This is an optimization exercise on Yosys and OpenROAD, whose aim is a short achievable clock period and few clock cycles, not a production implementation.
The RTL was checked by simulation tests, not by an equivalence proof against the original design.
Some runs may be left out. An edit can pass the tests and still lose a function that they never use.
No activity file was given, so power comes from the tool's default toggle rates.

[run.sh]
#!/bin/bash
# synth_recipe.tcl (not shown) runs the flow's synth.tcl, then flattens the netlist and writes it again
# the make line also repeats each setting of config.mk as NAME=value (left out here)
make -C /OpenROAD-flow-scripts/flow DESIGN_CONFIG=/design/flow/config.mk WORK_HOME=/design/flow/orfs CLKGATE_MAP_FILE= SYNTH_SCRIPT=/design/flow/synth_recipe.tcl finish
[config.mk]
export PLATFORM = sky130hd
export DESIGN_NAME = rv_core
export DESIGN_NICKNAME = rv_core
export VERILOG_FILES = /design/flow/design.v
export SDC_FILE = /design/flow/constraint.sdc
export NUM_CORES = 4
export LEC_CHECK = 0
export CAP_MARGIN = 20
export CORE_MARGIN = 2
export CORE_UTILIZATION = 45
export PLACE_DENSITY = 0.6
export SLEW_MARGIN = 20
[constraint.sdc]
create_clock -name core_clock -period 8.0 [get_ports {i_core_clk}]
set_input_delay 1.6000 -clock core_clock [delete_from_list [all_inputs] [get_ports {i_core_clk}]]
set_output_delay 1.6000 -clock core_clock [all_outputs]
set_load 0.01 [all_outputs]
[design.v]
module rv_dff #(
    parameter   BW_DATA     = 32,
    parameter   INIT_VAL    = 0
)(  
    input                       i_dff_clk,
    input                       i_dff_rstn,
    input                       i_dff_en,
    input       [BW_DATA-1:0]   i_dff_d,
    output reg  [BW_DATA-1:0]   o_dff_q
);
    always @(posedge i_dff_clk) begin
        if (!i_dff_rstn) begin
            o_dff_q <= INIT_VAL;
        end else if (i_dff_en) begin
            o_dff_q <= i_dff_d;
        end
    end
endmodule
module rv_adder #(  
    parameter   BW_DATA = 32
)(  
    input   [BW_DATA-1:0]   i_adder_data1,
    input   [BW_DATA-1:0]   i_adder_data2,
    output  [BW_DATA-1:0]   o_adder_data
);
    assign o_adder_data = i_adder_data1 + i_adder_data2;
endmodule
module rv_alu ( 
    input       [32-1:0]     i_alu_a,
    input       [32-1:0]     i_alu_b,
    input       [3:0]           i_alu_ctrl,
    output reg  [32-1:0]     o_alu_res
);
    always @(*) begin
        case (i_alu_ctrl)
            4'd4   : o_alu_res = i_alu_a & i_alu_b;
            4'd3    : o_alu_res = i_alu_a | i_alu_b;
            4'd0   : o_alu_res = i_alu_a + i_alu_b;
            4'd1   : o_alu_res = i_alu_a - i_alu_b;
            4'd2   : o_alu_res = i_alu_a ^ i_alu_b;
            4'd9  : o_alu_res = i_alu_a < i_alu_b ? 32'd1 : 32'd0;
            4'd5   : o_alu_res = i_alu_a << i_alu_b[4:0];
            4'd7   : o_alu_res = $signed(i_alu_a) >>> $signed(i_alu_b[4:0]);
            4'd6   : o_alu_res = i_alu_a >>> (i_alu_b[4:0]);
            4'd8   : o_alu_res = $signed(i_alu_a) < $signed(i_alu_b) ? 32'd1 : 32'd0;
            default             : o_alu_res = 32'bx;
        endcase
    end
endmodule
module rv_immext (  
    input       [31:7]      i_immext_instr_31to7,
    input       [2:0]       i_immext_ctrl,
    output reg  [32-1:0] o_immext_ext_imm
);
    always @(*) begin 
        case (i_immext_ctrl)
            3'd4  : o_immext_ext_imm = {{20{i_immext_instr_31to7[31]}}, i_immext_instr_31to7[31:20]};
            3'd1  : o_immext_ext_imm = {{20{i_immext_instr_31to7[31]}}, i_immext_instr_31to7[31:25], i_immext_instr_31to7[11:7]};
            3'd2  : o_immext_ext_imm = {{20{i_immext_instr_31to7[31]}}, i_immext_instr_31to7[7], i_immext_instr_31to7[30:25], i_immext_instr_31to7[11:8], 1'b0};
            3'd3  : o_immext_ext_imm = {{12{i_immext_instr_31to7[31]}}, i_immext_instr_31to7[19:12], i_immext_instr_31to7[20], i_immext_instr_31to7[30:21], 1'b0};
            default         : o_immext_ext_imm = {i_immext_instr_31to7[31:12], 12'b0};   
        endcase
    end
endmodule
module rv_regfile ( 
    input                   i_rf_clk,
    input                   i_rf_rstn,
    input   [4:0]           i_rf_ra1,
    input   [4:0]           i_rf_ra2,
    input   [32-1:0]     i_rf_wd,
    input   [4:0]           i_rf_wa,
    input                   i_rf_we,
    output  [32-1:0]     o_rf_rd1,
    output  [32-1:0]     o_rf_rd2
);
    reg [32-1:0] reg_arr [0:31];
    integer i;
    always @(posedge i_rf_clk) begin
        if (!i_rf_rstn) begin
            for (i=0; i<32; i=i+1) begin
                reg_arr[i] <= 32'd0;
            end
        end else if (i_rf_we) begin
            if (i_rf_wa != 5'd0) begin
                reg_arr[i_rf_wa] <= i_rf_wd;
            end
        end
    end
    assign o_rf_rd1 = reg_arr[i_rf_ra1];
    assign o_rf_rd2 = reg_arr[i_rf_ra2];
endmodule
module rv_if_stage (    
    input                       i_if_clk,
    input                       i_if_rstn,
    input                       i_if_flush,      
    input                       i_if_stall,      
    input       [32-1:0]     i_if_imem_rd,
    output      [32-1:0]     o_if_imem_ra,
    input       [32-1:0]     i_if_target_addr,
    output reg  [32-1:0]     o_if_id_pc,
    output reg  [31:0]          o_if_id_instr
);
    wire    [31:0]          instr_if;
    wire    [32-1:0]     pc_if;
    wire    [32-1:0]     pc_next;
    wire    [32-1:0]     pc_plus_4_if;
    assign  o_if_imem_ra    = pc_if;
    assign  instr_if        = i_if_imem_rd;
    assign  pc_next         = i_if_flush ? i_if_target_addr : pc_plus_4_if;
    rv_dff #(
        .BW_DATA                (32                      ),
        .INIT_VAL               (0                   )
    ) u_pc(
        .i_dff_clk              (i_if_clk                   ),
        .i_dff_rstn             (i_if_rstn                  ),
        .i_dff_en               (!i_if_stall                ),
        .i_dff_d                (pc_next                    ),
        .o_dff_q                (pc_if                      )
    );
    rv_adder #(
        .BW_DATA                (32                      )
    ) u_rv_adder_pc_plus_4_id(
        .i_adder_data1          (pc_if                      ),
        .i_adder_data2          (32'd4                      ),
        .o_adder_data           (pc_plus_4_if               )
    );
    always @(posedge i_if_clk) begin
        if (!i_if_rstn) begin
            o_if_id_instr   <= 'd0;
            o_if_id_pc      <= 'd0;
        end else begin
            if (i_if_flush) begin
                o_if_id_instr   <= 'd0;
                o_if_id_pc      <= 'd0;
            end else if (!i_if_stall) begin
                o_if_id_instr   <= instr_if;
                o_if_id_pc      <= pc_if;
            end
        end
    end
endmodule
module rv_ctrl(
    input       [6:0]   i_ctrl_opcode,
    input       [2:0]   i_ctrl_func3,
    input               i_ctrl_func7_5,
    output reg  [2:0]   o_ctrl_immext_ctrl,
    output              o_ctrl_is_branch,
    output              o_ctrl_is_jump,
    output              o_ctrl_is_load,
    output reg  [3:0]   o_ctrl_alu_ctrl,
    output              o_ctrl_alu_a_sel,
    output              o_ctrl_alu_b_sel,
    output              o_ctrl_dmem_we,
    output reg  [2:0]   o_ctrl_dmem_bytectrl,
    output              o_ctrl_rf_we,
    output reg  [1:0]   o_ctrl_rf_wd_pre_sel
);
    reg     illegal_instr;
    always @(*) begin
        case (i_ctrl_opcode)
            7'b0100011,
            7'b1100011,
            7'b0110111,
            7'b0010111,
            7'b1101111,
            7'b0000011,
            7'b1100111,
            7'b0110011,
            7'b0010011,
            7'b1110011     : illegal_instr = 1'b0;
            default             : illegal_instr = 1'b1;
        endcase
    end
    assign o_ctrl_is_branch = (i_ctrl_opcode == 7'b1100011);
    assign o_ctrl_is_jump   = (i_ctrl_opcode == 7'b1101111) || (i_ctrl_opcode == 7'b1100111);
    assign o_ctrl_is_load   = (i_ctrl_opcode == 7'b0000011);
    assign o_ctrl_alu_a_sel = (i_ctrl_opcode == 7'b0010111) || (i_ctrl_opcode == 7'b1101111) || (i_ctrl_opcode == 7'b1100011);    
    assign o_ctrl_alu_b_sel = (i_ctrl_opcode == 7'b0110011);                                                                                  
    assign o_ctrl_dmem_we   = !illegal_instr ? (i_ctrl_opcode[6:4] == 3'b010)   : 1'b0;      
    assign o_ctrl_rf_we     = !illegal_instr ? (i_ctrl_opcode[5:2] != 4'b1000)  : 1'b0;      
    always @(*) begin
        case (i_ctrl_opcode)
            7'b1100111,
            7'b1101111       : o_ctrl_rf_wd_pre_sel = 2'd2;       
            7'b0110111   : o_ctrl_rf_wd_pre_sel = 2'd1;         
            default             : o_ctrl_rf_wd_pre_sel = 2'd0;         
        endcase
    end
    always @(*) begin
        case (i_ctrl_opcode)
            7'b0110111,
            7'b0010111 : o_ctrl_immext_ctrl = 3'd0;   
            7'b0100011       : o_ctrl_immext_ctrl = 3'd1;   
            7'b1100011       : o_ctrl_immext_ctrl = 3'd2;   
            7'b1101111       : o_ctrl_immext_ctrl = 3'd3;   
            default             : o_ctrl_immext_ctrl = 3'd4;   
        endcase
    end
    always @(*) begin
        case (i_ctrl_func3)
            3'h0    : o_ctrl_dmem_bytectrl = 3'd1;
            3'h1    : o_ctrl_dmem_bytectrl = 3'd3;
            3'h2    : o_ctrl_dmem_bytectrl = 3'd0;
            3'h4    : o_ctrl_dmem_bytectrl = 3'd2;
            default : o_ctrl_dmem_bytectrl = 3'd4;
        endcase
    end
    always @(*) begin
        case (i_ctrl_opcode)
            7'b0110011,
            7'b0010011 : begin
                case (i_ctrl_func3)
                     3'h0       : o_ctrl_alu_ctrl = i_ctrl_opcode[5]&&i_ctrl_func7_5 ? 4'd1 : 4'd0;
                     3'h1       : o_ctrl_alu_ctrl = 4'd5;
                     3'h2       : o_ctrl_alu_ctrl = 4'd8;
                     3'h3       : o_ctrl_alu_ctrl = 4'd9;
                     3'h4       : o_ctrl_alu_ctrl = 4'd2;
                     3'h5       : o_ctrl_alu_ctrl = i_ctrl_func7_5 ? 4'd7 : 4'd6;
                     3'h6       : o_ctrl_alu_ctrl = 4'd3;
                     3'h7       : o_ctrl_alu_ctrl = 4'd4;
                endcase
            end
            default : o_ctrl_alu_ctrl = 4'd0;
        endcase
    end
    reg [8*128-1:0] DEBUG_INSTR_ID;
    always @(*) begin
        case (i_ctrl_opcode)
            7'b0110011   : begin
                case (i_ctrl_func3)
                    3'h0    : DEBUG_INSTR_ID = i_ctrl_func7_5 ? "SUB" : "ADD";
                    3'h4    : DEBUG_INSTR_ID = i_ctrl_func7_5 ? "UNDEFINED" : "XOR";
                    3'h6    : DEBUG_INSTR_ID = i_ctrl_func7_5 ? "UNDEFINED" : "OR";
                    3'h7    : DEBUG_INSTR_ID = i_ctrl_func7_5 ? "UNDEFINED" : "AND";
                    3'h1    : DEBUG_INSTR_ID = i_ctrl_func7_5 ? "UNDEFINED" : "SLL";
                    3'h5    : DEBUG_INSTR_ID = i_ctrl_func7_5 ? "SRA" : "SRL";
                    3'h2    : DEBUG_INSTR_ID = i_ctrl_func7_5 ? "UNDEFINED" : "SLT";
                    3'h3    : DEBUG_INSTR_ID = i_ctrl_func7_5 ? "UNDEFINED" : "SLTU";
                endcase
            end
            7'b0010011 : begin
                case (i_ctrl_func3)
                    3'h0    : DEBUG_INSTR_ID = "ADDI";
                    3'h4    : DEBUG_INSTR_ID = "XORI";
                    3'h6    : DEBUG_INSTR_ID = "ORI";
                    3'h7    : DEBUG_INSTR_ID = "ANDI";
                    3'h1    : DEBUG_INSTR_ID = i_ctrl_func7_5 ? "UNDEFINED" : "SLLI";
                    3'h5    : DEBUG_INSTR_ID = i_ctrl_func7_5 ? "SRAI" : "SRLI";
                    3'h2    : DEBUG_INSTR_ID = i_ctrl_func7_5 ? "UNDEFINED" : "SLTI";
                    default : DEBUG_INSTR_ID = i_ctrl_func7_5 ? "UNDEFINED" : "SLTIU";
                endcase
            end
            7'b0000011 : begin
                case (i_ctrl_func3)
                    3'h0    : DEBUG_INSTR_ID = "LB";
                    3'h1    : DEBUG_INSTR_ID = "LH";
                    3'h2    : DEBUG_INSTR_ID = "LW";
                    3'h4    : DEBUG_INSTR_ID = "LBU";
                    3'h5    : DEBUG_INSTR_ID = "LHU";
                    default : DEBUG_INSTR_ID = "UNDEFINED";
                endcase
            end
            7'b1100111 : DEBUG_INSTR_ID = i_ctrl_func3==3'h0 ? "JALR" : "UNDEFINED";
            7'b0100011 : begin
                case (i_ctrl_func3)
                    3'h0    : DEBUG_INSTR_ID = "SB";
                    3'h1    : DEBUG_INSTR_ID = "SH";
                    3'h2    : DEBUG_INSTR_ID = "SW";
                    default : DEBUG_INSTR_ID = "UNDEFINED";
                endcase
            end
            7'b1100011 : begin
                case (i_ctrl_func3)
                    3'h0    : DEBUG_INSTR_ID = "BEQ";
                    3'h1    : DEBUG_INSTR_ID = "BNE";
                    3'h4    : DEBUG_INSTR_ID = "BLT";
                    3'h5    : DEBUG_INSTR_ID = "BGE";
                    3'h6    : DEBUG_INSTR_ID = "BLTU";
                    3'h7    : DEBUG_INSTR_ID = "BGEU";
                    default : DEBUG_INSTR_ID = "UNDEFINED";
                endcase
            end
            7'b1101111       : DEBUG_INSTR_ID = "JAL";
            7'b0110111   : DEBUG_INSTR_ID = "LUI";
            7'b0010111 : DEBUG_INSTR_ID = "AUIPC";
            7'b1110011     : DEBUG_INSTR_ID = i_ctrl_func3==3'h0 ? "E" : "UNDEFINED";
            default             : DEBUG_INSTR_ID = "UNDEFINED";
        endcase
    end
endmodule 
module rv_id_stage (    
    input                       i_id_clk,
    input                       i_id_rstn,
    input                       i_id_flush,      
    input                       i_id_stall,      
    input       [32-1:0]     i_id_pc,
    input       [31:0]          i_id_instr,
    input       [32-1:0]     i_id_rf_rd1,
    input       [32-1:0]     i_id_rf_rd2,
    output      [4:0]           o_id_rf_ra1,
    output      [4:0]           o_id_rf_ra2,
    output reg  [32-1:0]     o_id_ex_pc,
    output reg  [2:0]           o_id_ex_func3,
    output reg  [32-1:0]     o_id_ex_ext_imm,
    output reg                  o_id_ex_is_branch,
    output reg                  o_id_ex_is_jump,
    output reg                  o_id_ex_is_load,
    output reg  [3:0]           o_id_ex_alu_ctrl,
    output reg                  o_id_ex_alu_a_sel,
    output reg                  o_id_ex_alu_b_sel,
    output reg                  o_id_ex_dmem_we,
    output reg  [2:0]           o_id_ex_dmem_bytectrl,
    output reg                  o_id_ex_rf_we,
    output reg  [4:0]           o_id_ex_rf_wa,
    output reg  [32-1:0]     o_id_ex_rf_rd1,
    output reg  [32-1:0]     o_id_ex_rf_rd2,
    output reg  [1:0]           o_id_ex_rf_wd_pre_sel,
    input       [32-1:0]     i_id_rf_rd_fwd_wb,
    input                       i_id_rf_rd1_sel,
    input                       i_id_rf_rd2_sel,
    input       [32-1:0]     i_id_ex_rf_rd1_hold,     
    input       [32-1:0]     i_id_ex_rf_rd2_hold,
    output reg  [4:0]           o_id_ex_rf_ra1,          
    output reg  [4:0]           o_id_ex_rf_ra2           
);
    wire                is_branch_id;
    wire                is_jump_id;
    wire                is_load_id;
    wire [2:0]          immext_ctrl;
    wire [32-1:0]    ext_imm_id;
    wire [3:0]          alu_ctrl_id;
    wire                alu_a_sel_id;
    wire                alu_b_sel_id;
    wire                dmem_we_id;
    wire [2:0]          dmem_bytectrl_id;
    wire                rf_we_id;
    wire [4:0]          rf_wa_id;
    wire [1:0]          rf_wd_pre_sel_id;
    wire [32-1:0]    rf_rd_muxed_id [1:2];
    assign rf_wa_id             = i_id_instr[11:7];
    assign o_id_rf_ra1          = i_id_instr[19:15];
    assign o_id_rf_ra2          = i_id_instr[24:20];
    assign rf_rd_muxed_id[1]    = i_id_rf_rd1_sel ? i_id_rf_rd_fwd_wb : i_id_rf_rd1;
    assign rf_rd_muxed_id[2]    = i_id_rf_rd2_sel ? i_id_rf_rd_fwd_wb : i_id_rf_rd2;
    rv_ctrl 
    u_rv_ctrl(
        .i_ctrl_opcode              (i_id_instr[6:0]                        ),
        .i_ctrl_func3               (i_id_instr[14:12]                      ),
        .i_ctrl_func7_5             (i_id_instr[30]                         ),
        .o_ctrl_immext_ctrl         (immext_ctrl                            ),
        .o_ctrl_is_branch           (is_branch_id                           ),
        .o_ctrl_is_jump             (is_jump_id                             ),
        .o_ctrl_is_load             (is_load_id                             ),
        .o_ctrl_alu_ctrl            (alu_ctrl_id                            ),
        .o_ctrl_alu_a_sel           (alu_a_sel_id                           ),
        .o_ctrl_alu_b_sel           (alu_b_sel_id                           ),
        .o_ctrl_dmem_we             (dmem_we_id                             ),
        .o_ctrl_dmem_bytectrl       (dmem_bytectrl_id                       ),
        .o_ctrl_rf_we               (rf_we_id                               ),
        .o_ctrl_rf_wd_pre_sel       (rf_wd_pre_sel_id                       )
    );
    rv_immext 
    u_rv_immext(
        .i_immext_instr_31to7       (i_id_instr[31:7]                       ),
        .i_immext_ctrl              (immext_ctrl                            ),
        .o_immext_ext_imm           (ext_imm_id                             )
    );
    always @(posedge i_id_clk) begin
        if (!i_id_rstn) begin
            o_id_ex_pc              <= 'd0; 
            o_id_ex_func3           <= 'd0;
            o_id_ex_ext_imm         <= 'd0;
            o_id_ex_is_branch       <= 'd0;
            o_id_ex_is_jump         <= 'd0;
            o_id_ex_is_load         <= 'd0;
            o_id_ex_alu_ctrl        <= 'd0;
            o_id_ex_alu_a_sel       <= 'd0;
            o_id_ex_alu_b_sel       <= 'd0;
            o_id_ex_dmem_we         <= 'd0;
            o_id_ex_dmem_bytectrl   <= 'd0;
            o_id_ex_rf_we           <= 'd0;
            o_id_ex_rf_wa           <= 'd0;
            o_id_ex_rf_rd1          <= 'd0;
            o_id_ex_rf_rd2          <= 'd0;
            o_id_ex_rf_wd_pre_sel   <= 'd0;
            o_id_ex_rf_ra1          <= 'd0;
            o_id_ex_rf_ra2          <= 'd0;
        end else begin
            if (i_id_flush) begin
                o_id_ex_pc              <= 'd0;
                o_id_ex_func3           <= 'd0;
                o_id_ex_ext_imm         <= 'd0;
                o_id_ex_is_branch       <= 'd0;
                o_id_ex_is_jump         <= 'd0;
                o_id_ex_is_load         <= 'd0;
                o_id_ex_alu_ctrl        <= 'd0;
                o_id_ex_alu_a_sel       <= 'd0;
                o_id_ex_alu_b_sel       <= 'd0;
                o_id_ex_dmem_we         <= 'd0;
                o_id_ex_dmem_bytectrl   <= 'd0;
                o_id_ex_rf_we           <= 'd0;
                o_id_ex_rf_wa           <= 'd0;
                o_id_ex_rf_rd1          <= 'd0;
                o_id_ex_rf_rd2          <= 'd0;
                o_id_ex_rf_wd_pre_sel   <= 'd0;
                o_id_ex_rf_ra1          <= 'd0;
                o_id_ex_rf_ra2          <= 'd0;
            end else if (i_id_stall) begin
                o_id_ex_rf_rd1          <= i_id_ex_rf_rd1_hold;
                o_id_ex_rf_rd2          <= i_id_ex_rf_rd2_hold;
            end else begin
                o_id_ex_pc              <= i_id_pc;
                o_id_ex_func3           <= i_id_instr[14:12];
                o_id_ex_ext_imm         <= ext_imm_id;
                o_id_ex_is_branch       <= is_branch_id;
                o_id_ex_is_jump         <= is_jump_id;
                o_id_ex_is_load         <= is_load_id;
                o_id_ex_alu_ctrl        <= alu_ctrl_id;
                o_id_ex_alu_a_sel       <= alu_a_sel_id;
                o_id_ex_alu_b_sel       <= alu_b_sel_id;
                o_id_ex_dmem_we         <= dmem_we_id;
                o_id_ex_dmem_bytectrl   <= dmem_bytectrl_id;
                o_id_ex_rf_wa           <= rf_wa_id;
                o_id_ex_rf_we           <= rf_we_id;
                o_id_ex_rf_rd1          <= rf_rd_muxed_id[1];
                o_id_ex_rf_rd2          <= rf_rd_muxed_id[2];
                o_id_ex_rf_wd_pre_sel   <= rf_wd_pre_sel_id;
                o_id_ex_rf_ra1          <= o_id_rf_ra1;
                o_id_ex_rf_ra2          <= o_id_rf_ra2;
            end
        end
    end
endmodule
module rv_branch_comp ( 
    input   [32-1:0]     i_brcomp_a,
    input   [32-1:0]     i_brcomp_b,
    input   [2:0]           i_brcomp_func3_ex,
    input                   i_brcomp_is_branch_ex,
    input                   i_brcomp_is_jump_ex,
    output                  o_brcomp_flush_ifid 
);
    reg     take_branch;
    wire    brcomp_eq   = i_brcomp_a == i_brcomp_b;
    wire    brcomp_lt   = $signed(i_brcomp_a) < $signed(i_brcomp_b);
    wire    brcomp_ltu  = i_brcomp_a < i_brcomp_b;
    assign  o_brcomp_flush_ifid = take_branch&&i_brcomp_is_branch_ex || i_brcomp_is_jump_ex;
    always @(*) begin
        case (i_brcomp_func3_ex)
            3'h0  : take_branch = brcomp_eq;
            3'h1  : take_branch = !brcomp_eq;
            3'h4  : take_branch = brcomp_lt;
            3'h5  : take_branch = !brcomp_lt;
            3'h6 : take_branch = brcomp_ltu;
            default     : take_branch = !brcomp_ltu;  
        endcase
    end
endmodule
module rv_ex_stage (    
    input                       i_ex_clk,
    input                       i_ex_rstn,
    input                       i_ex_stall,      
    output                      o_ex_flush_ifid,
    input       [32-1:0]     i_ex_pc,
    input       [2:0]           i_ex_func3,
    input       [32-1:0]     i_ex_ext_imm,
    input                       i_ex_is_branch,
    input                       i_ex_is_jump,
    input                       i_ex_is_load,
    input       [3:0]           i_ex_alu_ctrl,
    input                       i_ex_alu_a_sel,
    input                       i_ex_alu_b_sel,
    input                       i_ex_dmem_we,
    input       [2:0]           i_ex_dmem_bytectrl,
    input       [32-1:0]     i_ex_rf_rd1,
    input       [32-1:0]     i_ex_rf_rd2,
    input       [4:0]           i_ex_rf_wa,
    input                       i_ex_rf_we,
    input       [1:0]           i_ex_rf_wd_pre_sel,
    output reg  [32-1:0]     o_ex_if_target_addr,
    output reg                  o_ex_mem_is_load,
    output reg  [32-1:0]     o_ex_mem_alu_res,
    output reg  [32-1:0]     o_ex_mem_ext_imm,
    output reg  [32-1:0]     o_ex_mem_pc_plus_4,
    output reg                  o_ex_mem_dmem_we,
    output reg  [32-1:0]     o_ex_mem_dmem_wd,
    output reg  [2:0]           o_ex_mem_dmem_bytectrl,
    output reg                  o_ex_mem_rf_we,
    output reg  [4:0]           o_ex_mem_rf_wa,
    output reg  [1:0]           o_ex_mem_rf_wd_pre_sel,
    input       [32-1:0]     i_ex_rf_rd_fwd_mem,
    input       [32-1:0]     i_ex_rf_rd_fwd_wb,
    input       [1:0]           i_ex_rf_rd1_sel,
    input       [1:0]           i_ex_rf_rd2_sel,
    output      [32-1:0]     o_ex_rf_rd1_fwd,         
    output      [32-1:0]     o_ex_rf_rd2_fwd          
);
    wire    [32-1:0]     pc_plus_4_ex;
    wire                    flush_ifid_ex;
    assign o_ex_flush_ifid      = flush_ifid_ex && !i_ex_stall;
    reg     [32-1:0]     rf_rd_muxed_ex [1:2];
    reg     [32-1:0]     alu_a;
    reg     [32-1:0]     alu_b;
    wire    [32-1:0]     alu_res_ex;
    assign o_ex_if_target_addr  = alu_res_ex;
    always @(*) begin
        case (i_ex_rf_rd1_sel)
            2'b01   : rf_rd_muxed_ex[1] = i_ex_rf_rd_fwd_mem;
            2'b10   : rf_rd_muxed_ex[1] = i_ex_rf_rd_fwd_wb;
            default : rf_rd_muxed_ex[1] = i_ex_rf_rd1;
        endcase
    end
    always @(*) begin
        case (i_ex_rf_rd2_sel)
            2'b01   : rf_rd_muxed_ex[2] = i_ex_rf_rd_fwd_mem;
            2'b10   : rf_rd_muxed_ex[2] = i_ex_rf_rd_fwd_wb;
            default : rf_rd_muxed_ex[2] = i_ex_rf_rd2;
        endcase
    end
    assign o_ex_rf_rd1_fwd = rf_rd_muxed_ex[1];
    assign o_ex_rf_rd2_fwd = rf_rd_muxed_ex[2];
    assign alu_a = i_ex_alu_a_sel ? i_ex_pc             : rf_rd_muxed_ex[1];
    assign alu_b = i_ex_alu_b_sel ? rf_rd_muxed_ex[2]   : i_ex_ext_imm;
    rv_alu 
    u_rv_alu(
        .i_alu_a                (alu_a                  ),
        .i_alu_b                (alu_b                  ),
        .i_alu_ctrl             (i_ex_alu_ctrl          ),
        .o_alu_res              (alu_res_ex             )
    );
    rv_branch_comp
    u_rv_branch_comp(
        .i_brcomp_a             (rf_rd_muxed_ex[1]      ),
        .i_brcomp_b             (rf_rd_muxed_ex[2]      ),
        .i_brcomp_func3_ex      (i_ex_func3             ),
        .i_brcomp_is_branch_ex  (i_ex_is_branch         ),
        .i_brcomp_is_jump_ex    (i_ex_is_jump           ),
        .o_brcomp_flush_ifid    (flush_ifid_ex          )
    );
    rv_adder #(
        .BW_DATA                (32                  )
    ) u_rv_adder_pc_plus_4_ex(
        .i_adder_data1          (i_ex_pc                ),
        .i_adder_data2          (32'd4                  ),
        .o_adder_data           (pc_plus_4_ex           )
    );
    always @(posedge i_ex_clk) begin
        if (!i_ex_rstn) begin
            o_ex_mem_dmem_we        <= 'd0;
            o_ex_mem_rf_we          <= 'd0;
            o_ex_mem_is_load        <= 'd0;
            o_ex_mem_alu_res        <= 'd0;
            o_ex_mem_pc_plus_4      <= 'd0;
            o_ex_mem_ext_imm        <= 'd0;
            o_ex_mem_dmem_wd        <= 'd0;
            o_ex_mem_dmem_bytectrl  <= 'd0;
            o_ex_mem_rf_wa          <= 'd0;
            o_ex_mem_rf_wd_pre_sel  <= 'd0;
        end else begin
            o_ex_mem_dmem_we        <= i_ex_dmem_we && !i_ex_stall;
            o_ex_mem_rf_we          <= i_ex_rf_we   && !i_ex_stall;
            o_ex_mem_is_load        <= i_ex_is_load && !i_ex_stall;
            o_ex_mem_alu_res        <= alu_res_ex;
            o_ex_mem_pc_plus_4      <= pc_plus_4_ex;
            o_ex_mem_ext_imm        <= i_ex_ext_imm;
            o_ex_mem_dmem_wd        <= rf_rd_muxed_ex[2];
            o_ex_mem_dmem_bytectrl  <= i_ex_dmem_bytectrl;
            o_ex_mem_rf_wa          <= i_ex_rf_wa;
            o_ex_mem_rf_wd_pre_sel  <= i_ex_rf_wd_pre_sel;
        end
    end
endmodule
module rv_mem_stage (   
    input                       i_mem_clk,
    input                       i_mem_rstn,
    input                       i_mem_is_load,
    input       [32-1:0]     i_mem_alu_res,
    input       [32-1:0]     i_mem_ext_imm,
    input       [32-1:0]     i_mem_pc_plus_4,
    input                       i_mem_dmem_we,
    input       [32-1:0]     i_mem_dmem_wd,
    input       [2:0]           i_mem_dmem_bytectrl,
    input                       i_mem_rf_we,
    input       [4:0]           i_mem_rf_wa,
    input       [1:0]           i_mem_rf_wd_pre_sel,
    output reg                  o_mem_wb_is_load,
    output reg  [32-1:0]     o_mem_wb_dmem_rd,
    output reg                  o_mem_wb_rf_we,
    output reg  [4:0]           o_mem_wb_rf_wa,
    output reg  [32-1:0]     o_mem_wb_rf_wd_pre,
    input       [32-1:0]     i_mem_dmem_rd,
    output      [32-1:0]     o_mem_dmem_a,
    output                      o_mem_dmem_we,
    output      [32-1:0]     o_mem_dmem_wd,
    output      [2:0]           o_mem_dmem_bytectrl,
    output reg  [32-1:0]     o_mem_rf_rd_fwd          
);
    assign o_mem_dmem_a         = i_mem_alu_res;
    assign o_mem_dmem_we        = i_mem_dmem_we;
    assign o_mem_dmem_wd        = i_mem_dmem_wd;
    assign o_mem_dmem_bytectrl  = i_mem_dmem_bytectrl;
    always @(*) begin
        case (i_mem_rf_wd_pre_sel)
            2'd1      : o_mem_rf_rd_fwd = i_mem_ext_imm;
            2'd2    : o_mem_rf_rd_fwd = i_mem_pc_plus_4;
            default                 : o_mem_rf_rd_fwd = i_mem_alu_res;
        endcase
    end
    always @(posedge i_mem_clk) begin
        if (!i_mem_rstn) begin
            o_mem_wb_rf_we      <= 'd0;
            o_mem_wb_is_load    <= 'd0;
            o_mem_wb_dmem_rd    <= 'd0;
            o_mem_wb_rf_wa      <= 'd0;
            o_mem_wb_rf_wd_pre  <= 'd0;
        end else begin
            o_mem_wb_rf_we      <= i_mem_rf_we;
            o_mem_wb_is_load    <= i_mem_is_load;
            o_mem_wb_dmem_rd    <= i_mem_dmem_rd;
            o_mem_wb_rf_wa      <= i_mem_rf_wa;
            o_mem_wb_rf_wd_pre  <= o_mem_rf_rd_fwd;
        end
    end
endmodule
module rv_wb_stage (    
    input                   i_wb_is_load,
    input   [32-1:0]     i_wb_dmem_rd,
    input                   i_wb_rf_we,
    input   [4:0]           i_wb_rf_wa,
    input   [32-1:0]     i_wb_rf_wd_pre,
    output                  o_wb_rf_we,
    output  [4:0]           o_wb_rf_wa,
    output  [32-1:0]     o_wb_rf_wd,
    output  [32-1:0]     o_wb_rf_rd_fwd   
);
    assign o_wb_rf_we       = i_wb_rf_we;
    assign o_wb_rf_wa       = i_wb_rf_wa;
    assign o_wb_rf_wd       = i_wb_is_load ? i_wb_dmem_rd : i_wb_rf_wd_pre;
    assign o_wb_rf_rd_fwd   = o_wb_rf_wd;
endmodule
module rv_hazard_unit(
    input               i_haz_is_load_mem,
    input               i_haz_is_load_wb,
    input       [4:0]   i_haz_rf_ra1_id,
    input       [4:0]   i_haz_rf_ra2_id,
    input       [4:0]   i_haz_rf_ra1_ex,
    input       [4:0]   i_haz_rf_ra2_ex,
    input       [4:0]   i_haz_rf_wa_mem,
    input       [4:0]   i_haz_rf_wa_wb,
    input               i_haz_rf_we_mem,
    input               i_haz_rf_we_wb,
    output reg  [1:0]   o_haz_rf_rd1_sel_ex,     
    output reg  [1:0]   o_haz_rf_rd2_sel_ex,     
    output              o_haz_rf_rd1_sel_id,     
    output              o_haz_rf_rd2_sel_id,     
    output              o_haz_stall_ifid         
);
    wire    [1:0]   raw_hazard [1:2];            
    assign o_haz_stall_ifid = i_haz_is_load_mem && (raw_hazard[1][0] || raw_hazard[2][0]);
    assign raw_hazard[1][0] = (i_haz_rf_ra1_ex == i_haz_rf_wa_mem)  &&  i_haz_rf_we_mem && (i_haz_rf_wa_mem != 5'b0);
    assign raw_hazard[1][1] = (i_haz_rf_ra1_ex == i_haz_rf_wa_wb)   &&  i_haz_rf_we_wb  && (i_haz_rf_wa_wb != 5'b0);
    assign raw_hazard[2][0] = (i_haz_rf_ra2_ex == i_haz_rf_wa_mem)  &&  i_haz_rf_we_mem && (i_haz_rf_wa_mem != 5'b0);
    assign raw_hazard[2][1] = (i_haz_rf_ra2_ex == i_haz_rf_wa_wb)   &&  i_haz_rf_we_wb  && (i_haz_rf_wa_wb != 5'b0);
    assign o_haz_rf_rd1_sel_id = (i_haz_rf_ra1_id==i_haz_rf_wa_wb) && i_haz_rf_we_wb && (i_haz_rf_wa_wb != 5'b0);
    assign o_haz_rf_rd2_sel_id = (i_haz_rf_ra2_id==i_haz_rf_wa_wb) && i_haz_rf_we_wb && (i_haz_rf_wa_wb != 5'b0);
    always @(*) begin
        case (raw_hazard[1])
            2'b00 : o_haz_rf_rd1_sel_ex = 2'd0;
            2'b01 : o_haz_rf_rd1_sel_ex = 2'd1;
            2'b10 : o_haz_rf_rd1_sel_ex = 2'd2;
            2'b11 : o_haz_rf_rd1_sel_ex = 2'd1;
        endcase
    end
    always @(*) begin
        case (raw_hazard[2])
            2'b00 : o_haz_rf_rd2_sel_ex = 2'd0;
            2'b01 : o_haz_rf_rd2_sel_ex = 2'd1;
            2'b10 : o_haz_rf_rd2_sel_ex = 2'd2;
            2'b11 : o_haz_rf_rd2_sel_ex = 2'd1;
        endcase
    end
endmodule
module rv_core (
    input                   i_core_clk,
    input                   i_core_rstn,
    input   [31:0]          i_core_imem_rd,
    output  [32-1:0]     o_core_imem_ra,
    input   [32-1:0]     i_core_dmem_rd,
    output  [32-1:0]     o_core_dmem_a,
    output  [32-1:0]     o_core_dmem_wd,
    output                  o_core_dmem_we,
    output  [2:0]           o_core_dmem_bytectrl
);
    wire                    flush_ifid;
    wire                    stall_ifid;
    wire    [32-1:0]     target_addr;
    wire    [32-1:0]     rf_rd_fwd_mem;
    wire    [32-1:0]     rf_rd_fwd_wb;
    wire                    rf_rd1_sel_id;
    wire                    rf_rd2_sel_id;
    wire    [1:0]           rf_rd1_sel_ex;
    wire    [1:0]           rf_rd2_sel_ex;
    wire                    rf_we_core;
    wire    [4:0]           rf_wa_core;
    wire    [32-1:0]     rf_wd_core;
    wire    [4:0]           rf_ra1_core;
    wire    [4:0]           rf_ra2_core;
    wire    [32-1:0]     rf_rd1_core;
    wire    [32-1:0]     rf_rd2_core;
    wire    [32-1:0]     pc_id;
    wire    [31:0]          instr_id;
    wire    [32-1:0]     pc_ex;
    wire    [2:0]           func3_ex;
    wire    [32-1:0]     ext_imm_ex;
    wire                    is_branch_ex;
    wire                    is_jump_ex;
    wire                    is_load_ex;
    wire    [3:0]           alu_ctrl_ex;
    wire                    alu_a_sel_ex;
    wire                    alu_b_sel_ex;
    wire                    dmem_we_ex;
    wire    [32-1:0]     dmem_wd_ex;
    wire    [2:0]           dmem_bytectrl_ex;
    wire                    rf_we_ex;
    wire    [4:0]           rf_wa_ex;
    wire    [32-1:0]     rf_rd1_ex;
    wire    [32-1:0]     rf_rd2_ex;
    wire    [1:0]           rf_wd_pre_sel_ex;
    wire    [32-1:0]     rf_rd1_fwd_ex;
    wire    [32-1:0]     rf_rd2_fwd_ex;
    wire    [4:0]           rf_ra1_ex;
    wire    [4:0]           rf_ra2_ex;
    wire                    is_load_mem;
    wire    [32-1:0]     alu_res_mem;
    wire    [32-1:0]     pc_plus_4_mem;
    wire    [32-1:0]     ext_imm_mem;
    wire                    dmem_we_mem;
    wire    [32-1:0]     dmem_wd_mem;
    wire    [2:0]           dmem_bytectrl_mem;
    wire    [1:0]           rf_wd_pre_sel_mem;
    wire                    rf_we_mem;
    wire    [4:0]           rf_wa_mem;
    wire                    is_load_wb;
    wire    [32-1:0]     dmem_rd_wb;
    wire                    rf_we_wb;
    wire    [4:0]           rf_wa_wb;
    wire    [32-1:0]     rf_wd_pre_wb;
    rv_regfile
    u_rv_regfle(
        .i_rf_clk               (i_core_clk             ),
        .i_rf_rstn              (i_core_rstn            ),
        .i_rf_ra1               (rf_ra1_core            ),
        .i_rf_ra2               (rf_ra2_core            ),
        .i_rf_wd                (rf_wd_core             ),
        .i_rf_wa                (rf_wa_core             ),
        .i_rf_we                (rf_we_core             ),
        .o_rf_rd1               (rf_rd1_core            ),
        .o_rf_rd2               (rf_rd2_core            )
    );
    rv_if_stage 
    u_rv_if_stage(
        .i_if_clk               (i_core_clk             ),
        .i_if_rstn              (i_core_rstn            ),
        .i_if_flush             (flush_ifid             ),   
        .i_if_stall             (stall_ifid             ),   
        .i_if_imem_rd           (i_core_imem_rd         ),
        .o_if_imem_ra           (o_core_imem_ra         ),
        .i_if_target_addr       (target_addr            ),
        .o_if_id_pc             (pc_id                  ),
        .o_if_id_instr          (instr_id               )
    );
    rv_id_stage 
    u_rv_id_stage(
        .i_id_clk               (i_core_clk             ),
        .i_id_rstn              (i_core_rstn            ),
        .i_id_flush             (flush_ifid             ),   
        .i_id_stall             (stall_ifid             ),   
        .i_id_rf_rd1            (rf_rd1_core            ),
        .i_id_rf_rd2            (rf_rd2_core            ),
        .o_id_rf_ra1            (rf_ra1_core            ),
        .o_id_rf_ra2            (rf_ra2_core            ),
        .i_id_pc                (pc_id                  ),
        .i_id_instr             (instr_id               ),
        .o_id_ex_pc             (pc_ex                  ),
        .o_id_ex_func3          (func3_ex               ),
        .o_id_ex_ext_imm        (ext_imm_ex             ),
        .o_id_ex_is_branch      (is_branch_ex           ),
        .o_id_ex_is_jump        (is_jump_ex             ),
        .o_id_ex_is_load        (is_load_ex             ),
        .o_id_ex_alu_ctrl       (alu_ctrl_ex            ),
        .o_id_ex_alu_a_sel      (alu_a_sel_ex           ),
        .o_id_ex_alu_b_sel      (alu_b_sel_ex           ),
        .o_id_ex_dmem_we        (dmem_we_ex             ),
        .o_id_ex_dmem_bytectrl  (dmem_bytectrl_ex       ),
        .o_id_ex_rf_we          (rf_we_ex               ),
        .o_id_ex_rf_wa          (rf_wa_ex               ),
        .o_id_ex_rf_rd1         (rf_rd1_ex              ),
        .o_id_ex_rf_rd2         (rf_rd2_ex              ),
        .o_id_ex_rf_wd_pre_sel  (rf_wd_pre_sel_ex       ),
        .i_id_rf_rd_fwd_wb      (rf_rd_fwd_wb           ),   
        .i_id_rf_rd1_sel        (rf_rd1_sel_id          ),   
        .i_id_rf_rd2_sel        (rf_rd2_sel_id          ),   
        .i_id_ex_rf_rd1_hold    (rf_rd1_fwd_ex          ),   
        .i_id_ex_rf_rd2_hold    (rf_rd2_fwd_ex          ),   
        .o_id_ex_rf_ra1         (rf_ra1_ex              ),   
        .o_id_ex_rf_ra2         (rf_ra2_ex              )    
    );
    rv_ex_stage 
    u_rv_ex_stage(
        .i_ex_clk               (i_core_clk             ),
        .i_ex_rstn              (i_core_rstn            ),
        .i_ex_stall             (stall_ifid             ),   
        .o_ex_flush_ifid        (flush_ifid             ),
        .i_ex_pc                (pc_ex                  ),
        .i_ex_func3             (func3_ex               ),
        .i_ex_ext_imm           (ext_imm_ex             ),
        .i_ex_is_branch         (is_branch_ex           ),
        .i_ex_is_jump           (is_jump_ex             ),
        .i_ex_is_load           (is_load_ex             ),
        .i_ex_alu_ctrl          (alu_ctrl_ex            ),
        .i_ex_alu_a_sel         (alu_a_sel_ex           ),
        .i_ex_alu_b_sel         (alu_b_sel_ex           ),
        .i_ex_dmem_we           (dmem_we_ex             ),
        .i_ex_dmem_bytectrl     (dmem_bytectrl_ex       ),
        .i_ex_rf_we             (rf_we_ex               ),
        .i_ex_rf_wa             (rf_wa_ex               ),
        .i_ex_rf_rd1            (rf_rd1_ex              ),
        .i_ex_rf_rd2            (rf_rd2_ex              ),
        .i_ex_rf_wd_pre_sel     (rf_wd_pre_sel_ex       ),
        .o_ex_if_target_addr    (target_addr            ),
        .o_ex_mem_is_load       (is_load_mem            ),
        .o_ex_mem_alu_res       (alu_res_mem            ),
        .o_ex_mem_ext_imm       (ext_imm_mem            ),
        .o_ex_mem_pc_plus_4     (pc_plus_4_mem          ),
        .o_ex_mem_dmem_we       (dmem_we_mem            ),
        .o_ex_mem_dmem_wd       (dmem_wd_mem            ),
        .o_ex_mem_dmem_bytectrl (dmem_bytectrl_mem      ),
        .o_ex_mem_rf_wa         (rf_wa_mem              ),
        .o_ex_mem_rf_we         (rf_we_mem              ),
        .o_ex_mem_rf_wd_pre_sel (rf_wd_pre_sel_mem      ),
        .i_ex_rf_rd_fwd_mem     (rf_rd_fwd_mem          ),   
        .i_ex_rf_rd_fwd_wb      (rf_rd_fwd_wb           ),   
        .i_ex_rf_rd1_sel        (rf_rd1_sel_ex          ),   
        .i_ex_rf_rd2_sel        (rf_rd2_sel_ex          ),   
        .o_ex_rf_rd1_fwd        (rf_rd1_fwd_ex          ),   
        .o_ex_rf_rd2_fwd        (rf_rd2_fwd_ex          )    
    );
    rv_mem_stage 
    u_rv_mem_stage(
        .i_mem_clk              (i_core_clk             ),
        .i_mem_rstn             (i_core_rstn            ),
        .i_mem_dmem_rd          (i_core_dmem_rd         ),
        .o_mem_dmem_a           (o_core_dmem_a          ),
        .o_mem_dmem_we          (o_core_dmem_we         ),
        .o_mem_dmem_wd          (o_core_dmem_wd         ),
        .o_mem_dmem_bytectrl    (o_core_dmem_bytectrl   ),
        .i_mem_is_load          (is_load_mem            ),
        .i_mem_alu_res          (alu_res_mem            ),
        .i_mem_pc_plus_4        (pc_plus_4_mem          ),
        .i_mem_ext_imm          (ext_imm_mem            ),
        .i_mem_dmem_we          (dmem_we_mem            ),
        .i_mem_dmem_wd          (dmem_wd_mem            ),
        .i_mem_dmem_bytectrl    (dmem_bytectrl_mem      ),
        .i_mem_rf_we            (rf_we_mem              ),
        .i_mem_rf_wa            (rf_wa_mem              ),
        .i_mem_rf_wd_pre_sel    (rf_wd_pre_sel_mem      ),
        .o_mem_wb_is_load       (is_load_wb             ),
        .o_mem_wb_dmem_rd       (dmem_rd_wb             ),
        .o_mem_wb_rf_we         (rf_we_wb               ),
        .o_mem_wb_rf_wa         (rf_wa_wb               ),
        .o_mem_wb_rf_wd_pre     (rf_wd_pre_wb           ),
        .o_mem_rf_rd_fwd        (rf_rd_fwd_mem          )    
    );
    rv_wb_stage 
    u_rv_wb_stage(
        .o_wb_rf_wa             (rf_wa_core             ),
        .o_wb_rf_we             (rf_we_core             ),
        .o_wb_rf_wd             (rf_wd_core             ),
        .i_wb_is_load           (is_load_wb             ),
        .i_wb_dmem_rd           (dmem_rd_wb             ),
        .i_wb_rf_wa             (rf_wa_wb               ),
        .i_wb_rf_we             (rf_we_wb               ),
        .i_wb_rf_wd_pre         (rf_wd_pre_wb           ),
        .o_wb_rf_rd_fwd         (rf_rd_fwd_wb           )    
    );
    rv_hazard_unit 
    u_rv_hazard_unit(
        .i_haz_is_load_mem      (is_load_mem            ),
        .i_haz_is_load_wb       (is_load_wb             ),
        .i_haz_rf_ra1_id        (rf_ra1_core            ),
        .i_haz_rf_ra2_id        (rf_ra2_core            ),
        .i_haz_rf_ra1_ex        (rf_ra1_ex              ),
        .i_haz_rf_ra2_ex        (rf_ra2_ex              ),
        .i_haz_rf_we_mem        (rf_we_mem              ),
        .i_haz_rf_wa_mem        (rf_wa_mem              ),
        .i_haz_rf_we_wb         (rf_we_wb               ),
        .i_haz_rf_wa_wb         (rf_wa_wb               ),
        .o_haz_rf_rd1_sel_ex    (rf_rd1_sel_ex          ),   
        .o_haz_rf_rd2_sel_ex    (rf_rd2_sel_ex          ),   
        .o_haz_rf_rd1_sel_id    (rf_rd1_sel_id          ),   
        .o_haz_rf_rd2_sel_id    (rf_rd2_sel_id          ),   
        .o_haz_stall_ifid       (stall_ifid             )    
    );
endmodule
==> results.txt, run 1 <==
- Clock Tree Buf Depth: 3
- Synth warn: 19
- GP Congestion: approximately 1.0
- Synthesized area: 81,970 um2
- Sw Ratio: 0.2791
- Worst-path clk slew: roughly 60 ps
- Dpl cell area: ~87,000 um2
- GR Overflow Total: 0
- Placed cells: roughly 9,400
- Worst reg2reg startpoint: u_rv_mem_stage.o_mem_wb_rf_wa[0]$_SDFF_PN0_
- Fillers: 15,790
- FMAX: around 130 MHz
- Max Slew Vio Count: 0
- Mean post-synth cell area: around 11 um2
- Grt met1 use: 0.4802
- WP data required: 8670 ps
- Final #Nets: 7,380
- Clk root buf: clkbuf_16
- Initial core utilization: 0.4531
- Unrepaired setup endpoints after global routing: no
- Grt met3 use: 0.06697
- Outcome: no timing/DRC/antenna violations
- CP peak stage delay: between 800 and 900 ps
- Pint: 13.94 mW
- Final std cells w/o fill: 9,676
- Crit path DAT: 8150 ps
- Leak: between 30 and 40 nW
- Commonest non-fill, non-tap cells in the layout: nor2_1 (1,534), edfxtp_1 (1,024), mux4_2 (640)
- Reg-to-reg setup timing slack: between 500 and 600 ps
Testbench counts for the RTL of run 1, summed over its fixed seeds: cycles 56,341.
## run 1: cell families after synthesis
logic type,after synthesis,share of synthesized area
other cells,1,0.00004575
simple gates,2598,0.1333
flops,1504,0.4923
fa+ha+maj,143,0.02201
mux,901,0.2100
compound gates,1211,0.09620
xor+xnor,84,0.008975
buf+inv,775,0.03710
## run 1: registers in the layout, summed over array words and instances (netlist names), 32 cells and up, named ones only
name	count
u_rv_regfle.reg_arr	1024
u_rv_ex_stage.o_ex_mem_alu_res	32
u_rv_ex_stage.o_ex_mem_dmem_wd	32
u_rv_ex_stage.o_ex_mem_ext_imm	32
u_rv_ex_stage.o_ex_mem_pc_plus_4	32
u_rv_id_stage.o_id_ex_ext_imm	32
u_rv_id_stage.o_id_ex_pc	32
u_rv_id_stage.o_id_ex_rf_rd1	32
u_rv_id_stage.o_id_ex_rf_rd2	32
u_rv_if_stage.o_if_id_instr	32
u_rv_if_stage.o_if_id_pc	32
u_rv_if_stage.u_pc.o_dff_q	32
u_rv_mem_stage.o_mem_wb_dmem_rd	32
u_rv_mem_stage.o_mem_wb_rf_wd_pre	32
## run 1: worst max-delay path, delay by kind of cell, from the launching register on
family                     cells  cell delay, ps
AOI/OAI and AO/OA             11            4200
xor gates and xnor gates       1             170
adders and majority gates      1             270
buffers and inverters          1             160
DFF                            1             570
and+or+nand+nor                6            1890
## run 1: routing by layer
layer | wire [um] | share of wire | vias up
li1 | - | - | 26540
met4 | 17730 | 0.054 | 12
met5 | 78 | 0.00024 | -
met1 | 125900 | 0.38 | 32760
met2 | 148300 | 0.45 | 4489
met3 | 36430 | 0.11 | 763
## run 1: final cells by class
type | instances | area [um2] | area share
Tap cell | 2370 | 2965 | 0.03214
Multi-Input combinational cell | 4969 | 39410 | 0.4272
Sequential cell | 1504 | 40400 | 0.4379
Clock buffer | 208 | 4380 | 0.04748
Timing Repair Buffer | 419 | 3827 | 0.04149
Inverter | 113 | 429.2 | 0.004652
Clock inverter | 87 | 832.0 | 0.009019
Antenna cell | 6 | 15.01 | 0.0001627
## run 1: power by group through the flow
stage / combinational (mW) / clock, mW / sequential [mW]
after floorplan: 1.78 / 0 / 8.86
after global placement: 2.90 / 0 / 8.97
after detailed placement: 2.90 / 0 / 8.99
after CTS: 2.91 / 7.55 / 8.82
after global routing: 3.10 / 7.85 / 8.85
final: 2.99 / 7.51 / 8.83
## run 1: worst max path at each step
stage / start / to / cells past startpoint
floorplan: u_rv_ex_stage.o_ex_mem_rf_wd_pre_sel[0]$_SDFF_PN0_ / u_rv_if_stage.u_pc.o_dff_q[29]$_SDFFE_PN0N_ / 27
global placement: u_rv_ex_stage.o_ex_mem_rf_wd_pre_sel[0]$_SDFF_PN0_ / u_rv_if_stage.u_pc.o_dff_q[28]$_SDFFE_PN0N_ / 21
detailed placement: u_rv_mem_stage.o_mem_wb_rf_wa[4]$_SDFF_PN0_ / u_rv_if_stage.u_pc.o_dff_q[28]$_SDFFE_PN0N_ / 20
CTS: u_rv_mem_stage.o_mem_wb_rf_wa[0]$_SDFF_PN0_ / u_rv_if_stage.u_pc.o_dff_q[28]$_SDFFE_PN0N_ / 20
global route: u_rv_mem_stage.o_mem_wb_rf_wa[3]$_SDFF_PN0_ / u_rv_if_stage.u_pc.o_dff_q[28]$_SDFFE_PN0N_ / 20
finish: u_rv_mem_stage.o_mem_wb_rf_wa[0]$_SDFF_PN0_ / u_rv_if_stage.u_pc.o_dff_q[28]$_SDFFE_PN0N_ / 20
## run 1: cells in the mapped netlist (11+ instances only)
master and count:
a211oi_1 67, a21o_1 22, a21oi_1 461, a221oi_1 16, a22o_1 14, a22oi_1 41, a311oi_1 14, a31oi_1 30
and2_1 125, and3_1 59, buf_1 87, buf_2 48, clkbuf_1 515, dfxtp_1 480, edfxtp_1 1024, ha_1 141
inv_1 106, mux2_2 80, mux2i_1 159, mux2i_2 21, mux4_2 640, nand2_1 524, nand2b_1 21, nand3_1 100
nand4_1 31, nor2_1 1536, nor2b_1 24, nor3_1 103, nor3b_1 11, nor4_1 12, o211ai_1 40, o21a_1 13
o21ai_0 238, o21ai_1 22, o21bai_1 18, o221ai_1 12, o22ai_1 27, o2bb2ai_1 11, o31ai_1 18, o31ai_4 21
or3_1 18, xnor2_1 39, xor2_1 45
Figure 1. Zoomed window (run 1).
Window x 205 to 225, y 292 to 312 um. Cells in grey, sequential cells in the stronger grey; small squares are vias.
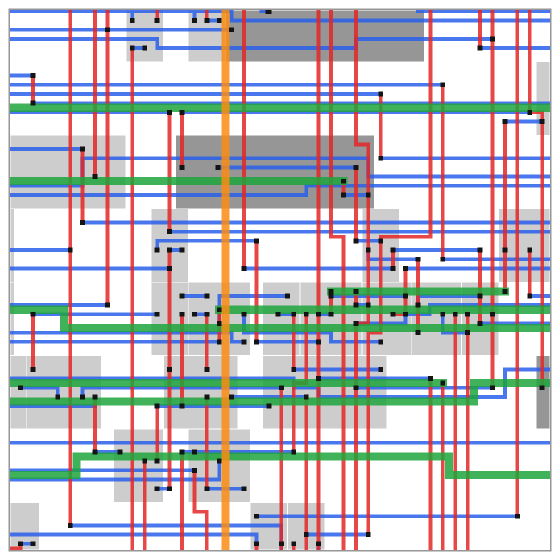
[metal 3] green
[metal 1] blue
[metal 2] red
[metal 4] orange
cells with their middle in the window: 23
netlist names of flops here include: u_rv_id_stage.o_id_ex_pc (1), u_rv_id_stage.o_id_ex_rf_rd2 (1)
sequential cells in the window: 2
most frequent: nor2_1 (5), nand2_1 (3)

Figure 2. Cell area per tile (run 1).
The bar under the picture is 100 um long. 22 x 22 tiles, from white (low) to dark blue (high), 0 to 100% covered.
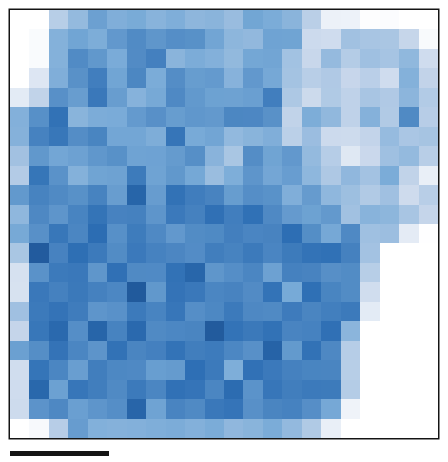
emptiest ninth of the die: lower right
tiles over 75% full: 2.7%
fullest tile: 83%
mean over tiles: 48%
nearly empty tiles: 9.9%

Figure 3. Met4 routing (run 1).
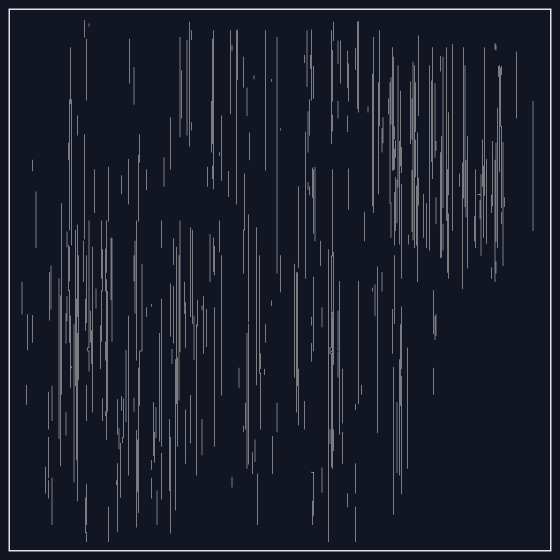
longest straight run: 233 um
share of all routed wire: 5.4%
main direction: vertical
wire length on this layer: 17,700 um
nets with wire on the layer: 258

--- run 2 (changed files replaced; the others as in run 1) ---
==> design.v <==
module rv_adder #(
    parameter   W = 32
)(
    input   [W-1:0] a,
    input   [W-1:0] b,
    input           ci,
    output  [W-1:0] s
);
    localparam L = 5;            
    wire [W-1:0] g [0:L];
    wire [W-1:0] p [0:L];
    wire [W-1:0] x = a ^ b;
    assign g[0] = (a & b) | {{(W-1){1'b0}}, x[0] & ci};
    assign p[0] = x;
    genvar l, i;
    generate
        for (l = 0; l < L; l = l + 1) begin : g_lvl
            for (i = 0; i < W; i = i + 1) begin : g_bit
                if (i >= (1 << l)) begin : g_op
                    assign g[l+1][i] = g[l][i] | (p[l][i] & g[l][i-(1<<l)]);
                    assign p[l+1][i] = p[l][i] & p[l][i-(1<<l)];
                end else begin : g_pass
                    assign g[l+1][i] = g[l][i];
                    assign p[l+1][i] = p[l][i];
                end
            end
        end
    endgenerate
    assign s = x ^ {g[L][W-2:0], ci};
endmodule
module rv_branch_comp (
    input   [31:0]  a,
    input   [31:0]  b,
    output          eq,
    output          lt,
    output          ltu
);
    wire [30:0] g0 = a[30:0] & ~b[30:0];
    wire [30:0] p0 = ~(a[30:0] ^ b[30:0]);
    wire [31:0] gl0 = {1'b0, g0[30:1], g0[0] | p0[0]};
    wire [31:0] pl0 = {1'b1, p0};
    wire [15:0] gl1, pl1;
    wire [7:0]  gl2, pl2;
    wire [3:0]  gl3, pl3;
    wire [1:0]  gl4, pl4;
    genvar i;
    generate
        for (i = 0; i < 16; i = i + 1) begin : g_l1
            assign gl1[i] = gl0[2*i+1] | (pl0[2*i+1] & gl0[2*i]);
            assign pl1[i] = pl0[2*i+1] & pl0[2*i];
        end
        for (i = 0; i < 8; i = i + 1) begin : g_l2
            assign gl2[i] = gl1[2*i+1] | (pl1[2*i+1] & gl1[2*i]);
            assign pl2[i] = pl1[2*i+1] & pl1[2*i];
        end
        for (i = 0; i < 4; i = i + 1) begin : g_l3
            assign gl3[i] = gl2[2*i+1] | (pl2[2*i+1] & gl2[2*i]);
            assign pl3[i] = pl2[2*i+1] & pl2[2*i];
        end
        for (i = 0; i < 2; i = i + 1) begin : g_l4
            assign gl4[i] = gl3[2*i+1] | (pl3[2*i+1] & gl3[2*i]);
            assign pl4[i] = pl3[2*i+1] & pl3[2*i];
        end
    endgenerate
    wire ge30 = gl4[1] | (pl4[1] & gl4[0]);
    wire p31  = ~(a[31] ^ b[31]);
    wire geu  = (a[31] & ~b[31]) | (p31 & ge30);
    wire ges  = (~a[31] & b[31]) | (p31 & ge30);
    assign ltu = ~geu;
    assign lt  = ~ges;
    assign eq  = &(~(a ^ b));
endmodule
module rv_core (
    input               i_core_clk,
    input               i_core_rstn,
    input       [31:0]  i_core_imem_rd,
    output      [31:0]  o_core_imem_ra,
    input       [31:0]  i_core_dmem_rd,
    output      [31:0]  o_core_dmem_a,
    output      [31:0]  o_core_dmem_wd,
    output              o_core_dmem_we,
    output      [2:0]   o_core_dmem_bytectrl
);
    wire clk  = i_core_clk;
    wire rstn = i_core_rstn;
    reg  [31:0] pc_f;
    reg         valid_d;
    reg  [31:0] ins_d;
    reg  [31:0] pc_d;
    reg  [31:0] off_d;       
    reg  [31:0] imm_d;       
    reg  [31:1] s1_d, s2_d;  
    reg         d_lui, d_auipc, d_jal, d_jalr, d_br, d_load, d_store, d_opimm, d_op;
    reg  [2:0]  bc_d;
    reg         wen_e, ld_e, st_e, jmp_e, br_e;
    reg  [4:0]  rd_e;
    reg  [2:0]  bc_e;
    reg  [31:0] rv1_e, rv2_e, imm_e, pre_e, tgt_e;
    reg         a_m_e, a_w_e, a_r_e;
    reg         b_i_e, b_m_e, b_w_e, b_r_e;
    reg         s_m_e, s_w_e, s_r_e;
    reg  [8:0]  c_eq_e, c_ne_e, c_lt_e, c_ge_e, c_ltu_e, c_geu_e;
    reg         op_add_e, op_sub_e, op_slt_e, op_sltu_e, op_xor_e, op_or_e, op_and_e;
    reg         op_sll_e, op_srl_e, op_sra_e, op_pre_e;
    reg         wen_m, ld_m, st_m;
    reg  [4:0]  rd_m;
    reg  [2:0]  bc_m;
    reg  [31:0] res_m, wd_m;
    reg         wen_w;
    reg  [4:0]  rd_w;
    reg  [31:0] res_w;
    reg  [31:0] rf [1:31];
    assign o_core_imem_ra = pc_f;
    wire [31:0] ins_f = i_core_imem_rd;
    wire [4:0]  opf   = ins_f[6:2];
    wire f_lui   = (opf == 5'b01101);
    wire f_auipc = (opf == 5'b00101);
    wire f_jal   = (opf == 5'b11011);
    wire f_jalr  = (opf == 5'b11001);
    wire f_br    = (opf == 5'b11000);
    wire f_load  = (opf == 5'b00000);
    wire f_store = (opf == 5'b01000);
    wire f_opimm = (opf == 5'b00100);
    wire f_op    = (opf == 5'b01100);
    wire [31:0] immI_f = {{20{ins_f[31]}}, ins_f[31:20]};
    wire [31:0] immS_f = {{20{ins_f[31]}}, ins_f[31:25], ins_f[11:7]};
    wire [31:0] immB_f = {{20{ins_f[31]}}, ins_f[7], ins_f[30:25], ins_f[11:8], 1'b0};
    wire [31:0] immJ_f = {{12{ins_f[31]}}, ins_f[19:12], ins_f[20], ins_f[30:21], 1'b0};
    wire [31:0] immU_f = {ins_f[31:12], 12'b0};
    wire [31:0] off_f  = !ins_f[6] ? immU_f : ins_f[3] ? immJ_f : immB_f;
    wire [31:0] imm_f  = f_store ? immS_f : immI_f;
    reg  [2:0]  bc_f;
    always @(*) begin
        case (ins_f[14:12])
            3'd0:    bc_f = 3'd1;    
            3'd1:    bc_f = 3'd3;    
            3'd2:    bc_f = 3'd0;    
            3'd4:    bc_f = 3'd2;    
            default: bc_f = 3'd4;    
        endcase
    end
    wire [31:1] s1_f, s2_f;
    genvar gi;
    generate
        for (gi = 1; gi < 32; gi = gi + 1) begin : g_sel
            assign s1_f[gi] = (ins_f[19:15] == gi);
            assign s2_f[gi] = (ins_f[24:20] == gi);
        end
    endgenerate
    wire [4:0]  rs1_d = ins_d[19:15];
    wire [4:0]  rs2_d = ins_d[24:20];
    wire [4:0]  rd_d  = ins_d[11:7];
    wire [2:0]  f3_d  = ins_d[14:12];
    wire        f7_d  = ins_d[30];
    wire [31:0] tgt_d;
    rv_adder u_tgt (.a(pc_d), .b(off_d), .ci(1'b0), .s(tgt_d));
    wire [31:0] pcp4_d = pc_d + 32'd4;
    reg  [31:0] rr1_d, rr2_d;
    integer k;
    always @(*) begin
        rr1_d = 32'd0;
        rr2_d = 32'd0;
        for (k = 1; k < 32; k = k + 1) begin
            rr1_d = rr1_d | ({32{s1_d[k]}} & rf[k]);
            rr2_d = rr2_d | ({32{s2_d[k]}} & rf[k]);
        end
    end
    wire byp1_d = wen_w && (rd_w == rs1_d);
    wire byp2_d = wen_w && (rd_w == rs2_d);
    wire [31:0] rv1_d = byp1_d ? res_w : rr1_d;
    wire [31:0] rv2_d = byp2_d ? res_w : rr2_d;
    wire stall = valid_d && ld_e && wen_e && (rs1_d == rd_e || rs2_d == rd_e);
    wire redirect;           
    wire off4_d     = (off_d == 32'd4);
    wire redirect_d = valid_d && d_jal && !off4_d && !stall;
    wire wr_d = d_lui || d_auipc || d_jal || d_jalr || d_load || d_opimm || d_op;
    wire a_m_d = wen_e && (rd_e == rs1_d);
    wire a_w_d = wen_m && (rd_m == rs1_d) && !a_m_d;
    wire a_r_d = !a_m_d && !a_w_d;
    wire b_m_d = wen_e && (rd_e == rs2_d);
    wire b_w_d = wen_m && (rd_m == rs2_d) && !b_m_d;
    wire b_r_d = !b_m_d && !b_w_d;
    wire b_i_d = !(d_op || d_br);
    wire [2:0] as_d = {a_w_d, a_m_d, a_r_d};
    wire [2:0] bs_d = {b_w_d, b_m_d, b_r_d};
    wire [8:0] pair_d;
    generate
        for (gi = 0; gi < 9; gi = gi + 1) begin : g_pair
            assign pair_d[gi] = d_br && as_d[gi / 3] && bs_d[gi % 3];
        end
    endgenerate
    wire alu_d = d_op || d_opimm;
    wire sub_d = d_op && f7_d;
    wire [31:0] pre_d = d_lui ? off_d : d_auipc ? tgt_d : pcp4_d;
    wire go_e = valid_d && !stall && !redirect;
    wire [31:0] opa = ({32{a_m_e}} & res_m) | ({32{a_w_e}} & res_w) | ({32{a_r_e}} & rv1_e);
    wire [31:0] opb = ({32{b_i_e}} & imm_e) | ({32{b_m_e}} & res_m) | ({32{b_w_e}} & res_w) | ({32{b_r_e}} & rv2_e);
    wire [31:0] ops = ({32{s_m_e}} & res_m) | ({32{s_w_e}} & res_w) | ({32{s_r_e}} & rv2_e);
    wire [31:0] sum, dif;
    rv_adder u_add (.a(opa), .b(opb),  .ci(1'b0), .s(sum));
    rv_adder u_sub (.a(opa), .b(~opb), .ci(1'b1), .s(dif));
    wire        eq_ab, lt, ltu;
    rv_branch_comp u_cmp (.a(opa), .b(opb), .eq(eq_ab), .lt(lt), .ltu(ltu));
    wire [31:0] shl  = opa << opb[4:0];
    wire [31:0] shr  = opa >> opb[4:0];
    wire [31:0] sar  = $signed(opa) >>> opb[4:0];
    wire [31:0] res_e = ({32{op_add_e}} & sum)
                      | ({32{op_sub_e}} & dif)
                      | ({32{op_slt_e}} & {31'd0, lt})
                      | ({32{op_sltu_e}} & {31'd0, ltu})
                      | ({32{op_xor_e}} & (opa ^ opb))
                      | ({32{op_or_e}}  & (opa | opb))
                      | ({32{op_and_e}} & (opa & opb))
                      | ({32{op_sll_e}} & shl)
                      | ({32{op_srl_e}} & shr)
                      | ({32{op_sra_e}} & sar)
                      | ({32{op_pre_e}} & pre_e);
    wire [31:0] srcs [0:2];
    assign srcs[0] = rv1_e;
    assign srcs[1] = res_m;
    assign srcs[2] = res_w;
    wire [31:0] srct [0:2];
    assign srct[0] = rv2_e;
    assign srct[1] = res_m;
    assign srct[2] = res_w;
    wire [8:0] p_eq, p_lt, p_ltu;
    generate
        for (gi = 0; gi < 9; gi = gi + 1) begin : g_bc
            if (gi == 4 || gi == 8) begin : g_same
                assign p_eq[gi]  = 1'b1;
                assign p_lt[gi]  = 1'b0;
                assign p_ltu[gi] = 1'b0;
            end else begin : g_cmp
                rv_branch_comp u_c (.a(srcs[gi / 3]), .b(srct[gi % 3]),
                                    .eq(p_eq[gi]), .lt(p_lt[gi]), .ltu(p_ltu[gi]));
            end
        end
    endgenerate
    wire taken = br_e && |((c_eq_e & p_eq) | (c_ne_e & ~p_eq) |
                           (c_lt_e & p_lt) | (c_ge_e & ~p_lt) |
                           (c_ltu_e & p_ltu) | (c_geu_e & ~p_ltu));
    wire [31:0] jt_r, jt_m, jt_w;
    rv_adder u_jr (.a(rv1_e), .b(imm_e), .ci(1'b0), .s(jt_r));
    rv_adder u_jm (.a(res_m), .b(imm_e), .ci(1'b0), .s(jt_m));
    rv_adder u_jw (.a(res_w), .b(imm_e), .ci(1'b0), .s(jt_w));
    wire [31:0] jt = ({32{a_r_e}} & jt_r) | ({32{a_m_e}} & jt_m) | ({32{a_w_e}} & jt_w);
    assign redirect = taken || jmp_e;
    wire [31:0] redir_e = jmp_e ? {jt[31:1], 1'b0} : tgt_e;
    wire [31:0] pc_seq = stall ? pc_f : pc_f + 32'd4;
    always @(posedge clk) begin
        if (!rstn)
            pc_f <= 32'd0;
        else
            pc_f <= redirect ? redir_e : redirect_d ? tgt_d : pc_seq;
    end
    always @(posedge clk) begin
        if (!rstn)
            valid_d <= 1'b0;
        else if (redirect || redirect_d)
            valid_d <= 1'b0;
        else if (!stall)
            valid_d <= 1'b1;
    end
    always @(posedge clk) begin
        if (!stall) begin
            ins_d   <= ins_f;
            pc_d    <= pc_f;
            off_d   <= off_f;
            imm_d   <= imm_f;
            s1_d    <= s1_f;
            s2_d    <= s2_f;
            d_lui   <= f_lui;
            d_auipc <= f_auipc;
            d_jal   <= f_jal;
            d_jalr  <= f_jalr;
            d_br    <= f_br;
            d_load  <= f_load;
            d_store <= f_store;
            d_opimm <= f_opimm;
            d_op    <= f_op;
            bc_d    <= bc_f;
        end
    end
    always @(posedge clk) begin
        if (!rstn) begin
            wen_e  <= 1'b0;
            ld_e   <= 1'b0;
            st_e   <= 1'b0;
            jmp_e  <= 1'b0;
            br_e   <= 1'b0;
        end else begin
            wen_e  <= go_e && wr_d && (rd_d != 5'd0);
            ld_e   <= go_e && d_load;
            st_e   <= go_e && d_store;
            jmp_e  <= go_e && d_jalr;
            br_e   <= go_e && d_br;
        end
    end
    always @(posedge clk) begin
        rd_e      <= rd_d;
        bc_e      <= bc_d;
        rv1_e     <= rv1_d;
        rv2_e     <= rv2_d;
        imm_e     <= imm_d;
        pre_e     <= pre_d;
        tgt_e     <= tgt_d;
        a_m_e     <= a_m_d;
        a_w_e     <= a_w_d;
        a_r_e     <= a_r_d;
        b_i_e     <= b_i_d;
        b_m_e     <= !b_i_d && b_m_d;
        b_w_e     <= !b_i_d && b_w_d;
        b_r_e     <= !b_i_d && b_r_d;
        s_m_e     <= b_m_d;
        s_w_e     <= b_w_d;
        s_r_e     <= b_r_d;
        c_eq_e    <= pair_d & {9{f3_d == 3'd0}};
        c_ne_e    <= pair_d & {9{f3_d == 3'd1}};
        c_lt_e    <= pair_d & {9{f3_d == 3'd4}};
        c_ge_e    <= pair_d & {9{f3_d == 3'd5}};
        c_ltu_e   <= pair_d & {9{f3_d == 3'd6}};
        c_geu_e   <= pair_d & {9{f3_d == 3'd7}};
        op_add_e  <= d_load || d_store || (alu_d && f3_d == 3'd0 && !sub_d);
        op_sub_e  <= alu_d && f3_d == 3'd0 && sub_d;
        op_sll_e  <= alu_d && f3_d == 3'd1;
        op_slt_e  <= alu_d && f3_d == 3'd2;
        op_sltu_e <= alu_d && f3_d == 3'd3;
        op_xor_e  <= alu_d && f3_d == 3'd4;
        op_srl_e  <= alu_d && f3_d == 3'd5 && !f7_d;
        op_sra_e  <= alu_d && f3_d == 3'd5 && f7_d;
        op_or_e   <= alu_d && f3_d == 3'd6;
        op_and_e  <= alu_d && f3_d == 3'd7;
        op_pre_e  <= d_lui || d_auipc || d_jal || d_jalr;
    end
    always @(posedge clk) begin
        if (!rstn) begin
            wen_m <= 1'b0;
            ld_m  <= 1'b0;
            st_m  <= 1'b0;
        end else begin
            wen_m <= wen_e;
            ld_m  <= ld_e;
            st_m  <= st_e;
        end
    end
    always @(posedge clk) begin
        rd_m  <= rd_e;
        bc_m  <= bc_e;
        res_m <= res_e;
        wd_m  <= ops;
    end
    assign o_core_dmem_a        = res_m;
    assign o_core_dmem_wd       = wd_m;
    assign o_core_dmem_we       = st_m;
    assign o_core_dmem_bytectrl = bc_m;
    always @(posedge clk) begin
        if (!rstn)
            wen_w <= 1'b0;
        else
            wen_w <= wen_m;
    end
    always @(posedge clk) begin
        rd_w  <= rd_m;
        res_w <= ld_m ? i_core_dmem_rd : res_m;
    end
    integer i;
    always @(posedge clk) begin
        if (!rstn) begin
            for (i = 1; i < 32; i = i + 1)
                rf[i] <= 32'd0;
        end else if (wen_w) begin
            rf[rd_w] <= res_w;
        end
    end
endmodule
==> config.mk <==
export PLATFORM = sky130hd
export DESIGN_NAME = rv_core
export DESIGN_NICKNAME = rv_core
export VERILOG_FILES = /design/flow/design.v
export SDC_FILE = /design/flow/constraint.sdc
export NUM_CORES = 4
export LEC_CHECK = 0
export ABC_CLOCK_PERIOD_IN_PS = 2500
export CAP_MARGIN = 20
export CORE_MARGIN = 2
export CORE_UTILIZATION = 50
export PLACE_DENSITY = 0.62
export SETUP_SLACK_MARGIN = 5
export SLEW_MARGIN = 20
Figure 4. Zoomed window (run 2).
Window x 200 to 220, y 284 to 304 um. Cells in grey, sequential cells in the stronger grey; small squares are vias.
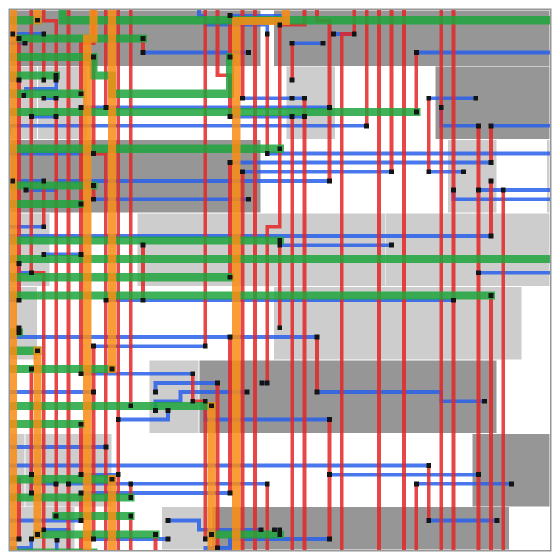
[metal 3] green
[metal 2] red
[metal 1] blue
[metal 4] orange
netlist names of flops here include: rf (5), rv1_e (1)
cells with their middle in the window: 17
sequential cells in the window: 6
most frequent: nor3_1 (5), edfxtp_1 (5), clkbuf_16 (3)

Figure 5. Cell area per tile (run 2).
The bar under the picture is 100 um long. 21 x 21 tiles, from white (low) to dark blue (high), 0 to 100% covered.
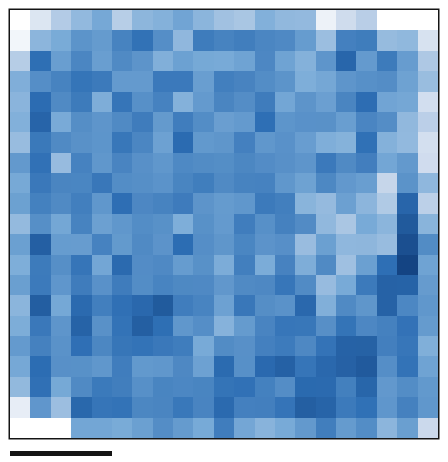
nearly empty tiles: 1.6%
fullest tile: 92%
emptiest ninth of the die: upper right
tiles over 75% full: 8.6%

==> results.txt, run 2 <==
- Delay-heaviest family, CP: compound AO/OA/AOI/OAI gates (unchanged)
- Worst-path clk slew: 70 ps (was 60 ps)
- WP data required: 8770 ps (was 8670 ps)
- Initial core utilization: 0.5038 (was 0.4531)
- Final hold violations: 0 (unchanged)
- Mean post-synth cell area: 9.986 um2 (was 11.36 um2)
- Simple-gate share of the synthesized area: 0.1566 (was 0.1333)
- Most numerous cell in the Yosys netlist: nor3_1 (was nor2_1)
- Unrepaired setup endpoints after global routing: yes (was no)
- Commonest cells in the netlist: nor3_1 (1,179), edfxtp_1 (1,158), clkbuf_1 (690), a21oi_1 (460), nand2_1 (454) (was nor2_1 (1,536), edfxtp_1 (1,024), mux4_2 (640), nand2_1 (524), clkbuf_1 (515))
- Outcome: no timing/DRC/antenna violations (unchanged)
- CP peak stage delay: 580 ps (was 840 ps)
- Commonest non-fill, non-tap cells in the layout: edfxtp_1 (1,158), nor3_1 (1,127), buf_4 (547) (was nor2_1 (1,534), edfxtp_1 (1,024), mux4_2 (640))
- Crit path DAT: 4990 ps (was 8150 ps)
- WP buf/inv: 2 (was 1)
- Post-synthesis adder-cell area fraction: 0.06659 (was 0.02201)
- Layout Utilization: 0.6190 (was 0.5099)
- Top Layer Used: met5 (unchanged)
- Compound-Gate Fraction of Synth Area: 0.2119 (was 0.09620)
- Met1 Wirelength: 147,600 um (was 125,900 um)
- FMAX: 236.8 MHz (was 133.7 MHz)
- DR WL met2: 189,300 um (was 148,300 um)
- CORE AREA: 171,900 um2 (was 180,900 um2)
- GR Overflow Total: 0 (unchanged)
- GP Congestion: 1.095 (was 1.034)
- Synthesized area: 86,620 um2 (was 81,970 um2)
- Post-synthesis mux area share: 0.01417 (was 0.2100)
- Clock Tree Buf Depth: 3 (unchanged)
- Top register by number of flip-flops: rf (was u_rv_regfle.reg_arr)
- Number of flip-flops in the largest register: 992 (was 1,024)
- Largest family of logic cells by synthesized area: compound AO/OA/AOI/OAI gates (was multiplexers)
- Leak: 39.04 nW (was 31.57 nW)
- XOR/XNOR share of the synthesized area: 0.01729 (was 0.008975)
- Met3 wire length: 75,820 um (was 36,430 um)
- Fillers: 14,190 (was 15,790)
- Max Slew Vio Count: 0 (unchanged)
Testbench counts for the RTL of run 2, summed over its fixed seeds: cycles 55,618.
Figure 6. Full-chip view from the flow's report step (run 2).
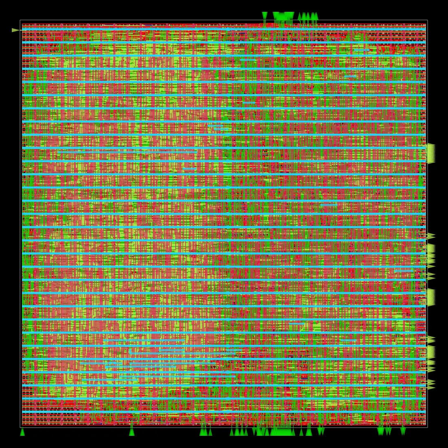
row cnt: 152
Top Ports: 166

[run 2: cells by family (layout without fill, tap and decap cells)]
| group | count (synthesis) | count (layout) |
|---|---|---|
| AOI/OAI and AO/OA | 2542 | 2542 |
| xor gates and xnor gates | 171 | 171 |
| adders and majority gates | 457 | 457 |
| buffers and inverters | 1080 | 1570 |
| DFF | 1526 | 1526 |
| muxes | 121 | 121 |
| other | 0 | 23 |
| and+or+nand+nor | 2777 | 2786 |
[run 2: final timing paths]
path | slack [ps] | from | cells after the start | to
min reg2reg | 310 | ins_d[25]$_DFFE_PN_ | 0 | imm_e[5]$_DFF_P_
max | 3780 | res_m[9]$_DFF_P_ | 12 | pc_f[31]$_SDFFE_PN0P_
max reg2reg | 3780 | res_m[9]$_DFF_P_ | 12 | pc_f[31]$_SDFFE_PN0P_
min | 310 | ins_d[25]$_DFFE_PN_ | 0 | imm_e[5]$_DFF_P_
[run 2: what timing repair did]
| action | in CTS | in global routing |
|---|---|---|
| hold endpoints to repair | 0 | 0 |
| cloned | 33 | 7 |
| setup endpoints to repair | 1864 | 385 |
| pin swaps | 263 | 177 |
| buffers inserted | 350 | 110 |
| resized for setup | 1293 | 354 |
[run 2: through the flow]
stage,power (mW),cells,area [um2],hold WS (ps)
detailed placement,14.09,10670,91390,312.8
floorplan,12.14,8674,87840,309.6
finish,23.68,11510,106400,313.7
global placement,14.03,10660,91250,310.0
CTS,22.89,11360,103800,324.3
global route,24.10,11490,106400,321.7
[run 2: area by class of cell]
type	count	area (um2)	share of cell area
inverter	329	1366	0.01284
antenna	23	57.56	0.0005408
timing repair buffer	921	8929	0.08390
clock buffer	220	4669	0.04388
tap	2310	2890	0.02716
clock inverter	91	1117	0.01050
sequential	1526	42550	0.3998
multi-input combinational	6077	44770	0.4207
timing repair inverter	9	75.07	0.0007054
[run 2: power by group]
part	switching (mW)	total [mW]	internal, mW
Sequential	0.543	9.43	8.89
Clock	3.58	8.29	4.71
Combinational	3.83	5.95	2.12
Total	7.95	23.7	15.7
[run 2: worst reg2reg max path, delay by kind of cell, from the launching register on]
family	cells	cell delay, ps
AO/OA/AOI/OAI	6	2090
buffers and inverters	2	270
AND/OR/NAND/NOR	2	850
XOR/XNOR	1	370
adder cells (fa/ha/maj)	1	270
flip-flops	1	300
[run 2: per-layer routing]
metal  global-route usage  vias to the layer above
met5              0.02473                        -
met4               0.4921                       44
met3               0.2280                     3399
met2               0.7281                     9415
met1               0.5798                    42390
li1                     -                    34650
Figure 7. Met4 routing (run 2).
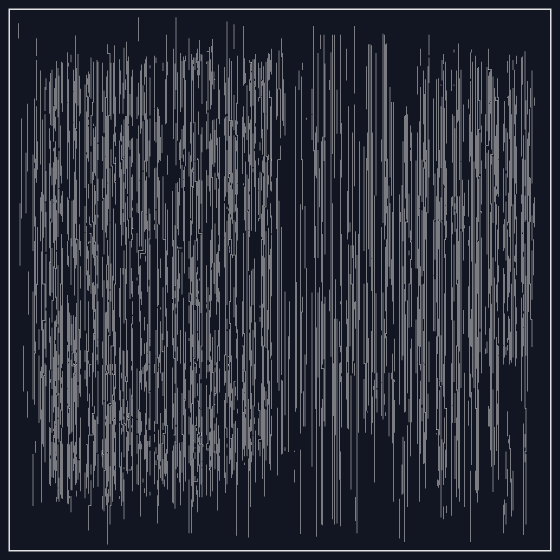

## Run 3: files that changed since run 2, shown whole
==> design.v <==
module rv_adder #(
    parameter   CI = 0
)(
    input   [31:0]  a,
    input   [31:0]  b,
    output  [31:0]  s
);
    wire [31:0] g [0:5];
    wire [31:0] p [0:5];
    wire [31:0] x = a ^ b;
    wire        c0 = CI;
    assign g[0] = (a & b) | {31'd0, x[0] & c0};
    assign p[0] = x;
    genvar l, i;
    generate
        for (l = 0; l < 5; l = l + 1) begin : g_lvl
            for (i = 0; i < 32; i = i + 1) begin : g_bit
                if (i >= (1 << l)) begin : g_op
                    assign g[l+1][i] = g[l][i] | (p[l][i] & g[l][i-(1<<l)]);
                    assign p[l+1][i] = p[l][i] & p[l][i-(1<<l)];
                end else begin : g_pass
                    assign g[l+1][i] = g[l][i];
                    assign p[l+1][i] = p[l][i];
                end
            end
        end
    endgenerate
    assign s = x ^ {g[5][30:0], c0};
endmodule
module rv_alu (
    input   [8:0]   sel,
    input           lt,
    input           ltu,
    input   [31:0]  x,
    input   [31:0]  o,
    input   [31:0]  n,
    input   [31:0]  shl,
    input   [31:0]  shr,
    input   [31:0]  sar,
    input   [31:0]  pre,
    output  [31:0]  res
);
    assign res = ({32{sel[0]}} & {31'd0, lt})
               | ({32{sel[1]}} & {31'd0, ltu})
               | ({32{sel[2]}} & x)
               | ({32{sel[3]}} & o)
               | ({32{sel[4]}} & n)
               | ({32{sel[5]}} & shl)
               | ({32{sel[6]}} & shr)
               | ({32{sel[7]}} & sar)
               | ({32{sel[8]}} & pre);
endmodule
module rv_branch_comp (
    input   [31:0]  a,
    input   [31:0]  b,
    output          eq,
    output          lt,
    output          ltu
);
    wire [30:0] g0 = a[30:0] & ~b[30:0];
    wire [30:0] p0 = ~(a[30:0] ^ b[30:0]);
    wire [31:0] gl0 = {1'b0, g0[30:1], g0[0] | p0[0]};
    wire [31:0] pl0 = {1'b1, p0};
    wire [15:0] gl1, pl1;
    wire [7:0]  gl2, pl2;
    wire [3:0]  gl3, pl3;
    wire [1:0]  gl4, pl4;
    genvar i;
    generate
        for (i = 0; i < 16; i = i + 1) begin : g_l1
            assign gl1[i] = gl0[2*i+1] | (pl0[2*i+1] & gl0[2*i]);
            assign pl1[i] = pl0[2*i+1] & pl0[2*i];
        end
        for (i = 0; i < 8; i = i + 1) begin : g_l2
            assign gl2[i] = gl1[2*i+1] | (pl1[2*i+1] & gl1[2*i]);
            assign pl2[i] = pl1[2*i+1] & pl1[2*i];
        end
        for (i = 0; i < 4; i = i + 1) begin : g_l3
            assign gl3[i] = gl2[2*i+1] | (pl2[2*i+1] & gl2[2*i]);
            assign pl3[i] = pl2[2*i+1] & pl2[2*i];
        end
        for (i = 0; i < 2; i = i + 1) begin : g_l4
            assign gl4[i] = gl3[2*i+1] | (pl3[2*i+1] & gl3[2*i]);
            assign pl4[i] = pl3[2*i+1] & pl3[2*i];
        end
    endgenerate
    wire ge30 = gl4[1] | (pl4[1] & gl4[0]);
    wire p31  = ~(a[31] ^ b[31]);
    wire geu  = (a[31] & ~b[31]) | (p31 & ge30);
    wire ges  = (~a[31] & b[31]) | (p31 & ge30);
    assign ltu = ~geu;
    assign lt  = ~ges;
    assign eq  = &(~(a ^ b));
endmodule
module rv_fwd5 (
    input   [4:0]   s,
    input   [31:0]  d0,
    input   [31:0]  d1,
    input   [31:0]  d2,
    input   [31:0]  d3,
    input   [31:0]  d4,
    output  [31:0]  q
);
    assign q = ({32{s[0]}} & d0) | ({32{s[1]}} & d1) | ({32{s[2]}} & d2) |
               ({32{s[3]}} & d3) | ({32{s[4]}} & d4);
endmodule
module rv_fwd6 (
    input   [5:0]   s,
    input   [31:0]  d0,
    input   [31:0]  d1,
    input   [31:0]  d2,
    input   [31:0]  d3,
    input   [31:0]  d4,
    input   [31:0]  d5,
    output  [31:0]  q
);
    assign q = ({32{s[0]}} & d0) | ({32{s[1]}} & d1) | ({32{s[2]}} & d2) |
               ({32{s[3]}} & d3) | ({32{s[4]}} & d4) | ({32{s[5]}} & d5);
endmodule
module rv_wb_stage (
    input           u_add,
    input           u_sub,
    input   [31:0]  sum,
    input   [31:0]  dif,
    input   [31:0]  rest,
    output  [31:0]  res
);
    assign res = ({32{u_add}} & sum) | ({32{u_sub}} & dif) | rest;
endmodule
module rv_hazard_unit (
    input           eq,
    input           lt,
    input           ltu,
    input   [5:0]   c,       
    output          t
);
    assign t = (c[0] & eq) | (c[1] & ~eq) | (c[2] & lt) | (c[3] & ~lt) |
               (c[4] & ltu) | (c[5] & ~ltu);
endmodule
module rv_core (
    input               i_core_clk,
    input               i_core_rstn,
    input       [31:0]  i_core_imem_rd,
    output      [31:0]  o_core_imem_ra,
    input       [31:0]  i_core_dmem_rd,
    output      [31:0]  o_core_dmem_a,
    output      [31:0]  o_core_dmem_wd,
    output              o_core_dmem_we,
    output      [2:0]   o_core_dmem_bytectrl
);
    wire clk  = i_core_clk;
    wire rstn = i_core_rstn;
    genvar gi;
    reg  [31:0] pc_f;
    reg         valid_d;
    reg  [31:0] ins_d;
    reg  [31:0] pc_d;
    reg  [31:0] off_d;       
    reg  [31:0] imm_d;       
    reg  [31:1] s1_d, s2_d;  
    reg         d_lui, d_auipc, d_jal, d_jalr, d_br, d_load, d_store, d_opimm, d_op;
    reg  [2:0]  bc_d;
    reg         wen_e, ld_e, st_e, jmp_e, br_e;
    reg  [4:0]  rd_e;
    reg  [2:0]  bc_e;
    reg  [31:0] rv1_e, rv2_e, imm_e, pre_e, tgt_e, pcp4_e;
    reg         pred_e;
    reg  [4:0]  fa_e;        
    reg  [5:0]  fb_e;        
    reg  [4:0]  fs_e;        
    reg         a_r_e, a_m_e, a_w_e;
    reg         b_r_e, b_m_e, b_w_e;
    reg  [5:0]  c_e [0:8];
    reg         tc_e;
    reg         op_add_e, op_sub_e, op_slt_e, op_sltu_e, op_xor_e, op_or_e, op_and_e;
    reg         op_sll_e, op_srl_e, op_sra_e, op_pre_e;
    reg         wen_m, ld_m, st_m, jmp_m, tc_m, pred_m;
    reg  [8:0]  cnd_m;
    reg  [4:0]  rd_m;
    reg  [2:0]  bc_m;
    reg         u_add_m, u_sub_m;
    reg  [31:0] sum_m, dif_m, rest_m, wd_m;
    reg  [31:0] ja_m, imm_m, tgt_m, pcp4_m;
    reg         wen_w;
    reg  [4:0]  rd_w;
    reg  [31:0] res_w;
    reg  [31:0] rf [1:31];
    assign o_core_imem_ra = pc_f;
    wire [31:0] ins_f = i_core_imem_rd;
    wire [4:0]  opf   = ins_f[6:2];
    wire f_lui   = (opf == 5'b01101);
    wire f_auipc = (opf == 5'b00101);
    wire f_jal   = (opf == 5'b11011);
    wire f_jalr  = (opf == 5'b11001);
    wire f_br    = (opf == 5'b11000);
    wire f_load  = (opf == 5'b00000);
    wire f_store = (opf == 5'b01000);
    wire f_opimm = (opf == 5'b00100);
    wire f_op    = (opf == 5'b01100);
    wire [31:0] immI_f = {{20{ins_f[31]}}, ins_f[31:20]};
    wire [31:0] immS_f = {{20{ins_f[31]}}, ins_f[31:25], ins_f[11:7]};
    wire [31:0] immB_f = {{20{ins_f[31]}}, ins_f[7], ins_f[30:25], ins_f[11:8], 1'b0};
    wire [31:0] immJ_f = {{12{ins_f[31]}}, ins_f[19:12], ins_f[20], ins_f[30:21], 1'b0};
    wire [31:0] immU_f = {ins_f[31:12], 12'b0};
    wire [31:0] off_f  = !ins_f[6] ? immU_f : ins_f[3] ? immJ_f : immB_f;
    wire [31:0] imm_f  = f_store ? immS_f : immI_f;
    reg  [2:0]  bc_f;
    always @(*) begin
        case (ins_f[14:12])
            3'd0:    bc_f = 3'd1;    
            3'd1:    bc_f = 3'd3;    
            3'd2:    bc_f = 3'd0;    
            3'd4:    bc_f = 3'd2;    
            default: bc_f = 3'd4;    
        endcase
    end
    wire [31:1] s1_f, s2_f;
    generate
        for (gi = 1; gi < 32; gi = gi + 1) begin : g_sel
            assign s1_f[gi] = (ins_f[19:15] == gi);
            assign s2_f[gi] = (ins_f[24:20] == gi);
        end
    endgenerate
    wire [4:0]  rs1_d = ins_d[19:15];
    wire [4:0]  rs2_d = ins_d[24:20];
    wire [4:0]  rd_d  = ins_d[11:7];
    wire [2:0]  f3_d  = ins_d[14:12];
    wire        f7_d  = ins_d[30];
    wire [31:0] tgt_d;
    rv_adder #(.CI(0)) u_tgt (.a(pc_d), .b(off_d), .s(tgt_d));
    wire [31:0] pcp4_d = pc_d + 32'd4;
    reg  [31:0] rr1_d, rr2_d;
    integer k;
    always @(*) begin
        rr1_d = 32'd0;
        rr2_d = 32'd0;
        for (k = 1; k < 32; k = k + 1) begin
            rr1_d = rr1_d | ({32{s1_d[k]}} & rf[k]);
            rr2_d = rr2_d | ({32{s2_d[k]}} & rf[k]);
        end
    end
    wire byp1_d = wen_w && (rd_w == rs1_d);
    wire byp2_d = wen_w && (rd_w == rs2_d);
    wire [31:0] rv1_d = byp1_d ? res_w : rr1_d;
    wire [31:0] rv2_d = byp2_d ? res_w : rr2_d;
    wire stall = valid_d && ld_e && wen_e && (rs1_d == rd_e || rs2_d == rd_e);
    wire redir;              
    wire off4_d     = (off_d == 32'd4);
    wire pred_d     = d_br && off_d[31];
    wire redirect_d = valid_d && !stall && ((d_jal && !off4_d) || pred_d);
    wire wr_d = d_lui || d_auipc || d_jal || d_jalr || d_load || d_opimm || d_op;
    wire a_m_d = wen_e && (rd_e == rs1_d);
    wire a_w_d = wen_m && (rd_m == rs1_d) && !a_m_d;
    wire a_r_d = !a_m_d && !a_w_d;
    wire b_m_d = wen_e && (rd_e == rs2_d);
    wire b_w_d = wen_m && (rd_m == rs2_d) && !b_m_d;
    wire b_r_d = !b_m_d && !b_w_d;
    wire b_i_d = !(d_op || d_br);
    wire m_add = op_add_e;
    wire m_sub = op_sub_e;
    wire m_oth = !op_add_e && !op_sub_e;
    wire [4:0] fa_d = {a_m_d && m_oth, a_m_d && m_sub, a_m_d && m_add, a_w_d, a_r_d};
    wire [4:0] fs_d = {b_m_d && m_oth, b_m_d && m_sub, b_m_d && m_add, b_w_d, b_r_d};
    wire [5:0] fb_d = b_i_d ? 6'b000001 : {fs_d, 1'b0};
    wire [2:0] as_d = {a_w_d, a_m_d, a_r_d};
    wire [2:0] bs_d = {b_w_d, b_m_d, b_r_d};
    wire [5:0] cf_d;
    assign cf_d[0] = f3_d == (pred_d ? 3'd1 : 3'd0);
    assign cf_d[1] = f3_d == (pred_d ? 3'd0 : 3'd1);
    assign cf_d[2] = f3_d == (pred_d ? 3'd5 : 3'd4);
    assign cf_d[3] = f3_d == (pred_d ? 3'd4 : 3'd5);
    assign cf_d[4] = f3_d == (pred_d ? 3'd7 : 3'd6);
    assign cf_d[5] = f3_d == (pred_d ? 3'd6 : 3'd7);
    wire tc_d = d_br && ((a_m_d && b_m_d) || (a_w_d && b_w_d)) &&
                ((f3_d == 3'd0 || f3_d == 3'd5 || f3_d == 3'd7) != pred_d);
    wire alu_d = d_op || d_opimm;
    wire sub_d = d_op && f7_d;
    wire [31:0] pre_d = d_lui ? off_d : d_auipc ? tgt_d : pcp4_d;
    wire go_e = valid_d && !stall && !redir;
    wire [31:0] res_m;
    rv_wb_stage u_resm (.u_add(u_add_m), .u_sub(u_sub_m), .sum(sum_m), .dif(dif_m),
                        .rest(rest_m), .res(res_m));
    wire [31:0] opa, opb, opa_a, opb_a, opa_s, opb_s, ops;
    rv_fwd5 u_fa  (.s(fa_e), .d0(rv1_e), .d1(res_w), .d2(sum_m), .d3(dif_m), .d4(rest_m), .q(opa));
    rv_fwd5 u_faa (.s(fa_e), .d0(rv1_e), .d1(res_w), .d2(sum_m), .d3(dif_m), .d4(rest_m), .q(opa_a));
    rv_fwd5 u_fas (.s(fa_e), .d0(rv1_e), .d1(res_w), .d2(sum_m), .d3(dif_m), .d4(rest_m), .q(opa_s));
    rv_fwd6 u_fb  (.s(fb_e), .d0(imm_e), .d1(rv2_e), .d2(res_w), .d3(sum_m), .d4(dif_m), .d5(rest_m), .q(opb));
    rv_fwd6 u_fba (.s(fb_e), .d0(imm_e), .d1(rv2_e), .d2(res_w), .d3(sum_m), .d4(dif_m), .d5(rest_m), .q(opb_a));
    rv_fwd6 u_fbs (.s(fb_e), .d0(imm_e), .d1(rv2_e), .d2(res_w), .d3(sum_m), .d4(dif_m), .d5(rest_m), .q(opb_s));
    rv_fwd5 u_fs  (.s(fs_e), .d0(rv2_e), .d1(res_w), .d2(sum_m), .d3(dif_m), .d4(rest_m), .q(ops));
    wire [31:0] sum, dif;
    rv_adder #(.CI(0)) u_add (.a(opa_a), .b(opb_a),  .s(sum));
    rv_adder #(.CI(1)) u_sub (.a(opa_s), .b(~opb_s), .s(dif));
    wire        eq_ab, lt, ltu;
    rv_branch_comp u_cmp (.a(opa), .b(opb), .eq(eq_ab), .lt(lt), .ltu(ltu));
    wire [31:0] shl  = opa << opb[4:0];
    wire [31:0] shr  = opa >> opb[4:0];
    wire [31:0] sar  = $signed(opa) >>> opb[4:0];
    wire [31:0] rest_e;
    rv_alu u_res (
        .sel ({op_pre_e, op_sra_e, op_srl_e, op_sll_e, op_and_e, op_or_e, op_xor_e,
               op_sltu_e, op_slt_e}),
        .lt (lt), .ltu (ltu),
        .x (opa ^ opb), .o (opa | opb), .n (opa & opb),
        .shl (shl), .shr (shr), .sar (sar), .pre (pre_e),
        .res (rest_e)
    );
    wire [31:0] srcs [0:2];
    assign srcs[0] = rv1_e;
    assign srcs[1] = res_m;
    assign srcs[2] = res_w;
    wire [31:0] srct [0:2];
    assign srct[0] = rv2_e;
    assign srct[1] = res_m;
    assign srct[2] = res_w;
    wire [8:0] pt;
    generate
        for (gi = 0; gi < 9; gi = gi + 1) begin : g_bc
            if (gi == 4 || gi == 8) begin : g_same
                assign pt[gi] = 1'b0;
            end else begin : g_cmp
                wire p_eq, p_lt, p_ltu;
                rv_branch_comp u_c (.a(srcs[gi / 3]), .b(srct[gi % 3]),
                                    .eq(p_eq), .lt(p_lt), .ltu(p_ltu));
                rv_hazard_unit u_t (.eq(p_eq), .lt(p_lt), .ltu(p_ltu), .c(c_e[gi]), .t(pt[gi]));
            end
        end
    endgenerate
    assign redir = |cnd_m || tc_m || jmp_m;
    wire [31:0] jt_m;
    rv_adder #(.CI(0)) u_jt (.a(ja_m), .b(imm_m), .s(jt_m));
    wire [31:0] rtgt_m = jmp_m ? {jt_m[31:1], 1'b0} : pred_m ? pcp4_m : tgt_m;
    wire [31:0] pc_seq = stall ? pc_f : pc_f + 32'd4;
    always @(posedge clk) begin
        if (!rstn)
            pc_f <= 32'd0;
        else
            pc_f <= redir ? rtgt_m : redirect_d ? tgt_d : pc_seq;
    end
    always @(posedge clk) begin
        if (!rstn)
            valid_d <= 1'b0;
        else if (redir || redirect_d)
            valid_d <= 1'b0;
        else if (!stall)
            valid_d <= 1'b1;
    end
    always @(posedge clk) begin
        if (!stall) begin
            ins_d   <= ins_f;
            pc_d    <= pc_f;
            off_d   <= off_f;
            imm_d   <= imm_f;
            s1_d    <= s1_f;
            s2_d    <= s2_f;
            d_lui   <= f_lui;
            d_auipc <= f_auipc;
            d_jal   <= f_jal;
            d_jalr  <= f_jalr;
            d_br    <= f_br;
            d_load  <= f_load;
            d_store <= f_store;
            d_opimm <= f_opimm;
            d_op    <= f_op;
            bc_d    <= bc_f;
        end
    end
    always @(posedge clk) begin
        if (!rstn) begin
            wen_e  <= 1'b0;
            ld_e   <= 1'b0;
            st_e   <= 1'b0;
            jmp_e  <= 1'b0;
            br_e   <= 1'b0;
        end else begin
            wen_e  <= go_e && wr_d && (rd_d != 5'd0);
            ld_e   <= go_e && d_load;
            st_e   <= go_e && d_store;
            jmp_e  <= go_e && d_jalr;
            br_e   <= go_e && d_br;
        end
    end
    integer j;
    always @(posedge clk) begin
        rd_e      <= rd_d;
        bc_e      <= bc_d;
        rv1_e     <= rv1_d;
        rv2_e     <= rv2_d;
        imm_e     <= imm_d;
        pre_e     <= pre_d;
        tgt_e     <= tgt_d;
        pcp4_e    <= pcp4_d;
        pred_e    <= pred_d;
        fa_e      <= fa_d;
        fb_e      <= fb_d;
        fs_e      <= fs_d;
        for (j = 0; j < 9; j = j + 1)
            c_e[j] <= (d_br && as_d[j / 3] && bs_d[j % 3]) ? cf_d : 6'd0;
        tc_e      <= tc_d;
        op_add_e  <= d_load || d_store || (alu_d && f3_d == 3'd0 && !sub_d);
        op_sub_e  <= alu_d && f3_d == 3'd0 && sub_d;
        op_sll_e  <= alu_d && f3_d == 3'd1;
        op_slt_e  <= alu_d && f3_d == 3'd2;
        op_sltu_e <= alu_d && f3_d == 3'd3;
        op_xor_e  <= alu_d && f3_d == 3'd4;
        op_srl_e  <= alu_d && f3_d == 3'd5 && !f7_d;
        op_sra_e  <= alu_d && f3_d == 3'd5 && f7_d;
        op_or_e   <= alu_d && f3_d == 3'd6;
        op_and_e  <= alu_d && f3_d == 3'd7;
        op_pre_e  <= d_lui || d_auipc || d_jal || d_jalr;
    end
    always @(posedge clk) begin
        if (!rstn) begin
            wen_m <= 1'b0;
            ld_m  <= 1'b0;
            st_m  <= 1'b0;
            jmp_m <= 1'b0;
            tc_m  <= 1'b0;
            cnd_m <= 9'd0;
        end else begin
            wen_m <= wen_e && !redir;
            ld_m  <= ld_e && !redir;
            st_m  <= st_e && !redir;
            jmp_m <= jmp_e && !redir;
            tc_m  <= tc_e && br_e && !redir;
            cnd_m <= pt & {9{br_e && !redir}};
        end
    end
    always @(posedge clk) begin
        rd_m    <= rd_e;
        bc_m    <= bc_e;
        u_add_m <= op_add_e;
        u_sub_m <= op_sub_e;
        sum_m   <= sum;
        dif_m   <= dif;
        rest_m  <= rest_e;
        wd_m    <= ops;
        ja_m    <= opa;
        imm_m   <= imm_e;
        tgt_m   <= tgt_e;
        pcp4_m  <= pcp4_e;
        pred_m  <= pred_e;
    end
    assign o_core_dmem_a        = sum_m;
    assign o_core_dmem_wd       = wd_m;
    assign o_core_dmem_we       = st_m;
    assign o_core_dmem_bytectrl = bc_m;
    always @(posedge clk) begin
        if (!rstn)
            wen_w <= 1'b0;
        else
            wen_w <= wen_m;
    end
    always @(posedge clk) begin
        rd_w  <= rd_m;
        res_w <= ld_m ? i_core_dmem_rd : res_m;
    end
    integer i;
    always @(posedge clk) begin
        if (!rstn) begin
            for (i = 1; i < 32; i = i + 1)
                rf[i] <= 32'd0;
        end else if (wen_w) begin
            rf[rd_w] <= res_w;
        end
    end
endmodule
==> config.mk <==
export PLATFORM = sky130hd
export DESIGN_NAME = rv_core
export DESIGN_NICKNAME = rv_core
export VERILOG_FILES = /design/flow/design.v
export SDC_FILE = /design/flow/constraint.sdc
export NUM_CORES = 4
export LEC_CHECK = 0
export CAP_MARGIN = 20
export CORE_MARGIN = 2
export CORE_UTILIZATION = 40
export PLACE_DENSITY = 0.55
export SETUP_SLACK_MARGIN = 5
export SLEW_MARGIN = 20
export SYNTH_HIERARCHICAL = 1
Figure 8. Met4 routing (run 3).
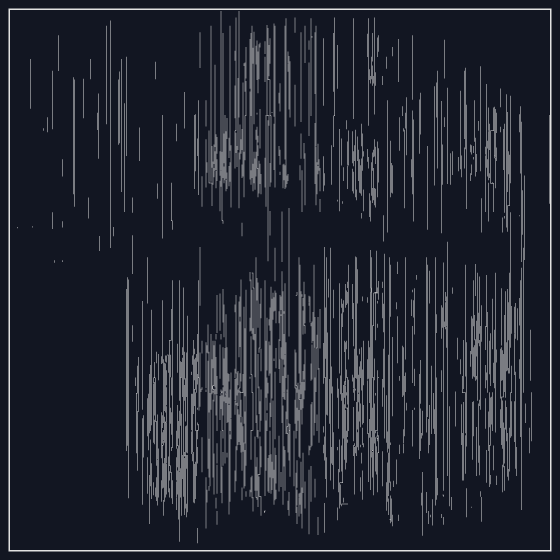
nets with wire on the layer: 520
wire length on this layer: 38.6 mm
main direction: vertical

Figure 9. Zoomed window (run 3).
Window x 239 to 259, y 338 to 358 um. Cells in grey, sequential cells in the stronger grey; small squares are vias.
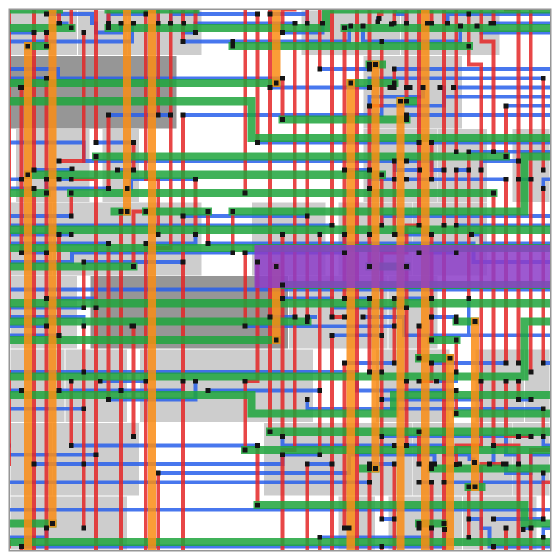
[metal 3] green
[metal 5] purple
[metal 4] orange
[metal 2] red
[metal 1] blue
netlist names of flops here include: dif_m (2)
sequential cells in the window: 2
most frequent: a22oi_1 (11), a222oi_1 (4), nand3_1 (4)
cells with their middle in the window: 34

Figure 10. Full-chip view from the flow's report step (run 3).
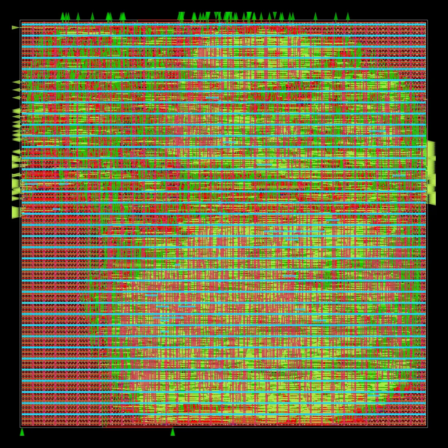
final std cells w/o fill: 13,080
Die Y: 497.8 um
die area: 247,800 um2
post-route cell area: 116,700 um2
Die X: 497.8 um

==> results.txt, run 3 <==
- Outcome: no timing/DRC/antenna violations (unchanged)
- Crit path DAT: 4640 ps (was 4990 ps)
- Final period util: 0.4926 (was 0.5279)
- Top Ports: 166 (unchanged)
- Multi-input gate area: 49,500 um2 (was 44,770 um2)
- Synth warn: 11 (was 2)
- Tmin final: 3941 ps (was 4223 ps)
- Reg-to-reg setup timing slack: 4060 ps (was 3780 ps)
- Worst hold slack: 319.2 ps (was 313.7 ps)
- Register Area: 46,860 um2 (was 42,550 um2)
- Top register by number of flip-flops: rf (unchanged)
- Final #Nets: 10,210 (was 9,553)
- Commonest non-fill, non-tap cells in the layout: edfxtp_1 (1,158), and2_1 (1,022), a22oi_1 (860) (was edfxtp_1 (1,158), nor3_1 (1,127), buf_4 (547))
- Fillers: 22,140 (was 14,190)
- Top flop regs: rf: 992 flops, c_e: 42 flops
- Row cnt: 181 (was 152)
- WP data required: 8690 ps (was 8770 ps)
- Final hold violations: 0 (unchanged)
- CORE AREA: 242,800 um2 (was 171,900 um2)
- Clk root buf: clkbuf_16 (unchanged)
- Leak: 44.44 nW (was 39.04 nW)
- Synthesized area: 97,530 um2 (was 86,620 um2)
- Mean post-synth cell area: 10.44 um2 (was 9.986 um2)
- Worst-path clk slew: 60 ps (was 70 ps)
- Max Slew Vio Count: 0 (unchanged)
- Unrepaired setup endpoints after global routing: yes (unchanged)
- CP peak stage delay: 840 ps (was 580 ps)
- GR Overflow Total: 0 (unchanged)
- Iter 0 DRT Violations: 19,530 (was 18,440)
- FMAX: 253.8 MHz (was 236.8 MHz)
- Residual DRC count: 0 (unchanged)
- Initial core utilization: 0.4017 (was 0.5038)
- Number of flip-flops in the largest register: 992 (unchanged)
- Clock Tree Buf Depth: 3 (unchanged)
Testbench counts for the RTL of run 3, summed over its fixed seeds: cycles 57,700.
[run 3: area by class of cell]
| class | instances | area share |
|---|---|---|
| clock inverters | 99 | 0.008682 |
| flip-flops and latches | 1744 | 0.4015 |
| multi-input cells | 6446 | 0.4241 |
| inverters | 465 | 0.01526 |
| clock buffers | 259 | 0.04580 |
| repair buffers | 832 | 0.06967 |
| diodes | 34 | 0.0007289 |
| well taps | 3202 | 0.03432 |
[run 3: timing repair]
action	4_1_cts	5_1_grt
pin swaps	184	193
setup endpoints to repair	1664	296
cloned	7	13
resized for setup	1072	314
buffers inserted	268	101
[run 3: path summary, 6_finish.rpt]
kind | cells after the start | startpoint | endpoint
max reg2reg | 11 | fa_e[0]$_DFF_P_ | rest_m[25]$_DFF_P_
max | 11 | fa_e[0]$_DFF_P_ | rest_m[25]$_DFF_P_
min | 0 | pcp4_e[21]$_DFF_P_ | pcp4_m[21]$_DFF_P_
min reg2reg | 0 | pcp4_e[21]$_DFF_P_ | pcp4_m[21]$_DFF_P_
[run 3: worst max-delay path, delay by kind of cell (launching register included)]
| kind | cells | cell delay (ps) |
|---|---|---|
| AO/OA/AOI/OAI | 4 | 1590 |
| flip-flops | 1 | 430 |
| multiplexers | 2 | 750 |
| buffers and inverters | 2 | 520 |
| AND/OR/NAND/NOR | 3 | 470 |
[run 3: metrics by stage]
step | area [um2] | worst slack, ps | std cells | power (mW) | util
after global placement | 102800 | 3214 | 12290 | 15.46 | 0.4236
final | 116700 | 4059 | 13080 | 25.92 | 0.4808
after floorplan | 98020 | 4690 | 9342 | 13.42 | -
after detailed placement | 102900 | 3165 | 12300 | 15.51 | 0.4239
after CTS | 114000 | 4314 | 12930 | 25.20 | 0.4698
after global routing | 116700 | 4033 | 13060 | 26.51 | 0.4805
[run 3: report_power, final]
group	internal (mW)	total [mW]	switching, mW
clock network	5.15	9.15	3.99
registers	10.2	11.0	0.800
logic	2.21	5.80	3.59
total	17.5	25.9	8.38
[run 3: metal layers]
metal / part of all wire / global-route usage / vias to the layer above
li1: - / - / 36390
met1: 0.37 / 0.5074 / 44750
met2: 0.38 / 0.5199 / 9147
met3: 0.17 / 0.1853 / 2204
met4: 0.076 / 0.2152 / 45
met5: 0.00071 / 0.007332 / -
## Run 4: what changed since run 3
--- a/design.v
+++ b/design.v
@@ -168,6 +168,9 @@
     reg  [4:0]  fa_e;        
     reg  [5:0]  fb_e;        
     reg  [4:0]  fs_e;        
+    reg  [4:0]  fa_a_e, fa_s_e, fa_h_e;
+    reg  [5:0]  fb_a_e, fb_s_e, fb_h_e;
+    reg         u_add_c, u_sub_c;    
     reg         a_r_e, a_m_e, a_w_e;
     reg         b_r_e, b_m_e, b_w_e;
     reg  [5:0]  c_e [0:8];
@@ -180,6 +183,7 @@
     reg  [2:0]  bc_m;
     reg         u_add_m, u_sub_m;
     reg  [31:0] sum_m, dif_m, rest_m, wd_m;
+    reg  [31:0] ma_m;        
     reg  [31:0] ja_m, imm_m, tgt_m, pcp4_m;
     reg         wen_w;
     reg  [4:0]  rd_w;
@@ -275,27 +279,34 @@
                 ((f3_d == 3'd0 || f3_d == 3'd5 || f3_d == 3'd7) != pred_d);
     wire alu_d = d_op || d_opimm;
     wire sub_d = d_op && f7_d;
+    wire add_d  = d_load || d_store || (alu_d && f3_d == 3'd0 && !sub_d);
+    wire subo_d = alu_d && f3_d == 3'd0 && sub_d;
+    wire sh_d   = alu_d && (f3_d == 3'd1 || f3_d == 3'd5);
     wire [31:0] pre_d = d_lui ? off_d : d_auipc ? tgt_d : pcp4_d;
     wire go_e = valid_d && !stall && !redir;
-    wire [31:0] res_m;
+    wire [31:0] res_m, res_mc;
     rv_wb_stage u_resm (.u_add(u_add_m), .u_sub(u_sub_m), .sum(sum_m), .dif(dif_m),
                         .rest(rest_m), .res(res_m));
-    wire [31:0] opa, opb, opa_a, opb_a, opa_s, opb_s, ops;
+    rv_wb_stage u_resc (.u_add(u_add_c), .u_sub(u_sub_c), .sum(sum_m), .dif(dif_m),
+                        .rest(rest_m), .res(res_mc));
+    wire [31:0] opa, opb, opa_a, opb_a, opa_s, opb_s, opa_h, opb_h, ops;
     rv_fwd5 u_fa  (.s(fa_e), .d0(rv1_e), .d1(res_w), .d2(sum_m), .d3(dif_m), .d4(rest_m), .q(opa));
-    rv_fwd5 u_faa (.s(fa_e), .d0(rv1_e), .d1(res_w), .d2(sum_m), .d3(dif_m), .d4(rest_m), .q(opa_a));
-    rv_fwd5 u_fas (.s(fa_e), .d0(rv1_e), .d1(res_w), .d2(sum_m), .d3(dif_m), .d4(rest_m), .q(opa_s));
+    rv_fwd5 u_fah (.s(fa_h_e), .d0(rv1_e), .d1(res_w), .d2(sum_m), .d3(dif_m), .d4(rest_m), .q(opa_h));
+    rv_fwd6 u_fbh (.s(fb_h_e), .d0(imm_e), .d1(rv2_e), .d2(res_w), .d3(sum_m), .d4(dif_m), .d5(rest_m), .q(opb_h));
+    rv_fwd5 u_faa (.s(fa_a_e), .d0(rv1_e), .d1(res_w), .d2(sum_m), .d3(dif_m), .d4(rest_m), .q(opa_a));
+    rv_fwd5 u_fas (.s(fa_s_e), .d0(rv1_e), .d1(res_w), .d2(sum_m), .d3(dif_m), .d4(rest_m), .q(opa_s));
     rv_fwd6 u_fb  (.s(fb_e), .d0(imm_e), .d1(rv2_e), .d2(res_w), .d3(sum_m), .d4(dif_m), .d5(rest_m), .q(opb));
-    rv_fwd6 u_fba (.s(fb_e), .d0(imm_e), .d1(rv2_e), .d2(res_w), .d3(sum_m), .d4(dif_m), .d5(rest_m), .q(opb_a));
-    rv_fwd6 u_fbs (.s(fb_e), .d0(imm_e), .d1(rv2_e), .d2(res_w), .d3(sum_m), .d4(dif_m), .d5(rest_m), .q(opb_s));
+    rv_fwd6 u_fba (.s(fb_a_e), .d0(imm_e), .d1(rv2_e), .d2(res_w), .d3(sum_m), .d4(dif_m), .d5(rest_m), .q(opb_a));
+    rv_fwd6 u_fbs (.s(fb_s_e), .d0(imm_e), .d1(rv2_e), .d2(res_w), .d3(sum_m), .d4(dif_m), .d5(rest_m), .q(opb_s));
     rv_fwd5 u_fs  (.s(fs_e), .d0(rv2_e), .d1(res_w), .d2(sum_m), .d3(dif_m), .d4(rest_m), .q(ops));
     wire [31:0] sum, dif;
     rv_adder #(.CI(0)) u_add (.a(opa_a), .b(opb_a),  .s(sum));
     rv_adder #(.CI(1)) u_sub (.a(opa_s), .b(~opb_s), .s(dif));
     wire        eq_ab, lt, ltu;
     rv_branch_comp u_cmp (.a(opa), .b(opb), .eq(eq_ab), .lt(lt), .ltu(ltu));
-    wire [31:0] shl  = opa << opb[4:0];
-    wire [31:0] shr  = opa >> opb[4:0];
-    wire [31:0] sar  = $signed(opa) >>> opb[4:0];
+    wire [31:0] shl  = opa_h << opb_h[4:0];
+    wire [31:0] shr  = opa_h >> opb_h[4:0];
+    wire [31:0] sar  = $signed(opa_h) >>> opb_h[4:0];
     wire [31:0] rest_e;
     rv_alu u_res (
         .sel ({op_pre_e, op_sra_e, op_srl_e, op_sll_e, op_and_e, op_or_e, op_xor_e,
@@ -307,11 +318,11 @@
     );
     wire [31:0] srcs [0:2];
     assign srcs[0] = rv1_e;
-    assign srcs[1] = res_m;
+    assign srcs[1] = res_mc;
     assign srcs[2] = res_w;
     wire [31:0] srct [0:2];
     assign srct[0] = rv2_e;
-    assign srct[1] = res_m;
+    assign srct[1] = res_mc;
     assign srct[2] = res_w;
     wire [8:0] pt;
     generate
@@ -393,12 +404,18 @@
         pred_e    <= pred_d;
         fa_e      <= fa_d;
         fb_e      <= fb_d;
+        fa_a_e    <= add_d ? fa_d : 5'd0;
+        fb_a_e    <= add_d ? fb_d : 6'd0;
+        fa_s_e    <= subo_d ? fa_d : 5'd0;
+        fb_s_e    <= subo_d ? fb_d : 6'd0;
+        fa_h_e    <= sh_d ? fa_d : 5'd0;
+        fb_h_e    <= sh_d ? fb_d : 6'd0;
         fs_e      <= fs_d;
         for (j = 0; j < 9; j = j + 1)
             c_e[j] <= (d_br && as_d[j / 3] && bs_d[j % 3]) ? cf_d : 6'd0;
         tc_e      <= tc_d;
-        op_add_e  <= d_load || d_store || (alu_d && f3_d == 3'd0 && !sub_d);
-        op_sub_e  <= alu_d && f3_d == 3'd0 && sub_d;
+        op_add_e  <= add_d;
+        op_sub_e  <= subo_d;
         op_sll_e  <= alu_d && f3_d == 3'd1;
         op_slt_e  <= alu_d && f3_d == 3'd2;
         op_sltu_e <= alu_d && f3_d == 3'd3;
@@ -431,7 +448,10 @@
         bc_m    <= bc_e;
         u_add_m <= op_add_e;
         u_sub_m <= op_sub_e;
+        u_add_c <= op_add_e && d_br;
+        u_sub_c <= op_sub_e && d_br;
         sum_m   <= sum;
+        ma_m    <= sum & {32{ld_e || st_e}};
         dif_m   <= dif;
         rest_m  <= rest_e;
         wd_m    <= ops;
@@ -441,7 +461,7 @@
         pcp4_m  <= pcp4_e;
         pred_m  <= pred_e;
     end
-    assign o_core_dmem_a        = sum_m;
+    assign o_core_dmem_a        = ma_m;
     assign o_core_dmem_wd       = wd_m;
     assign o_core_dmem_we       = st_m;
     assign o_core_dmem_bytectrl = bc_m;
--- a/config.mk
+++ b/config.mk
@@ -7,7 +7,10 @@
 export LEC_CHECK = 0
 export CAP_MARGIN = 20
 export CORE_MARGIN = 2
-export CORE_UTILIZATION = 40
+export CORE_UTILIZATION = 45
+export CTS_CLUSTER_DIAMETER = 150
+export CTS_CLUSTER_SIZE = 50
+export MIN_ROUTING_LAYER = met2
 export PLACE_DENSITY = 0.55
 export SETUP_SLACK_MARGIN = 5
 export SLEW_MARGIN = 20
==> results.txt, run 4 <==
- Mean post-synth cell area: 10.48 um2 (was 10.44 um2)
- Vias in the first global route: ~140k
- GP Congestion: 1.160 (was 0.9699)
- Synth warn: 11 (unchanged)
- Synthesized area: 100,400 um2 (was 97,530 um2)
- Post-Synthesis Cells: 9,586 (was 9,342)
- Clock Tree Buf Depth: 3 (unchanged)
- First-pass GRT wire length: ~840,000 um
- GR Overflow Total: just under 500
- Dpl cell area: 105,900 um2 (was 102,900 um2)
- DP Worst Slack: 2988 ps (was 3165 ps)
- H-tree levels: 2 (was 4)
- Die X: 476.4 um (was 497.8 um)
- Clock Sinks: 1,811 (was 1,744)
- Top Ports: 166 (unchanged)
- Clk root buf: clkbuf_16 (unchanged)
- Die Y: 476.4 um (was 497.8 um)
- CTS buffer count: 47 (was 193)
- Outcome: aborted with a tool error (was no timing/DRC/antenna violations)
- Row cnt: 173 (was 181)
- Initial core utilization: 0.4521 (was 0.4017)
- Largest net degree at the start of global routing: between 150 and 200
- Run Error: [ERROR GRT-0116] Global routing finished with congestion. Check the congestion regions in the DRC Viewer.
- GRT Total Usage: 0.7768
- Hold_buf cts: 0 (unchanged)
- HPWL after DPL: 335,200 um (was 291,300 um)
- Stop stage: global routing
- Placed cells: 12,360 (was 12,300)
- IO Port Bufs: 163 (unchanged)
Testbench counts for the RTL of run 4, summed over its fixed seeds: cycles 57,700.
run 4: layer usage:
layer | overflow | GRT usage
met5 | 67 | 0.7231
met4 | 20 | 0.5446
met3 | 391 | 0.8883
met2 | 11 | 0.8038
met1 | - | -
run 4: repair_timing:
action                                  4_1_cts
endpoints found under the setup margin     2044
pin swaps                                   291
cloned                                       15
buffers inserted                            296
resized for setup                          1155
run 4: power groups by stage:
stage | Clock, mW | Sequential (mW) | Combinational (mW)
3_3_place_gp | 0 | 11.0 | 2.82
4_1_cts | 4.31 | 10.8 | 3.12
2_1_floorplan | 0 | 10.8 | 1.51
3_5_place_dp | 0 | 11.0 | 2.83
run 4: worst min-delay path by stage:
stage,from,end
detailed placement,tgt_e[6]$_DFF_P_,tgt_m[6]$_DFF_P_
CTS,tgt_e[30]$_DFF_P_,tgt_m[30]$_DFF_P_
global placement,tgt_e[22]$_DFF_P_,tgt_m[22]$_DFF_P_
floorplan,bc_e[0]$_DFF_P_,bc_m[0]$_DFF_P_
run 4: through the flow:
stage / hold WS [ps] / power, mW
after floorplan: 309.6 / 12.31
after global placement: 309.7 / 13.79
after detailed placement: 312.1 / 13.82
after CTS: 335.3 / 18.18

[separate check: timing with driven ports]
No port has a modelled driver above. Below, the same layouts with a new extraction and two added sets of constraints.
Step 1 assumes that a clkbuf_16 drives the clock port and a buf_2 every other input.
Step 2 adds t to the input delays and takes it off the output delays; t is the mean of the earliest and latest rising clock arrival at the registers after step 1. Input paths then give back, and output paths get back, about the clock's delay inside the block.
a / b / c = ideal / step 1 / step 2; a / b = the first two.
run | shift t [ns] | setup slack, ns | worst hold slack (ns) | cell pins on the clock port's net
run 1 | 0.903 | 0.519 / 0.519 / 0.519 | 0.449 / 0.449 / 0.449 | 1
run 2 | 0.974 | 3.777 / 3.777 / 3.777 | 0.314 / 0.314 / 0.314 | 1
run 3 | 0.968 | 4.059 / 4.059 / 4.059 | 0.319 / 0.319 / 0.319 | 1
After both steps setup and hold are still met in every run listed.
